Source: an optimization exercise on an open RTL-to-GDS flow (aim: small area). Production flows keep margins and buffers that such runs may drop. At most, simulation tests tie the RTL to the original design; equivalence was not proved. Some runs may be left out. An edit can pass the tests and still lose a function that they never use. Function not checked in runs 2 to 5: the RTL went through the layout flow alone. With no activity given, the tool overestimates toggling in this design, so its power and IR-drop figures are unreliable.

**Run 1: static IR drop**

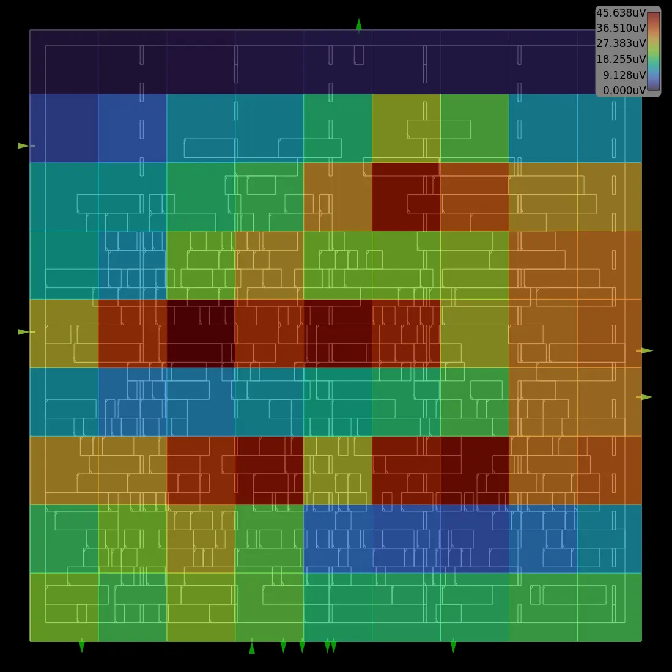
**Run 1: hierarchy map of the flops**

Drawn at 6 px/µm.
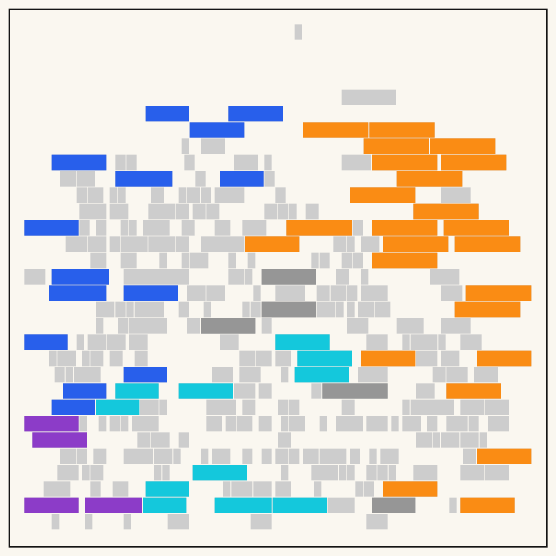
**Run 1: placement density heat map**

Drawn at 4 px/µm. The die is cut into 9 by 9 equal tiles; dark blue is low, red is high, 0 to 100% covered.
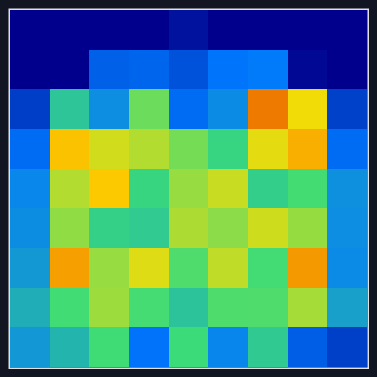
## design/flow/design.v

```verilog
module u_baud (input wire clk, input wire rst, output wire tick);
    reg [3:0] bc;
    assign tick = &bc;
    always @(posedge clk or posedge rst)
        if (rst) bc <= 4'd4;
        else     bc <= tick ? 4'd4 : bc + 4'd1;
endmodule
module u_rx (
    input  wire clk, input wire rst, input wire rx_in, input wire tick,
    output wire bitv,         
    output wire dadv,         
    output wire [2:0] k,      
    output wire sadv,         
    output wire done,         
    output reg  cc, output reg cd    
);
    reg r1, r2;
    always @(posedge clk or posedge rst)
        if (rst) begin r1 <= 1'b1; r2 <= 1'b1; end
        else     begin r1 <= rx_in; r2 <= r1; end
    wire fe = ~r1 & r2;
    assign bitv = r2;
    localparam [3:0] P_IDLE = 4'd2, P_START = 4'd7, P_STOP = 4'd0, P_DONE = 4'd1;
    reg [3:0] p, tc;
    wire idle  = (p == P_IDLE);
    wire start = (p == P_START);
    wire adv   = tick & (&tc);
    assign done = (p == P_DONE);
    assign dadv = p[3] & adv;
    assign sadv = (p == P_STOP) & adv;
    assign k    = p[2:0];
    always @(posedge clk or posedge rst)
        if (rst) p <= P_IDLE;
        else if (idle)  p <= fe ? P_START : P_IDLE;
        else if (done | (start & adv & r2)) p <= P_IDLE;
        else if (adv)   p <= p + 4'd1;
    always @(posedge clk)
        if (idle) tc <= 4'd8;
        else if (tick) tc <= tc + 4'd1;
    localparam [7:0] CMD_CONFIG = 8'hCD, CMD_DISPLAY = 8'hD1;
    reg mc, md;
    always @(posedge clk)
        if (start) begin mc <= 1'b1; md <= 1'b1; end
        else if (dadv) begin
            mc <= mc & (r2 == CMD_CONFIG[k]);
            md <= md & (r2 == CMD_DISPLAY[k]);
        end
    always @(posedge clk or posedge rst)
        if (rst) begin cc <= 1'b0; cd <= 1'b0; end
        else if (sadv & r2) begin cc <= mc; cd <= md; end
endmodule
module u_rxctrl (input wire clk, input wire rst, input wire done, input wire cc, output reg [2:0] r);
    always @(posedge clk or posedge rst)
        if (rst) r <= 3'd0;
        else case (r)
            3'd0: if (done & cc) r <= 3'd1;
            3'd1: if (done) r <= 3'd2;
            3'd2: if (done) r <= 3'd3;
            3'd3: if (done) r <= 3'd4;
            default: r <= 3'd0;
        endcase
endmodule
module u_tx (
    input wire clk, input wire rst, input wire tick, input wire display,
    output reg [2:0] s,
    output wire data,         
    output wire startb,       
    output wire [2:0] k,      
    output wire adv           
);
    localparam [3:0] Q_IDLE = 4'd1, Q_START = 4'd7;
    reg [3:0] q, tc;
    wire idle = (q == Q_IDLE);
    wire load = (s == 3'd2) | (s == 3'd4);
    assign data = q[3];
    assign startb = (q == Q_START);
    assign k = q[2:0];
    assign adv = tick & (&tc);
    always @(posedge clk or posedge rst)
        if (rst) s <= 3'd0;
        else case (s)
            3'd0: if (display) s <= 3'd1;
            3'd1: s <= 3'd2;
            3'd2: s <= 3'd3;
            3'd3: if (idle) s <= 3'd4;
            3'd4: s <= 3'd5;
            3'd5: if (idle) s <= 3'd0;
            default: s <= 3'd0;
        endcase
    always @(posedge clk or posedge rst)
        if (rst) q <= Q_IDLE;
        else if (load) q <= Q_START;
        else if (!idle & adv) q <= q + 4'd1;
    always @(posedge clk)
        if (load) tc <= 4'd0;
        else if (tick) tc <= tc + 4'd1;
endmodule
module u_regs (
    input wire clk, input wire rst,
    input wire bitv, input wire dadv, input wire [2:0] k, input wire sadv,
    input wire [2:0] r, input wire rot,
    output reg [7:0] A, output reg [7:0] B, output reg [5:0] op
);
    localparam [7:0] CMD_CONFIG = 8'hCD;
    reg f, fo;
    wire shA  = dadv & (r == 3'd1);
    wire shB  = dadv & (r == 3'd2);
    wire shO  = dadv & (r == 3'd3);
    wire fixA = dadv & f & (r == 3'd2);
    wire cpyB = dadv & f & (r == 3'd3);
    wire cpyO = dadv & fo;
    always @(posedge clk)
        if (sadv) f <= ~bitv;
    always @(posedge clk or posedge rst)
        if (rst) fo <= 1'b0;
        else if (sadv) fo <= ~bitv & (r == 3'd3);
    always @(posedge clk) begin
        if (shA | rot | fixA | cpyB)
            A <= {shA ? bitv : fixA ? CMD_CONFIG[k] : A[0], A[7:1]};
        if (shB | rot | cpyB | cpyO)
            B <= {shB ? bitv : cpyB ? A[0] : B[0], B[7:1]};
    end
    always @(posedge clk or posedge rst)
        if (rst) op <= 6'd0;
        else if ((shO | cpyO) & (k < 3'd6)) op <= {shO ? bitv : B[0], op[5:1]};
endmodule
module u_alu (
    input wire clk, input wire init, input wire step, input wire last,
    input wire a, input wire b, input wire a1, input wire [5:0] op,
    output wire res, output reg c, output reg z
);
    wire is_add = (op == 6'b100000);
    wire is_sub = (op == 6'b100010);
    wire is_and = (op == 6'b100100);
    wire is_or  = (op == 6'b100101);
    wire is_xor = (op == 6'b100110);
    wire is_nor = (op == 6'b100111);
    wire is_srl = (op == 6'b000010);
    wire is_sra = (op == 6'b000011);
    wire bx = b ^ is_sub;
    wire cn = (is_add | is_sub) & ((a & bx) | (a & c) | (bx & c));
    reg r_;
    always @(*) begin
        r_ = 1'b0;
        if (is_add | is_sub) r_ = a ^ bx ^ c;
        if (is_and) r_ = a & b;
        if (is_or)  r_ = a | b;
        if (is_xor) r_ = a ^ b;
        if (is_nor) r_ = ~(a | b);
        if (is_srl) r_ = last ? 1'b0 : a1;
        if (is_sra) r_ = last ? a : a1;
    end
    assign res = r_;
    always @(posedge clk)
        if (init) begin c <= is_sub; z <= 1'b1; end
        else if (step) begin
            c <= last ? (c ^ cn) : cn;
            z <= z & ~r_;
        end
endmodule
module uart_top (
    input  wire       CLK100MHZ,
    input  wire       RST,
    input  wire       RX_IN,
    output wire       TX_OUT,
    output wire [7:0] LED
);
    wire clk = CLK100MHZ;
    wire tick;
    u_baud i_baud (.clk(clk), .rst(RST), .tick(tick));
    wire bitv, dadv, sadv, done, cc, cd;
    wire [2:0] rk;
    u_rx i_rx (.clk(clk), .rst(RST), .rx_in(RX_IN), .tick(tick), .bitv(bitv), .dadv(dadv),
               .k(rk), .sadv(sadv), .done(done), .cc(cc), .cd(cd));
    wire [2:0] r;
    u_rxctrl i_rxctrl (.clk(clk), .rst(RST), .done(done), .cc(cc), .r(r));
    wire display = (r == 3'd0) & done & cd;
    wire [2:0] s, tk;
    wire tdata, tstart, tadv;
    u_tx i_tx (.clk(clk), .rst(RST), .tick(tick), .display(display), .s(s), .data(tdata),
               .startb(tstart), .k(tk), .adv(tadv));
    wire rot = (s == 3'd3) & tdata & tadv;
    wire [7:0] A, B;
    wire [5:0] op;
    u_regs i_regs (.clk(clk), .rst(RST), .bitv(bitv), .dadv(dadv), .k(rk), .sadv(sadv),
                   .r(r), .rot(rot), .A(A), .B(B), .op(op));
    wire res, c, z;
    u_alu i_alu (.clk(clk), .init(s == 3'd2), .step(rot), .last(tk == 3'd7),
                 .a(A[0]), .b(B[0]), .a1(A[1]), .op(op), .res(res), .c(c), .z(z));
    wire flag_bit = (tk == 3'd0) ? z : (tk == 3'd1) ? c : 1'b0;
    assign TX_OUT = tstart ? 1'b0 : tdata ? (s[1] ? res : flag_bit) : 1'b1;
    assign LED = {1'b1, s, 1'b1, r};
endmodule
```

## design/flow/run.sh

```bash
#!/bin/bash
# synth_recipe.tcl (not shown) runs the flow's synth.tcl, then flattens the netlist and writes it again
# the make line also repeats each setting of config.mk as NAME=value (left out here)
make -C /OpenROAD-flow-scripts/flow DESIGN_CONFIG=/design/flow/config.mk WORK_HOME=/design/flow/orfs CLKGATE_MAP_FILE= SYNTH_SCRIPT=/design/flow/synth_recipe.tcl finish
```

## design/flow/config.mk

```make
export PLATFORM = sky130hd
export DESIGN_NAME = uart_top
export DESIGN_NICKNAME = uart_top
export VERILOG_FILES = /design/flow/design.v
export SDC_FILE = /design/flow/constraint.sdc
export NUM_CORES = 4
export LEC_CHECK = 0
export CAP_MARGIN = 20
export CORE_MARGIN = 2
export CORE_UTILIZATION = 40
export SLEW_MARGIN = 20
```

## design/flow/constraint.sdc

```tcl
create_clock -name core_clock -period 10.0 [get_ports {CLK100MHZ}]
set_input_delay 2.0000 -clock core_clock [delete_from_list [all_inputs] [get_ports {CLK100MHZ}]]
set_output_delay 2.0000 -clock core_clock [all_outputs]
set_load 0.01 [all_outputs]
```

==> impl_metrics.json, run 1 <==
{
  "status": "finished clean",
  "hpwl_um": 3667,
  "grt_overflow_total": 0,
  "crit_end": "TX_OUT",
  "synth-async-reset-ratio": 0.5000,
  "dr.pass1.iters": 4,
  "cts_sinks": 58,
  "grt_util_met1": 0.2036,
  "wl_per_cell_um": 13.79,
  "cts_htree_levels": 3,
  "ios": 12,
  "crit_path_start": "i_regs.op[0]",
  "clock_path_buffers": 2,
  "seqAreaFraction": 0.4521,
  "final_nets": 299,
  "clkCellAreaFrac": 0.06669,
  "synth-seq-cells": 58,
  "start_kind": "register",
  "path_delay_family": "compound AO/OA/AOI/OAI gates",
  "fin_skew_ps": 5.485,
  "antenna_found_initial": 0,
  "drcViolationCount": 0,
  "path_clk_slew_ps": 70,
  "regArea_um2": 1493,
  "finalHoldViolCount": 0,
  "arrival_ps": 3160,
  "met3_usage": 0.05910,
  "holdBufCountCts": 0,
  "place_ws_ps": 5176,
  "yosys-top-cells-area": "dfrtp_1, edfxtp_1, dfxtp_1, ha_1, dfstp_2",
  "start_util": 0.4083,
  "crit_chain": "nor4_1, nand3_1, xnor2_1, fa_1, a21oi_1, a311o_1, o2111ai_1, o21ai_0, clkdlybuf4s50_1",
  "worstHoldPathCells": 0,
  "post-route-min-period_ps": 5156,
  "finalCritPeriodShare": 0.5156,
  "hold_path_class": "reg -> reg",
  "post_cts_buffers": 0,
  "slew_headroom": 0.5137,
  "rsz0062_at_grt": "no",
  "worstPathRequired_ps": 8000,
  "crit_buf_inv": 1,
  "yosysMostFrequentCell": "nor2_1"
}
## Picture notes: 'static IR drop'

## Picture notes: 'hierarchy map of the flops'
- purple: `i_baud` (sequential cells 4; where lower left)
- orange: `i_regs` (sequential cells 24)
- cyan: `i_tx` (sequential cells 11)
- blue: `i_rx` (sequential cells 14)
- not colored: 5

## Picture notes: 'placement density heat map'
- densest ninth of the die: center
- tiles over 75% full: 7.4%
- emptiest ninth of the die: upper left
- nearly empty tiles: 15%

## run 1: flip-flops by register name, summed over array words and instances (netlist names), 3 cells and up
| register | flops |
|---|---|
| i_rxctrl.r | 3 |
| i_rx.p | 4 |
| i_tx.tc | 4 |
| i_regs.B | 8 |
| i_regs.A | 8 |
| i_baud.bc | 4 |
| i_regs.op | 6 |
| i_tx.s | 3 |
| i_rx.tc | 4 |
| i_tx.q | 4 |
## run 1: kinds of logic after synthesis
logic type / share of synthesized area
multiplexers: 0.05539
AND/OR/NAND/NOR: 0.1709
buffers and inverters: 0.03950
AO/OA/AOI/OAI: 0.1146
adder cells (fa/ha/maj): 0.06698
XOR/XNOR: 0.03907
other: 0.001287
flip-flops: 0.5122
## run 1: layer usage
metal	up-vias	part of all wire
met5	-	0
met1	945	0.50
met4	0	0.011
met3	5	0.036
met2	22	0.45
li1	983	-
**Run 1: the metal 1 layer**

Drawn at 6 px/µm. Supply wires on this layer in gray.
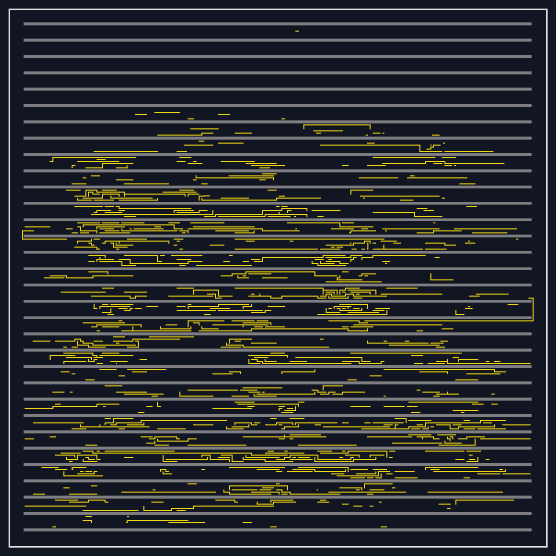

==> run 2: a larger rewrite; changed files in full <==
==> design/flow/design.v <==
module uart_top (
    input  wire       CLK100MHZ,
    input  wire       RST,
    input  wire       RX_IN,
    output wire       TX_OUT,
    output wire [7:0] LED
);
    wire clk = CLK100MHZ;
    reg [3:0] bc;
    wire tick = (bc == 4'd11);
    always @(posedge clk or posedge RST)
        if (RST) bc <= 4'd0;
        else     bc <= tick ? 4'd0 : bc + 4'd1;
    reg r1, r2;
    always @(posedge clk or posedge RST)
        if (RST) begin r1 <= 1'b1; r2 <= 1'b1; end
        else     begin r1 <= RX_IN; r2 <= r1; end
    wire fe = ~r1 & r2;
    localparam [3:0] P_IDLE = 4'd2, P_START = 4'd7, P_STOP = 4'd0, P_DONE = 4'd1;
    reg [3:0] p;
    reg [3:0] tc;
    wire ridle  = (p == P_IDLE);
    wire rdone  = (p == P_DONE);
    wire rstart = (p == P_START);
    wire rdata  = p[3];
    wire rstop  = (p == P_STOP);
    wire [2:0] rk = p[2:0];
    wire radv   = tick & (tc == 4'd15);
    always @(posedge clk or posedge RST)
        if (RST) p <= P_IDLE;
        else if (ridle)  p <= fe ? P_START : P_IDLE;
        else if (rdone)  p <= P_IDLE;
        else if (rstart & radv & r2) p <= P_IDLE;
        else if (radv)   p <= p + 4'd1;
    always @(posedge clk)
        if (ridle) tc <= 4'd8;
        else if (tick) tc <= tc + 4'd1;
    localparam [7:0] CMD_CONFIG = 8'hCD, CMD_DISPLAY = 8'hD1;
    reg mc, md;
    always @(posedge clk)
        if (rstart) begin mc <= 1'b1; md <= 1'b1; end
        else if (rdata & radv) begin
            mc <= mc & (r2 == CMD_CONFIG[rk]);
            md <= md & (r2 == CMD_DISPLAY[rk]);
        end
    reg cc, cd;
    wire good = rstop & radv & r2;
    wire bad  = rstop & radv & ~r2;
    always @(posedge clk or posedge RST)
        if (RST) begin cc <= 1'b0; cd <= 1'b0; end
        else if (good) begin cc <= mc; cd <= md; end
    reg [2:0] r;
    always @(posedge clk or posedge RST)
        if (RST) r <= 3'd0;
        else case (r)
            3'd0: if (rdone & cc) r <= 3'd1;
            3'd1, 3'd2, 3'd3: if (rdone) r <= r + 3'd1;
            default: r <= 3'd0;
        endcase
    wire display = (r == 3'd0) & rdone & cd;
    reg [2:0] s;
    localparam [3:0] Q_IDLE = 4'd1, Q_START = 4'd7;
    reg [3:0] q;
    reg [3:0] tc2;
    wire tidle = (q == Q_IDLE);
    wire tdata = q[3];
    wire [2:0] tk = q[2:0];
    wire tadv = tick & (tc2 == 4'd15);
    wire tload = (s == 3'd2) | (s == 3'd4);
    always @(posedge clk or posedge RST)
        if (RST) s <= 3'd0;
        else case (s)
            3'd0: if (display) s <= 3'd1;
            3'd1: s <= 3'd2;
            3'd2: s <= 3'd3;
            3'd3: if (tidle) s <= 3'd4;
            3'd4: s <= 3'd5;
            3'd5: if (tidle) s <= 3'd0;
            default: s <= 3'd0;
        endcase
    always @(posedge clk or posedge RST)
        if (RST) q <= Q_IDLE;
        else if (tload) q <= Q_START;
        else if (!tidle & tadv) q <= q + 4'd1;
    always @(posedge clk)
        if (tload) tc2 <= 4'd0;
        else if (tick) tc2 <= tc2 + 4'd1;
    reg [7:0] A, B;
    reg [5:0] op;
    wire rot = (s == 3'd3) & tdata & tadv;    
    wire shA = rdata & radv & (r == 3'd1);
    wire shB = rdata & radv & (r == 3'd2);
    wire shO = rdata & radv & (r == 3'd3) & (rk < 3'd6);
    always @(posedge clk) begin
        if (bad & (r == 3'd1)) A <= CMD_CONFIG;
        else if (shA | rot) A <= {shA ? r2 : A[0], A[7:1]};
        if (bad & (r == 3'd2)) B <= A;
        else if (shB | rot) B <= {shB ? r2 : B[0], B[7:1]};
    end
    always @(posedge clk or posedge RST)
        if (RST) op <= 6'd0;
        else if (bad & (r == 3'd3)) op <= B[5:0];
        else if (shO) op <= {r2, op[5:1]};
    wire is_add = (op == 6'b100000);
    wire is_sub = (op == 6'b100010);
    wire is_and = (op == 6'b100100);
    wire is_or  = (op == 6'b100101);
    wire is_xor = (op == 6'b100110);
    wire is_nor = (op == 6'b100111);
    wire is_srl = (op == 6'b000010);
    wire is_sra = (op == 6'b000011);
    wire a = A[0], b = B[0], a1 = A[1];
    wire last = (tk == 3'd7);
    reg c, z;
    wire bx = b ^ is_sub;
    wire cn = (is_add | is_sub) & ((a & bx) | (a & c) | (bx & c));
    reg res;
    always @(*) begin
        res = 1'b0;
        if (is_add | is_sub) res = a ^ bx ^ c;
        if (is_and) res = a & b;
        if (is_or)  res = a | b;
        if (is_xor) res = a ^ b;
        if (is_nor) res = ~(a | b);
        if (is_srl) res = last ? 1'b0 : a1;
        if (is_sra) res = last ? a : a1;
    end
    always @(posedge clk) begin
        if (s == 3'd2) begin c <= is_sub; z <= 1'b1; end
        else if (rot) begin
            c <= last ? (c ^ cn) : cn;
            z <= z & ~res;
        end
    end
    wire flag_bit = (tk == 3'd0) ? z : (tk == 3'd1) ? c : 1'b0;
    assign TX_OUT = (q == Q_START) ? 1'b0 : tdata ? (s[1] ? res : flag_bit) : 1'b1;
    assign LED = {1'b1, s, 1'b1, r};
endmodule
**Run 2: the metal 1 layer**

Drawn at 4 px/µm. Supply wires on this layer in gray.
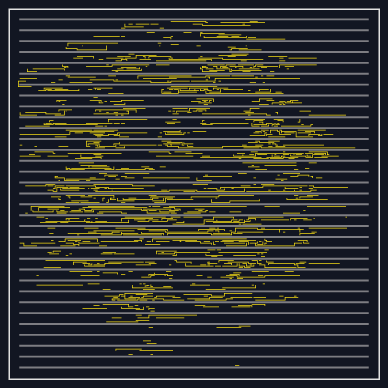
- wire length on this layer: 3010 µm
- share of all routed wire: 49%
- nets with wire on the layer: 302
- longest straight run: 23.5 µm
- main direction: horizontal

**Run 2: static IR drop**

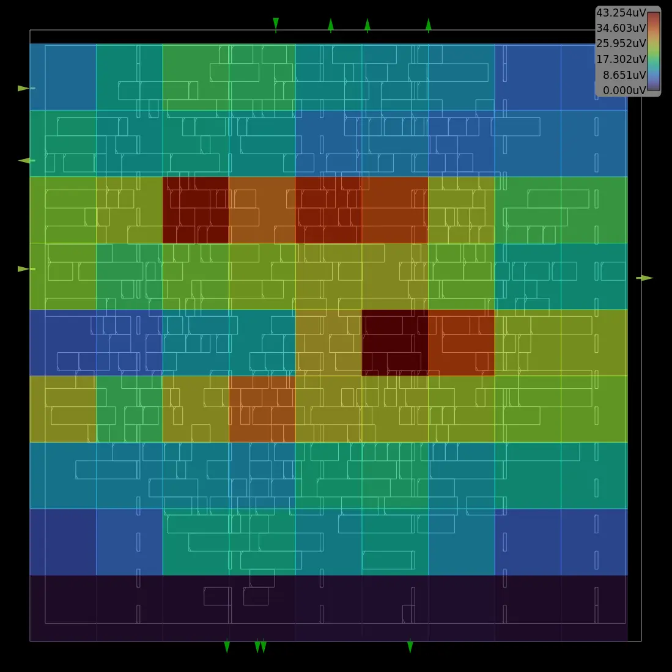

==> run 2 against run 1 <==
Compared with the run above: global-route usage shrank 0.36 points; final cell count grew 7.8%; largest cell class is now multi-input combinational cells; core utilization shrank 2.3 points; synthesized cell count grew 14%; fmax grew 4.8%; critical path type unchanged.
==> impl_metrics.json, run 2 <==
{
  "status": "finished clean",
  "drt-met1-wl_um": 3013,
  "worstPathRequired_ps": 8000,
  "final_nets": 333,
  "cp-end-kind": "output port",
  "finalCritPeriodShare": 0.4920,
  "ios": 12,
  "synthAdderAreaFrac": 0.07497,
  "start_util": 0.4081,
  "hpwl_um": 4427,
  "viasPerCell": 5.441,
  "drt-initial-drc-count": 138,
  "synth-seq-cells": 56,
  "synth_cell_types": 62,
  "grt_overflow_total": 0,
  "finalHoldViolCount": 0,
  "clkCellAreaFrac": 0.02508,
  "start_kind": "register",
  "clk_latency_ps": 310,
  "synth_top_family_by_area": "simple AND/OR/NAND/NOR gates",
  "rsz0062_at_grt": "no",
  "post-route-min-period_ps": 4920,
  "hold_path_class": "reg -> reg",
  "yosys-top-cells-area": "dfrtp_1, dfxtp_1, edfxtp_1, ha_1, mux2_4",
  "cts_resized": 0,
  "wl_per_cell_um": 14.76,
  "routed.top_layer": "met4",
  "slew_headroom": 0.5067,
  "path_clk_slew_ps": 100,
  "holdBufCountCts": 0,
  "cts_sinks": 56,
  "met3_usage": 0.02547,
  "clock_path_buffers": 2,
  "wl_met2_um": 2941,
  "synth-async-reset-ratio": 0.5000,
  "regArea_um2": 1356,
  "fin_skew_ps": 10.39,
  "crit_chain": "nand2b_1, nor2_1, nand3_1, xnor2_1, fa_1, nor2_1, o221a_2, o2111ai_1, o221ai_1, clkdlybuf4s50_1",
  "yosysMostFrequentCell": "dfrtp_1",
  "antenna_found_initial": 0,
  "synth_xor_area_frac": 0.03386,
  "synth_compound_area_frac": 0.1314,
  "seqAreaFraction": 0.4058,
  "cts_htree_levels": 2,
  "drcViolationCount": 0,
  "post_cts_buffers": 0,
  "path_delay_family": "buffers and inverters",
  "synth_cells": 308,
  "yosys-mux-area-fraction": 0.08222
}
**Run 2: drive-strength map**

Drawn at 6 px/µm.
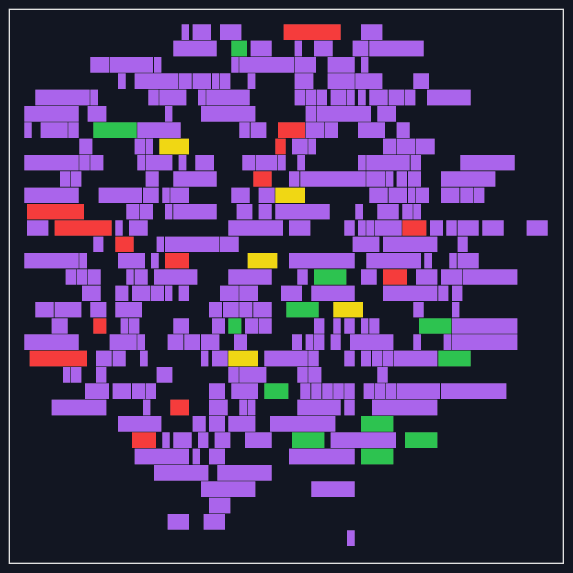
- yellow: _6 and larger (cells 5; most used clkbuf_8)
- red: _2 cells (cells 14; most used dfstp_2)
- green: _3 and _4 cells (cells 12; most used mux2_4)
- purple: _0 and _1 cells (cells 282; most used dfrtp_1)

## run 2: path summary, 6_finish.rpt
| path | startpoint | end | cells after the start |
|---|---|---|---|
| max in group asynchronous | RST | p[1] | 3 |
| min reg2reg | r1 | r2 | 0 |
| max reg2reg | bc[0] | B[6] | 5 |
| min in group asynchronous | RST | op[2] | 3 |
| min | r1 | r2 | 0 |
| max | op[2] | TX_OUT | 10 |
## run 2: per-stage QoR
| stage | area (µm²) | hold WS, ps | std cells | setup slack (ps) |
|---|---|---|---|---|
| floorplan | 3108 | 354.0 | 309 | 6080 |
| global placement | 3258 | 357.6 | 407 | 5495 |
| detailed placement | 3258 | 359.0 | 407 | 5451 |
| CTS | 3342 | 373.5 | 415 | 5081 |
| global route | 3342 | 381.4 | 415 | 4910 |
| finish | 3342 | 371.8 | 415 | 5080 |
**Run 2: where the registers sit**

Drawn at 8 px/µm.
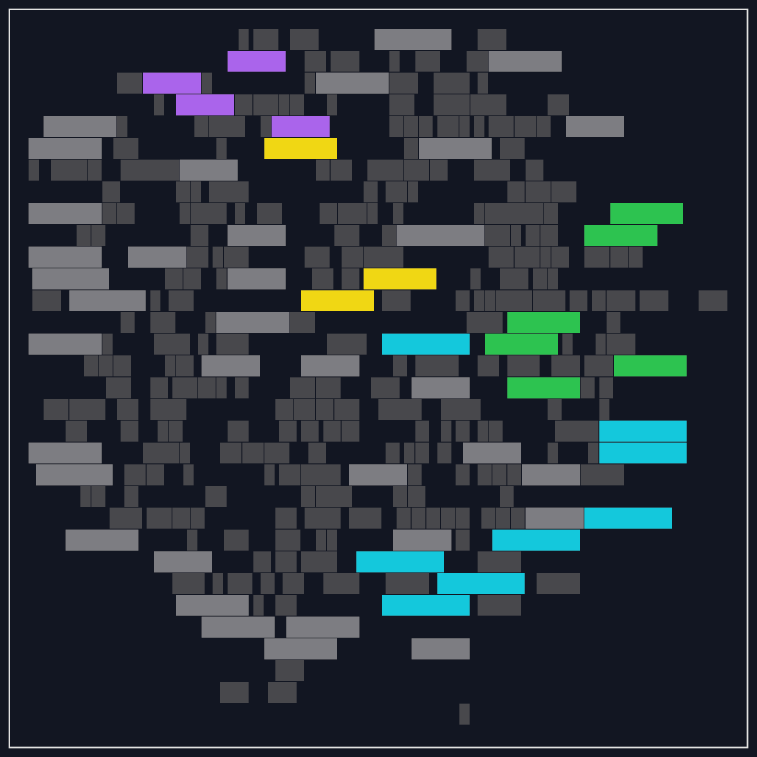

--- run 3 (diff from run 2) ---
--- a/design/flow/config.mk
+++ b/design/flow/config.mk
@@ -5,6 +5,7 @@
 export SDC_FILE = /design/flow/constraint.sdc
 export NUM_CORES = 4
 export LEC_CHECK = 0
+export ABC_AREA = 1
 export CAP_MARGIN = 20
 export CORE_MARGIN = 2
 export CORE_UTILIZATION = 40
**Run 3: where the registers sit**

Drawn at 8 px/µm.
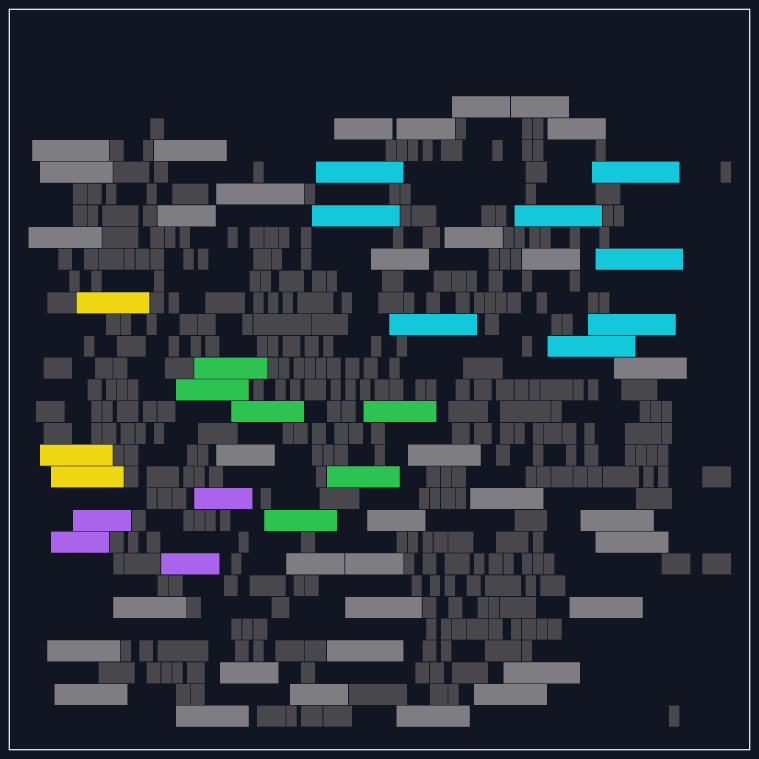
- green: `op` (sequential cells 6)
- cyan: `B` (sequential cells 8)
- yellow: `s` (sequential cells 3)
- purple: `tc2` (sequential cells 4)
- not colored: 35

**Run 3: static IR drop**

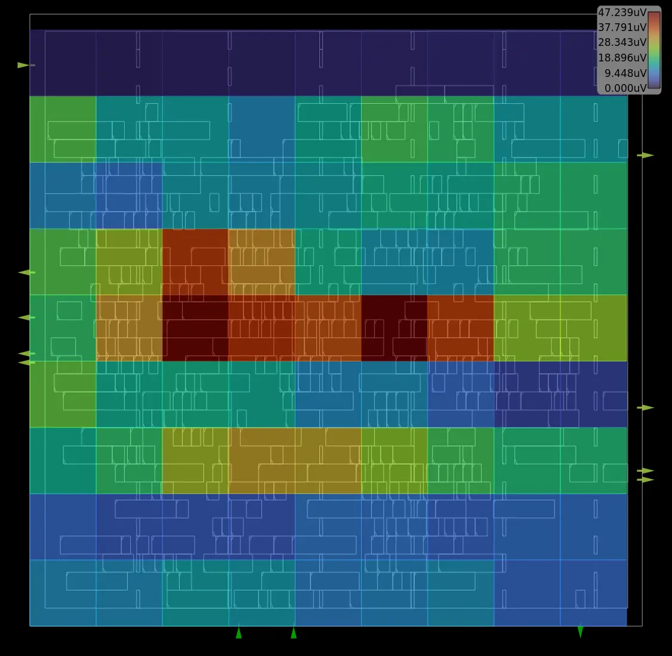

==> run 3 against run 2 <==
Compared with the run above: critical path depth grew 1; final cell count grew 21%; final area is 0.56% higher; first-iteration DRC count is 5.8% higher; fmax decreased by 0.41%; critical endpoint unchanged.
==> impl_metrics.json, run 3 <==
{
  "status": "finished clean",
  "yosys-top-cells-area": "dfrtp_1, dfxtp_1, nand2_1, edfxtp_1, nand3_1",
  "yosys-mux-area-fraction": 0,
  "worstHoldPathCells": 0,
  "mostFrequentLayoutCells": "nand2_1, inv_1, nand3_1",
  "r2r_slack_ps": 7780,
  "start_util": 0.4084,
  "numCtsBuffers": 5,
  "crit_chain": "nor2_1, nand4_1, nor2_1, xor2_1, fa_1, nor2_1, nor2_1, nor2_1, nand4_1, a21oi_1, clkdlybuf4s50_1",
  "buffers": 10,
  "worstPathRequired_ps": 8000,
  "die_x_um": 92.36,
  "finalCritPeriodShare": 0.4940,
  "cp-end-kind": "output port",
  "cts_htree_levels": 2,
  "cts_resized": 0,
  "synth-async-reset-ratio": 0.5000,
  "r2r-start": "bc[0]",
  "arrival_ps": 2940,
  "fin_setup_tns_ps": 0,
  "grt_overflow_total": 0,
  "taps": 102,
  "worstHoldStart": "r1",
  "buf_share": 0.02904,
  "cap_violations": 0,
  "regArea_um2": 1356,
  "rsz0062_at_grt": "no",
  "multi_input_gates": 272,
  "crit_top_cell": "nor2_1",
  "final_nets": 419,
  "wl_per_cell_um": 11.93,
  "synthAdderAreaFrac": 0.07452,
  "slew_viol_final": 0,
  "multi_input_area_um2": 1499,
  "synthSimpleGateAreaFrac": 0.3025,
  "drive_above_1_share": 0.08020,
  "gp_congestion": 0.8193,
  "start_kind": "register",
  "cts_sinks": 56,
  "viasPerCell": 4.970,
  "rows": 32,
  "drt-initial-drc-count": 146,
  "wirelength_um": 5978,
  "critPathKind": "reg -> out",
  "synth_top_family_by_area": "simple AND/OR/NAND/NOR gates",
  "nFillCells": 800,
  "yosysSeqAreaShare": 0.4343,
  "clockRootBuffer": "clkbuf_8",
  "cp.depth": 11,
  "min_to": "r2",
  "crit_path_start": "op[3]",
  "ios": 12,
  "synthToLayoutAreaGrowth_pct": 7.612,
  "multi_input_area_share": 0.4460,
  "crit_buf_inv": 1,
  "crit_end": "TX_OUT",
  "yosysMostFrequentCell": "nand2_1",
  "hold_path_class": "reg -> reg",
  "clock_path_buffers": 2,
  "tritoncts": "yes",
  "synth_cell_types": 35,
  "grtUsageTotal": 0.1542,
  "synth_xor_area_frac": 0.01402,
  "synth_compound_area_frac": 0.08654,
  "hpwl_um": 4525,
  "post-route-min-period_ps": 4940,
  "antenna_found_initial": 0,
  "syn_area_um2": 3123,
  "clkCellAreaFrac": 0.02420,
  "antenna_cells": 0,
  "final_antenna_net_count": 0,
  "fp.dieH_um": 92.36,
  "fin_skew_ps": 8.702,
  "worst_r2r_endpoint": "B[1]",
  "drcViolationCount": 0,
  "path_delay_family": "simple AND/OR/NAND/NOR gates",
  "synth-seq-cells": 56,
  "cp_slowest_cell": "clkdlybuf4s50_1",
  "finalHoldViolCount": 0,
  "path_clk_slew_ps": 100,
  "r2r_cells": 7,
  "synth_cells": 388,
  "dr.pass1.iters": 4,
  "post_cts_buffers": 0,
  "holdBufCountCts": 0,
  "fmax_mhz": 202.4,
  "clk_latency_ps": 310,
  "seqAreaFraction": 0.4036
}
**Run 3: drive-strength map**

Drawn at 6 px/µm.
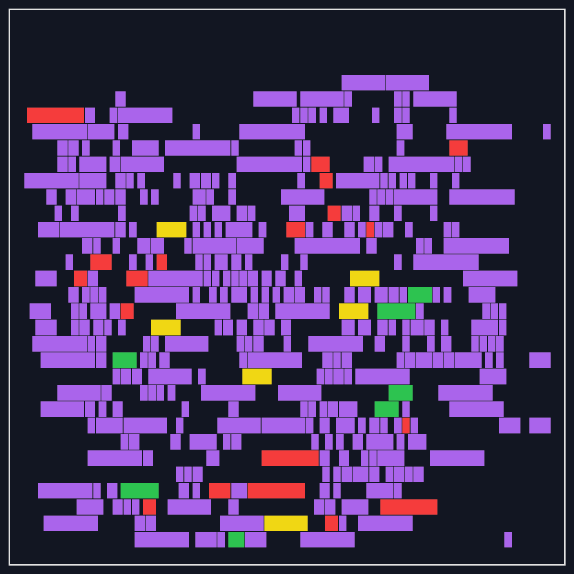
- purple: _0 and _1 cells (cells 367; most used nand2_1)
- red: _2 cells (cells 19)
- green: _3 and _4 cells (cells 7; most used nor2_4)
- yellow: _6 and larger (cells 6; most used clkbuf_8)

run 3: per-layer routing:
metal  GRT usage  up-vias  routed length [µm]
li1            -     1277                   -
met1      0.2065     1169                2991
met2      0.2524       37                2743
met3     0.02441        7                 158
met4     0.05721        0                  85
met5           0        -                   0
run 3: through the flow:
step / cell area (µm²) / cells / setup WS, ps / utilization / hold WS [ps]
floorplan: 3127 / 389 / 6059 / - / 354.0
global placement: 3279 / 493 / 5412 / 0.4288 / 363.2
detailed placement: 3279 / 493 / 5405 / 0.4288 / 358.2
CTS: 3361 / 501 / 5023 / 0.4395 / 368.3
global route: 3361 / 501 / 4762 / 0.4395 / 374.7
finish: 3361 / 501 / 5060 / 0.4395 / 370.4
run 3: kinds of logic (layout without fill, tap and decap cells):
| group | after synthesis | after routing |
|---|---|---|
| and+or+nand+nor | 199 | 199 |
| AOI/OAI and AO/OA | 48 | 48 |
| buffers and inverters | 61 | 71 |
| xor gates and xnor gates | 5 | 5 |
| DFF | 56 | 56 |
| other | 1 | 2 |
| adders and majority gates | 18 | 18 |
**Run 3: the metal 1 layer**

Drawn at 4 px/µm. Supply wires on this layer in gray.
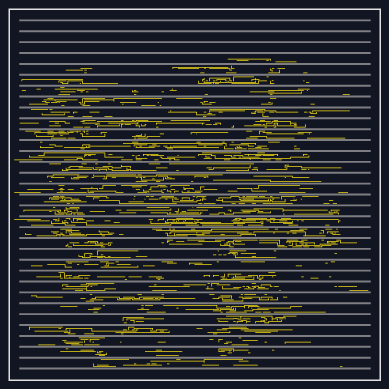

--- run 4 (diff from run 3) ---
--- a/design/flow/config.mk
+++ b/design/flow/config.mk
@@ -9,4 +9,7 @@
 export CAP_MARGIN = 20
 export CORE_MARGIN = 2
 export CORE_UTILIZATION = 40
+export CTS_BUF_LIST = sky130_fd_sc_hd__clkbuf_8
+export CTS_CLUSTER_DIAMETER = 500
+export CTS_CLUSTER_SIZE = 100
 export SLEW_MARGIN = 20
**Run 4: the metal 1 layer**

Drawn at 4 px/µm. Supply wires on this layer in gray.
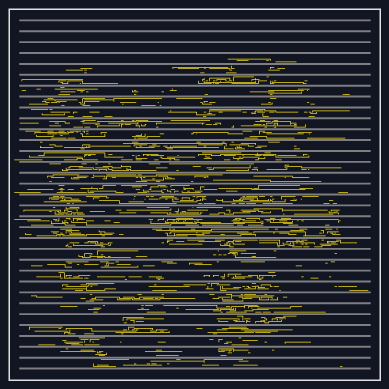
- longest straight run: 25.8 µm
- main direction: horizontal
- wire length on this layer: 2980 µm
- nets with wire on the layer: 393
- share of all routed wire: 50%

**Run 4: placement density heat map**

Drawn at 4 px/µm. The die is cut into 9 by 9 equal tiles; dark blue is low, red is high, 0 to 100% covered.
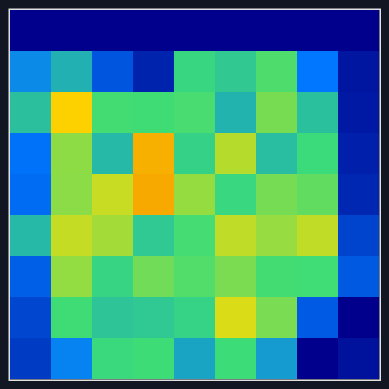
- tiles over 75% full: 3.7%
- nearly empty tiles: 14%
- densest ninth of the die: center

==> run 4 against run 3 <==
Compared with the run above: global-route usage unchanged; synthesized area unchanged; critical endpoint unchanged.
==> impl_metrics.json, run 4 <==
{
  "drt-met1-wl_um": 2983,
  "worstPathRequired_ps": 8000,
  "numCtsBuffers": 5,
  "met3_usage": 0.02441,
  "cp-end-kind": "output port",
  "final_nets": 419,
  "synthToLayoutAreaGrowth_pct": 7.612,
  "hold_path_class": "reg -> reg",
  "rows": 32,
  "cts_resized": 0,
  "crit_chain": "nor2_1, nand4_1, nor2_1, xor2_1, fa_1, nor2_1, nor2_1, nor2_1, nand4_1, a21oi_1, clkdlybuf4s50_1",
  "syn_area_um2": 3123,
  "path_clk_slew_ps": 100,
  "cts_sinks": 56,
  "wirelength_um": 5979,
  "routed.top_layer": "met4",
  "drt-initial-drc-count": 142,
  "slew_viol_final": 0,
  "crit_top_cell": "nor2_1",
  "die_x_um": 92.36,
  "clockRootBuffer": "clkbuf_8",
  "ios": 12,
  "grtUsageTotal": 0.1542,
  "wl_met2_um": 2747,
  "busiest_layer": "met2",
  "finalCritPeriodShare": 0.4938,
  "arrival_ps": 2940,
  "tritoncts": "yes",
  "synth_compound_area_frac": 0.08654,
  "synthSimpleGateAreaFrac": 0.3025,
  "clk_latency_ps": 310,
  "holdBufCountCts": 0,
  "wl_met3_um": 177,
  "clock_path_buffers": 2,
  "crit_buf_inv": 1,
  "synth_top_family_by_area": "simple AND/OR/NAND/NOR gates",
  "synth.avg_cell_area_um2": 8.049,
  "gp_congestion": 0.8193,
  "yosysMostFrequentCell": "nand2_1",
  "yosysSeqAreaShare": 0.4343,
  "start_kind": "register",
  "fp.dieH_um": 92.36,
  "synth_cells": 388,
  "grt_util_met1": 0.2065,
  "finalHoldViolCount": 0,
  "drive_above_1_share": 0.08020,
  "rsz0062_at_grt": "no",
  "synth-seq-cells": 56,
  "dr.pass1.iters": 4,
  "grt_overflow_total": 0,
  "cp_slowest_cell": "clkdlybuf4s50_1",
  "status": "finished clean",
  "path_delay_family": "simple AND/OR/NAND/NOR gates",
  "cap_violations": 0,
  "viasPerCell": 4.964,
  "antenna_cells": 0,
  "final_antenna_net_count": 0,
  "synth_cell_types": 35,
  "synth-async-reset-ratio": 0.5000,
  "wl_per_cell_um": 11.93,
  "yosys-mux-area-fraction": 0,
  "drcViolationCount": 0
}
**Run 4: static IR drop**

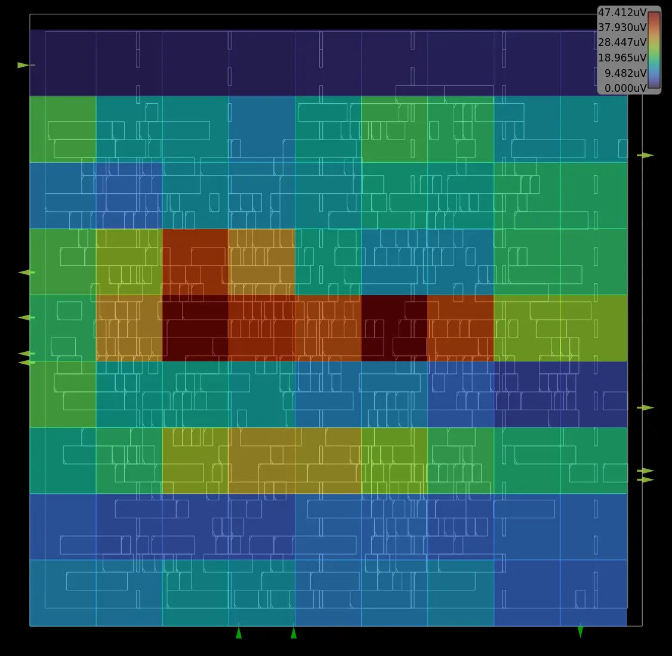

-- run 4: worst paths after layout --
path | from | end | slack [ps] | depth (start not counted)
max | op[3] | TX_OUT | 5060 | 11
min | r1 | r2 | 370 | 0
max reg2reg | bc[0] | B[1] | 7790 | 7
min reg2reg | r1 | r2 | 370 | 0
max in group asynchronous | RST | r1 | 7620 | 3
min in group asynchronous | RST | bc[3] | 2050 | 3
-- run 4: cell type report --
cell class,instances,area [µm²]
well taps,102,127.6
multi-input cells,272,1499
repair buffers,10,97.59
flip-flops and latches,56,1356
inverters,53,198.9
clock inverters,3,12.51
clock buffers,5,68.82
fillers,800,4287
-- run 4: per-stage QoR --
step	instance area [µm²]	setup slack, ps	util	hold slack (ps)	instances
2_1_floorplan	3127	6059	-	354.0	389
3_3_place_gp	3279	5412	0.4288	363.2	493
3_5_place_dp	3279	5405	0.4288	358.2	493
4_1_cts	3361	5023	0.4395	368.7	501
5_1_grt	3361	4762	0.4395	375.1	501
6_report	3361	5062	0.4395	370.3	501
--- run 5 (changed files replaced; the others as in run 4) ---
==> design/flow/design.v <==
module baud_rate_generator #(
    parameter CLK_FREQ = 100_000_000,    
    parameter BAUD_SELECTOR = 2'b00          
) (
    input  wire        clk,             
    input  wire        reset,           
    output wire        tick_16x         
);
    localparam DIV_9600   = (CLK_FREQ / (9600   * 16)) - 1;
    localparam DIV_19200  = (CLK_FREQ / (19200  * 16)) - 1;
    localparam DIV_57600  = (CLK_FREQ / (57600  * 16)) - 1;
    localparam DIV_115200 = (CLK_FREQ / (115200 * 16)) - 1;
    reg [$clog2(DIV_9600)-1:0] counter_reg;   
    reg [$clog2(DIV_9600)-1:0] divisor_reg;   
    reg [1:0]                  baud_selector_d; 
    always @(*) begin
        case (BAUD_SELECTOR)
            2'b00:  divisor_reg = DIV_9600;
            2'b01:  divisor_reg = DIV_19200;
            2'b10:  divisor_reg = DIV_57600;
            2'b11:  divisor_reg = DIV_115200;
            default: divisor_reg = DIV_9600;  
        endcase
    end
    always @(posedge clk or posedge reset) begin
        if (reset) begin
            counter_reg     <= 0;
            baud_selector_d <= 2'b0;
        end else begin
            if (BAUD_SELECTOR != baud_selector_d) begin
                baud_selector_d <= BAUD_SELECTOR;
                counter_reg     <= 0; 
            end
            else if (counter_reg == divisor_reg) begin
                counter_reg <= 0;
            end else begin
                counter_reg <= counter_reg + 1;
            end
        end
    end
    assign tick_16x = (counter_reg == divisor_reg);
endmodule
module register #(
    parameter WIDTH = 8  
) (
    input wire clk,
    input wire reset, 
    input wire load_en,
    input wire [WIDTH-1:0] data_in, 
    output reg [WIDTH-1:0] data_out 
);
always @(posedge clk or posedge reset) begin
    if (reset) data_out <= {WIDTH{1'b0}};       
    else if (load_en)  data_out <= data_in;     
end
endmodule
module uart_rx #(
) (
    input  wire                   clk,
    input  wire                   reset,
    input  wire                   serial_in,
    input  wire                   tick_16x,
    output reg                    data_ready_pulse,
    output wire                   error_frame,
    output wire [7:0]   data_out
);
    reg serial_in_r1, serial_in_r2;
    always @(posedge clk or posedge reset) begin
        if (reset) begin
            serial_in_r1 <= 1'b1;
            serial_in_r2 <= 1'b1;
        end else begin
            serial_in_r1 <= serial_in;
            serial_in_r2 <= serial_in_r1;
        end
    end
    wire falling_edge = ~serial_in_r1 & serial_in_r2;
    localparam [2:0] S_IDLE      = 3'd0;  
    localparam [2:0] S_START_BIT = 3'd1;  
    localparam [2:0] S_DATA_BITS = 3'd2;  
    localparam [2:0] S_STOP_BIT  = 3'd3;  
    localparam [2:0] S_DONE      = 3'd4;  
    reg [2:0]                   state_reg, next_state;
    reg [7:0]                   bit_index_reg, next_bit_index;
    reg [3:0]                   tick_count_reg, next_tick_count;
    reg [7:0]                   data_buffer_reg, next_data_buffer;
    reg [7:0]                   data_out_reg, next_data_out;
    reg                         error_frame_reg, next_error_frame;
    always @(posedge clk or posedge reset) begin
        if (reset) begin
            state_reg       <= S_IDLE;
            bit_index_reg   <= 0;
            tick_count_reg  <= 0;
            data_buffer_reg <= 0;
            data_out_reg    <= 0;
            error_frame_reg <= 1'b0;
        end else begin
            state_reg       <= next_state;
            bit_index_reg   <= next_bit_index;
            tick_count_reg  <= next_tick_count;
            data_buffer_reg <= next_data_buffer;
            data_out_reg    <= next_data_out;
            error_frame_reg <= next_error_frame;
        end
    end
    always @(*) begin
        next_state       = state_reg;
        next_bit_index   = bit_index_reg;
        next_tick_count  = tick_count_reg;
        next_data_buffer = data_buffer_reg;
        next_data_out    = data_out_reg;
        next_error_frame = error_frame_reg;
        data_ready_pulse        = 1'b0;  
        case (state_reg)
            S_IDLE: begin
                if (falling_edge) begin
                    next_state       = S_START_BIT;
                    next_tick_count  = 0;
                    next_error_frame = 1'b0;  
                end
            end
            S_START_BIT: begin
                if (tick_16x) begin
                    if (tick_count_reg == 7) begin  
                        next_tick_count = 0;
                        if (serial_in_r2 == 1'b0) begin  
                            next_state      = S_DATA_BITS;
                            next_tick_count = 0;
                            next_bit_index  = 0;
                        end else begin  
                            next_state = S_IDLE;
                        end
                    end else begin
                        next_tick_count = tick_count_reg + 1;
                    end
                end
            end
            S_DATA_BITS: begin
                if (tick_16x) begin
                    if (tick_count_reg == 15) begin  
                        next_tick_count  = 0;
                        next_data_buffer = {serial_in_r2, data_buffer_reg[7:1]};
                        if (bit_index_reg == 7) begin  
                            next_state = S_STOP_BIT;
                        end else begin
                            next_bit_index = bit_index_reg + 1;
                        end
                    end else begin
                        next_tick_count = tick_count_reg + 1;
                    end
                end
            end
            S_STOP_BIT: begin
                if (tick_16x) begin
                    if (tick_count_reg == 15) begin  
                        if (serial_in_r2 == 1'b1) begin  
                            next_data_out = data_buffer_reg;  
                            next_error_frame = 1'b0;
                        end else begin
                            next_error_frame = 1'b1;         
                        end
                        next_state = S_DONE;  
                    end else begin
                        next_tick_count = tick_count_reg + 1;
                    end
                end
            end
            S_DONE: begin
                data_ready_pulse  = 1'b1;  
                next_state = S_IDLE;  
            end
            default: begin
                next_state = S_IDLE;
            end
        endcase
    end
    assign data_out    = data_out_reg;
    assign error_frame = error_frame_reg;
endmodule
module uart_tx (
    input  wire        clk,             
    input  wire        reset,           
    input  wire        tick_16x,        
    input  wire [7:0]  data_in,         
    input  wire        start,           
    output reg         serial_out,      
    output wire        busy             
);
    localparam S_IDLE      = 2'd0;  
    localparam S_START_BIT = 2'd1;  
    localparam S_DATA_BITS = 2'd2;  
    localparam S_STOP_BIT  = 2'd3;  
    reg [1:0] state_reg;
    reg [3:0] tick_counter_reg; 
    reg [2:0] bit_index_reg;    
    reg [7:0] data_buffer_reg;  
    always @(posedge clk or posedge reset) begin
        if (reset) begin
            state_reg        <= S_IDLE;
            tick_counter_reg <= 4'd0;
            bit_index_reg    <= 3'd0;
            serial_out       <= 1'b1;  
        end else begin
            case (state_reg)
                S_IDLE: begin 
                    serial_out <= 1'b1;
                    if (start) begin
                        data_buffer_reg  <= data_in;  
                        tick_counter_reg <= 4'd0;
                        serial_out       <= 1'b0;   
                        state_reg        <= S_START_BIT;
                    end
                end
                S_START_BIT: begin
                    if (tick_16x) begin
                        if (tick_counter_reg == 15) begin  
                            tick_counter_reg <= 4'd0;
                            bit_index_reg    <= 3'd0;
                            serial_out       <= data_buffer_reg[0];  
                            state_reg        <= S_DATA_BITS;
                        end else begin
                            tick_counter_reg <= tick_counter_reg + 1;
                        end
                    end
                end
                S_DATA_BITS: begin
                    if (tick_16x) begin
                        if (tick_counter_reg == 15) begin  
                            tick_counter_reg <= 4'd0;
                            if (bit_index_reg == 7) begin  
                                serial_out <= 1'b1; 
                                state_reg  <= S_STOP_BIT;
                            end else begin  
                                bit_index_reg <= bit_index_reg + 1;
                                serial_out    <= data_buffer_reg[bit_index_reg + 1];
                            end
                        end else begin
                            tick_counter_reg <= tick_counter_reg + 1;
                        end
                    end
                end
                S_STOP_BIT: begin
                    if (tick_16x) begin
                        if (tick_counter_reg == 15) begin
                            state_reg <= S_IDLE;
                        end else begin
                            tick_counter_reg <= tick_counter_reg + 1;
                        end
                    end
                end
                default: begin
                    state_reg <= S_IDLE;
                end
            endcase
        end
    end
    assign busy = (state_reg != S_IDLE);  
endmodule
module rx_controller (
    input  wire        clk,
    input  wire        reset,
    input  wire        data_ready_pulse,  
    input  wire [7:0]  data_in,           
    output wire [21:0] alu_data_out,        
    output wire        reg_load_pulse,      
    output wire [2:0]  current_ctrl_state,      
    output wire        display_cmd_pulse    
);
    localparam CMD_CONFIG  = 8'hCD;
    localparam CMD_DISPLAY = 8'hD1;
    localparam [2:0] S_IDLE    = 3'd0;
    localparam [2:0] S_WAIT_A  = 3'd1;
    localparam [2:0] S_WAIT_B  = 3'd2;
    localparam [2:0] S_WAIT_OP = 3'd3;
    localparam [2:0] S_DONE    = 3'd4; 
    reg [2:0] state_reg, next_state;
    reg [7:0] op_a_reg;
    reg [7:0] op_b_reg;
    reg [7:0] op_code_reg;
    reg [21:0] alu_data_out_reg;
    reg display_cmd_pulse_comb;
    always @(posedge clk or posedge reset) begin
        if (reset) begin
            state_reg        <= S_IDLE;
            op_a_reg         <= 8'd0;
            op_b_reg         <= 8'd0;
            op_code_reg      <= 8'd0;
            alu_data_out_reg <= 22'd0;
        end else begin
            state_reg <= next_state;
            if (data_ready_pulse) begin
                case (state_reg)
                    S_WAIT_A:  op_a_reg    <= data_in;
                    S_WAIT_B:  op_b_reg    <= data_in;
                    S_WAIT_OP: op_code_reg <= data_in; 
                endcase
            end
            if (next_state == S_DONE) begin
                 alu_data_out_reg <= {data_in[5:0], op_b_reg, op_a_reg};
            end
        end
    end
    always @(*) begin
        next_state             = state_reg;
        display_cmd_pulse_comb = 1'b0;
        case (state_reg)
            S_IDLE: begin
                if (data_ready_pulse) begin
                    if (data_in == CMD_CONFIG) begin
                        next_state = S_WAIT_A;
                    end 
                    else if (data_in == CMD_DISPLAY) begin
                        display_cmd_pulse_comb = 1'b1;
                        next_state = S_IDLE;  
                    end
                end
            end
            S_WAIT_A: begin
                if (data_ready_pulse) next_state = S_WAIT_B;
            end
            S_WAIT_B: begin
                if (data_ready_pulse) next_state = S_WAIT_OP;
            end
            S_WAIT_OP: begin
                if (data_ready_pulse) next_state = S_DONE;
            end
            S_DONE: begin
                next_state = S_IDLE;
            end
            default: begin
                next_state = S_IDLE;
            end
        endcase
    end
    assign alu_data_out      = alu_data_out_reg;
    assign reg_load_pulse    = (state_reg == S_DONE);
    assign display_cmd_pulse = display_cmd_pulse_comb;
    assign current_ctrl_state = state_reg;
endmodule
module tx_controller (
    input  wire        clk,
    input  wire        reset,
    input  wire        display_cmd_pulse,    
    input  wire [7:0]  alu_result,
    input  wire        alu_zero_flag,
    input  wire        alu_overflow_flag,
    input  wire        tx_busy,              
    output wire [7:0]  tx_data_out,        
    output wire        tx_start_pulse,        
    output wire [2:0]  tx_current_state
);
    localparam [2:0] S_IDLE              = 3'd0;  
    localparam [2:0] S_CAPTURE_DATA      = 3'd1;  
    localparam [2:0] S_SEND_RESULT       = 3'd2;  
    localparam [2:0] S_WAIT_RESULT_SENT  = 3'd3;  
    localparam [2:0] S_SEND_FLAGS        = 3'd4;  
    localparam [2:0] S_WAIT_FLAGS_SENT   = 3'd5;  
    reg [2:0] state_reg, next_state;
    reg [7:0] result_reg;
    reg [7:0] flags_reg;
    always @(posedge clk or posedge reset) begin
        if (reset) begin
            state_reg  <= S_IDLE;
            result_reg <= 8'd0;
            flags_reg  <= 8'd0;
        end else begin
            state_reg <= next_state;
            if (next_state == S_CAPTURE_DATA) begin
                result_reg <= alu_result;
                flags_reg  <= {6'b0, alu_overflow_flag, alu_zero_flag};
            end
        end
    end
    always @(*) begin
        next_state = state_reg;
        case (state_reg)
            S_IDLE: begin
                if (display_cmd_pulse && !tx_busy) begin
                    next_state = S_CAPTURE_DATA;
                end
            end
            S_CAPTURE_DATA: begin
                next_state = S_SEND_RESULT;
            end
            S_SEND_RESULT: begin
                next_state = S_WAIT_RESULT_SENT;
            end
            S_WAIT_RESULT_SENT: begin
                if (!tx_busy) begin
                    next_state = S_SEND_FLAGS;
                end
            end
            S_SEND_FLAGS: begin
                next_state = S_WAIT_FLAGS_SENT;
            end
            S_WAIT_FLAGS_SENT: begin
                if (!tx_busy) begin
                    next_state = S_IDLE;
                end
            end
            default: begin
                next_state = S_IDLE;
            end
        endcase
    end
    assign tx_start_pulse = (state_reg == S_SEND_RESULT) || (state_reg == S_SEND_FLAGS);
    assign tx_data_out = (state_reg == S_SEND_RESULT) ? result_reg : flags_reg;
    assign tx_current_state = state_reg;
endmodule
module simple_alu #(
    parameter DATA_WIDTH = 8
) (
    input  wire [DATA_WIDTH-1:0] A,
    input  wire [DATA_WIDTH-1:0] B,
    input  wire [5:0] Op,
    output reg signed [DATA_WIDTH-1:0] Result, 
    output reg Overflow,
    output reg Zero
);
localparam OP_ADD = 6'b100000;
localparam OP_SUB = 6'b100010;
localparam OP_AND = 6'b100100;
localparam OP_OR  = 6'b100101;
localparam OP_XOR = 6'b100110;
localparam OP_SRA = 6'b000011;
localparam OP_SRL = 6'b000010;
localparam OP_NOR = 6'b100111;
reg [DATA_WIDTH:0] sum_result;
wire a_sign, b_sign, res_sign;      
assign a_sign = A[DATA_WIDTH-1];
assign b_sign = B[DATA_WIDTH-1];
assign res_sign = Result[DATA_WIDTH-1];
always @(*) begin
    Result = {DATA_WIDTH{1'b0}};   
    Overflow = 1'b0;
    Zero = 1'b0;
    case (Op)
        OP_ADD: begin
            sum_result = {1'b0, A} + {1'b0, B};
            Result = sum_result[DATA_WIDTH-1:0];
            Overflow = (a_sign == 1'b0 && b_sign == 1'b0 && res_sign == 1'b1) || 
                       (a_sign == 1'b1 && b_sign == 1'b1 && res_sign == 1'b0);
        end
        OP_SUB: begin
            sum_result = {1'b0, A} - {1'b0, B};
            Result = sum_result[DATA_WIDTH-1:0];
            Overflow = (a_sign == 1'b0 && b_sign == 1'b1 && res_sign == 1'b1) || 
                       (a_sign == 1'b1 && b_sign == 1'b0 && res_sign == 1'b0);
        end
        OP_AND: Result = A & B;
        OP_OR:  Result = A | B;
        OP_XOR: Result = A ^ B;
        OP_NOR: Result = ~(A | B);
        OP_SRL: Result = A >> 1;  
        OP_SRA: Result = $signed(A) >>> 1;  
        default: Result = {DATA_WIDTH{1'b0}};  
    endcase
    if (Result == {DATA_WIDTH{1'b0}}) Zero = 1'b1;
    else Zero = 1'b0;
end
endmodule
module uart_controller #(
    parameter BAUD_SELECTOR = 2'b00
)
 (
    input  wire        clk,
    input  wire        reset,
    input  wire        serial_in,
    output wire        serial_out,
    input  wire [7:0]  alu_result,
    input  wire        alu_zero_flag,
    input  wire        alu_overflow_flag,
    output wire [21:0] alu_data_out,
    output wire        reg_load_pulse,
    output wire [2:0]  rx_current_state,
    output wire [2:0]  tx_current_state
);
    wire tick_16x;
    wire       rx_data_ready_pulse;
    wire [7:0] rx_data_out;
    wire       rx_error_frame;
    wire       tx_start_pulse;
    wire [7:0] tx_data_out;
    wire       tx_busy;
    wire display_cmd_pulse;
    baud_rate_generator #(
        .CLK_FREQ(1_843_200),   
        .BAUD_SELECTOR(BAUD_SELECTOR)
    ) i_baud_gen (
        .clk(clk),
        .reset(reset),
        .tick_16x(tick_16x)
    );
    uart_rx i_uart_rx (
        .clk(clk),
        .reset(reset),
        .serial_in(serial_in),
        .tick_16x(tick_16x),
        .data_ready_pulse(rx_data_ready_pulse),
        .error_frame(rx_error_frame),
        .data_out(rx_data_out)
    );
    rx_controller i_rx_controller (
        .clk(clk),
        .reset(reset),
        .data_ready_pulse(rx_data_ready_pulse),
        .data_in(rx_data_out),
        .alu_data_out(alu_data_out),
        .reg_load_pulse(reg_load_pulse),
        .display_cmd_pulse(display_cmd_pulse),
        .current_ctrl_state(rx_current_state)
    );
    tx_controller i_tx_controller (
        .clk(clk),
        .reset(reset),
        .display_cmd_pulse(display_cmd_pulse),
        .alu_result(alu_result),
        .alu_zero_flag(alu_zero_flag),
        .alu_overflow_flag(alu_overflow_flag),
        .tx_busy(tx_busy),
        .tx_data_out(tx_data_out),
        .tx_start_pulse(tx_start_pulse),
        .tx_current_state(tx_current_state)
    );
    uart_tx i_uart_tx (
        .clk(clk),
        .reset(reset),
        .tick_16x(tick_16x),
        .data_in(tx_data_out),
        .start(tx_start_pulse),
        .serial_out(serial_out),
        .busy(tx_busy)
    );
endmodule
module uart_top (
    input  wire        CLK100MHZ,      
    input  wire        RST,     
    input  wire        RX_IN,          
    output wire        TX_OUT,         
    output wire [7:0]  LED             
);
wire [21:0] reg_alu_data_in;
wire        reg_alu_load_pulse;
wire [21:0] alu_config_bus;
wire [7:0] alu_in_a;
wire [7:0] alu_in_b;
wire [5:0] alu_in_op;
wire [7:0] alu_result_out;
wire       alu_zero_out;
wire       alu_overflow_out;
wire [2:0] rx_current_state;
wire [2:0] tx_current_state;
assign alu_in_op = alu_config_bus[21:16];
assign alu_in_b  = alu_config_bus[15:8];
assign alu_in_a  = alu_config_bus[7:0];
uart_controller #(
    .BAUD_SELECTOR(2'b00)
)i_uart_ctrl 
(
    .clk(CLK100MHZ),
    .reset(RST),
    .serial_in(RX_IN),
    .serial_out(TX_OUT),
    .alu_result(alu_result_out),
    .alu_zero_flag(alu_zero_out),
    .alu_overflow_flag(alu_overflow_out),
    .alu_data_out(reg_alu_data_in),
    .reg_load_pulse(reg_alu_load_pulse),
    .rx_current_state(rx_current_state),
    .tx_current_state(tx_current_state)
);
register #(
    .WIDTH(22)
) i_alu_register (
    .clk(CLK100MHZ),
    .reset(RST),
    .load_en(reg_alu_load_pulse),
    .data_in(reg_alu_data_in),
    .data_out(alu_config_bus)
);
simple_alu #(
    .DATA_WIDTH(8)
) i_simple_alu (
    .A(alu_in_a),
    .B(alu_in_b),
    .Op(alu_in_op),
    .Result(alu_result_out),
    .Overflow(alu_overflow_out),
    .Zero(alu_zero_out)
);
assign LED[2:0] = rx_current_state;
assign LED[3]   = 1'b1;
assign LED[6:4] = tx_current_state;
assign LED[7]   = 1'b1;
endmodule
==> design/flow/config.mk <==
export PLATFORM = sky130hd
export DESIGN_NAME = uart_top
export DESIGN_NICKNAME = uart_top
export VERILOG_FILES = /design/flow/design.v
export SDC_FILE = /design/flow/constraint.sdc
export NUM_CORES = 4
export LEC_CHECK = 0
export CAP_MARGIN = 20
export CORE_MARGIN = 2
export CORE_UTILIZATION = 40
export SLEW_MARGIN = 20
**Run 5: static IR drop**

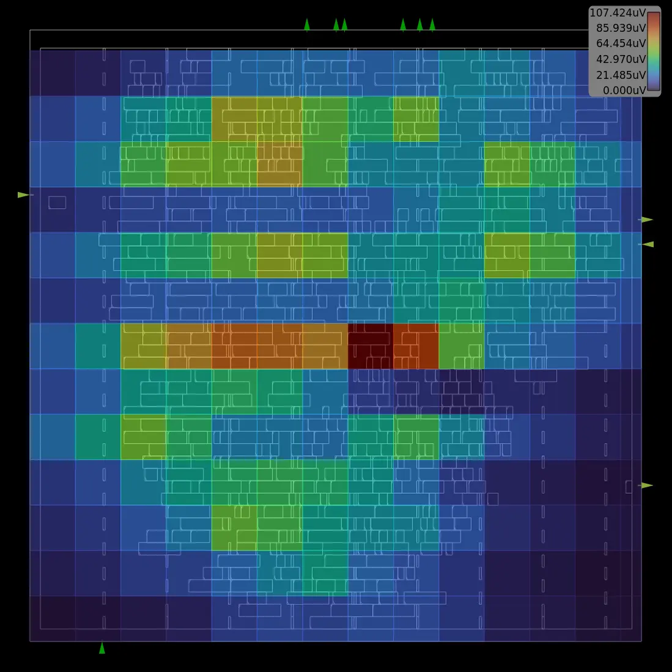

**Run 5: placement density heat map**

Drawn at 3 px/µm. The die is cut into 13 by 13 equal tiles; dark blue is low, red is high, 0 to 100% covered.
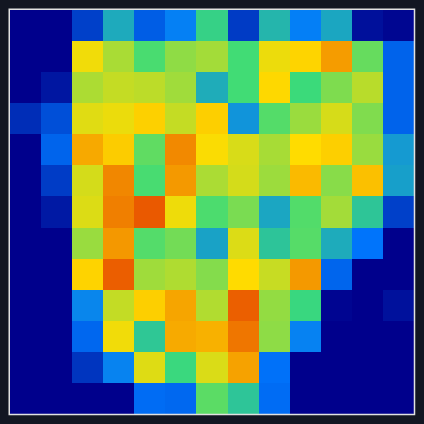
- tiles over 75% full: 17%
- mean over tiles: 42%
- emptiest ninth of the die: lower right

==> run 5 against run 4 <==
Compared with the run above: via count grew 86%; still clean on timing, DRC and antenna; routed wire length grew 120%; register-to-register slack lost 1800 ps; core utilization grew 2.9 points; die area grew 110%; critical endpoint is now i_uart_ctrl.i_tx_controller.flags_reg[0]; fmax grew 24%; sequential cell count grew 75; clock skew shrank 3.0 ps; critical path type is now reg -> reg.
==> impl_metrics.json, run 5 <==
{
  "status": "finished clean",
  "antenna_found_initial": 0,
  "worstPathRequired_ps": 10360,
  "nFillCells": 1476,
  "post-route-min-period_ps": 3985,
  "yosysWarnings": 7,
  "place_area_um2": 7106,
  "fmax_mhz": 251.0,
  "fin_setup_tns_ps": 0,
  "fin_skew_ps": 5.924,
  "cp-end-kind": "register",
  "wl_met2_um": 6549,
  "cts_resized": 0,
  "place_ws_ps": 6036,
  "finalCritPeriodShare": 0.3985,
  "fin_ws_ps": 6015,
  "cp_slowest_cell": "or4b_1",
  "cp.depth": 11,
  "holdWs_ps": 366.5,
  "post_cts_buffers": 0,
  "mostFrequentLayoutCells": "dfrtp_1, mux2_2, nand2_1",
  "grt_max_degree": 84,
  "die_x_um": 134.6,
  "synth_cell_types": 74,
  "r2r_cells": 11,
  "arrival_ps": 4340,
  "drcViolationCount": 0,
  "slew_headroom": 0.2889,
  "cts_sinks": 131,
  "syn_area_um2": 6818,
  "r2r-start": "i_alu_register.data_out[19]",
  "clk_latency_ps": 420,
  "fp.dieH_um": 134.6,
  "crit_chain": "or4b_1, nor2_8, mux2_2, fa_1, or2_2, a21oi_1, a2111oi_0, nand2_1, nor4_1, o2111a_1, a22o_1",
  "drt-met1-wl_um": 6166,
  "grtUsageTotal": 0.1643,
  "r2r_slack_ps": 6020,
  "clockRootBuffer": "clkbuf_16",
  "viasPerCell": 5.420,
  "worstHoldPathCells": 0,
  "synth_cells": 610,
  "yosys-top-cells-area": "dfrtp_1, mux2_2, ha_1, edfxtp_1, o21ai_0",
  "yosysSeqAreaShare": 0.4872,
  "drive_above_1_share": 0.2025,
  "start_util": 0.4097,
  "final_cell_count_no_fill": 852,
  "antenna_cells": 0,
  "dp_cells": 820,
  "yosysMostFrequentCell": "dfrtp_1",
  "routed.top_layer": "met4",
  "clock_path_buffers": 2,
  "path_clk_slew_ps": 60,
  "wl_met3_um": 431,
  "crit_path_start": "i_alu_register.data_out[19]",
  "synth.avg_cell_area_um2": 11.18,
  "holdBufCountCts": 0,
  "final_nets": 660,
  "hpwl_um": 9460,
  "synthToLayoutAreaGrowth_pct": 14.41,
  "cts_htree_levels": 4,
  "grt_overflow_total": 0,
  "final_antenna_net_count": 0,
  "start_kind": "register",
  "cap_violations": 0,
  "ios": 12,
  "synth-async-reset-ratio": 0.9389,
  "dr.pass1.iters": 4,
  "gp_congestion": 0.8370,
  "wl_per_cell_um": 15.75,
  "synth-seq-cells": 131,
  "min_to": "i_uart_ctrl.i_uart_rx.serial_in_r2",
  "worst_r2r_endpoint": "i_uart_ctrl.i_tx_controller.flags_reg[0]",
  "worstHoldStart": "i_uart_ctrl.i_uart_rx.serial_in_r1",
  "tritoncts": "yes",
  "crit_end": "i_uart_ctrl.i_tx_controller.flags_reg[0]",
  "crit_buf_inv": 0
}
**Run 5: hierarchy map of the flops**

Drawn at 4 px/µm.
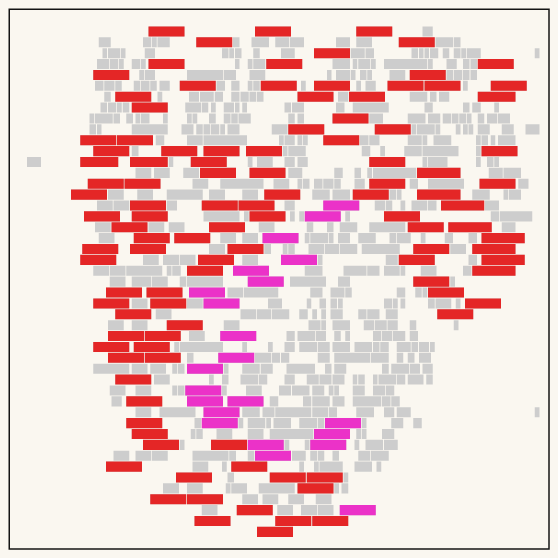
- red: `i_uart_ctrl` (sequential cells 109; where all over the die)
- magenta: `i_alu_register` (sequential cells 22)

run 5: changes by cell type after synthesis, sizes merged, moves of 9 or more:
| cell | delta |
|---|---|
| dfrtp | +96 |
| mux2 | +72 |
| nand3 | -41 |
| nand2 | -35 |
| inv | -26 |
| ha | +20 |
| dfxtp | -19 |
| o21ai | +17 |
| xnor2 | +17 |
| clkbuf | +15 |
| nand2b | +10 |
| and2 | +9 |
| and3 | +9 |
run 5: cell families after synthesis:
group | Yosys count | synth area share
mux | 81 | 0.1364
compound gates | 112 | 0.1077
buf+inv | 48 | 0.02991
simple gates | 179 | 0.1406
xor+xnor | 20 | 0.02679
other cells | 1 | 0.0005500
flops | 131 | 0.4872
fa+ha+maj | 38 | 0.07084
run 5: layer usage:
layer	vias up	GRT usage
met1	2311	0.2114
li1	2219	-
met5	-	0
met4	0	0.06374
met2	67	0.2642
met3	21	0.04617
run 5: layout make-up:
cell class,count,area (µm²),area share
Sequential cell,131,3322,0.4259
Clock inverter,13,227.7,0.02919
Clock buffer,19,452.9,0.05807
Multi-Input combinational cell,432,3311,0.4244
Tap cell,220,275.3,0.03529
Inverter,26,102.6,0.01315
Timing Repair Buffer,11,108.9,0.01396

[afterwards: timing with drivers on the ports]
Ports are ideal in the flow. The routed layouts listed here were re-timed in OpenROAD. Step 1 assumes that a clkbuf_16 drives the clock port and a buf_2 every other input. Step 2 moves the port delays by t, midway between the first and last clock arrival at a register: inputs arrive t later, outputs are due t later. That takes back most of the time a late clock gives input paths. Three values: ideal, step 1, step 2; two values: the first two.
run	shift t [ns]	setup WS [ns]	worst slew at a driven data input, ns	cell pins on the clock port's net
run 1	0.365	4.844 / 4.815 / 5.180	0.03	1
run 2	0.330	5.080 / 5.052 / 5.381	0.03	1
run 3	0.335	5.060 / 5.028 / 5.363	0.03	1
run 4	0.333	5.062 / 5.030 / 5.363	0.03	1
run 5	0.457	6.015 / 6.015 / 6.015	0.04	1
After both steps setup and hold are still met in every run listed.
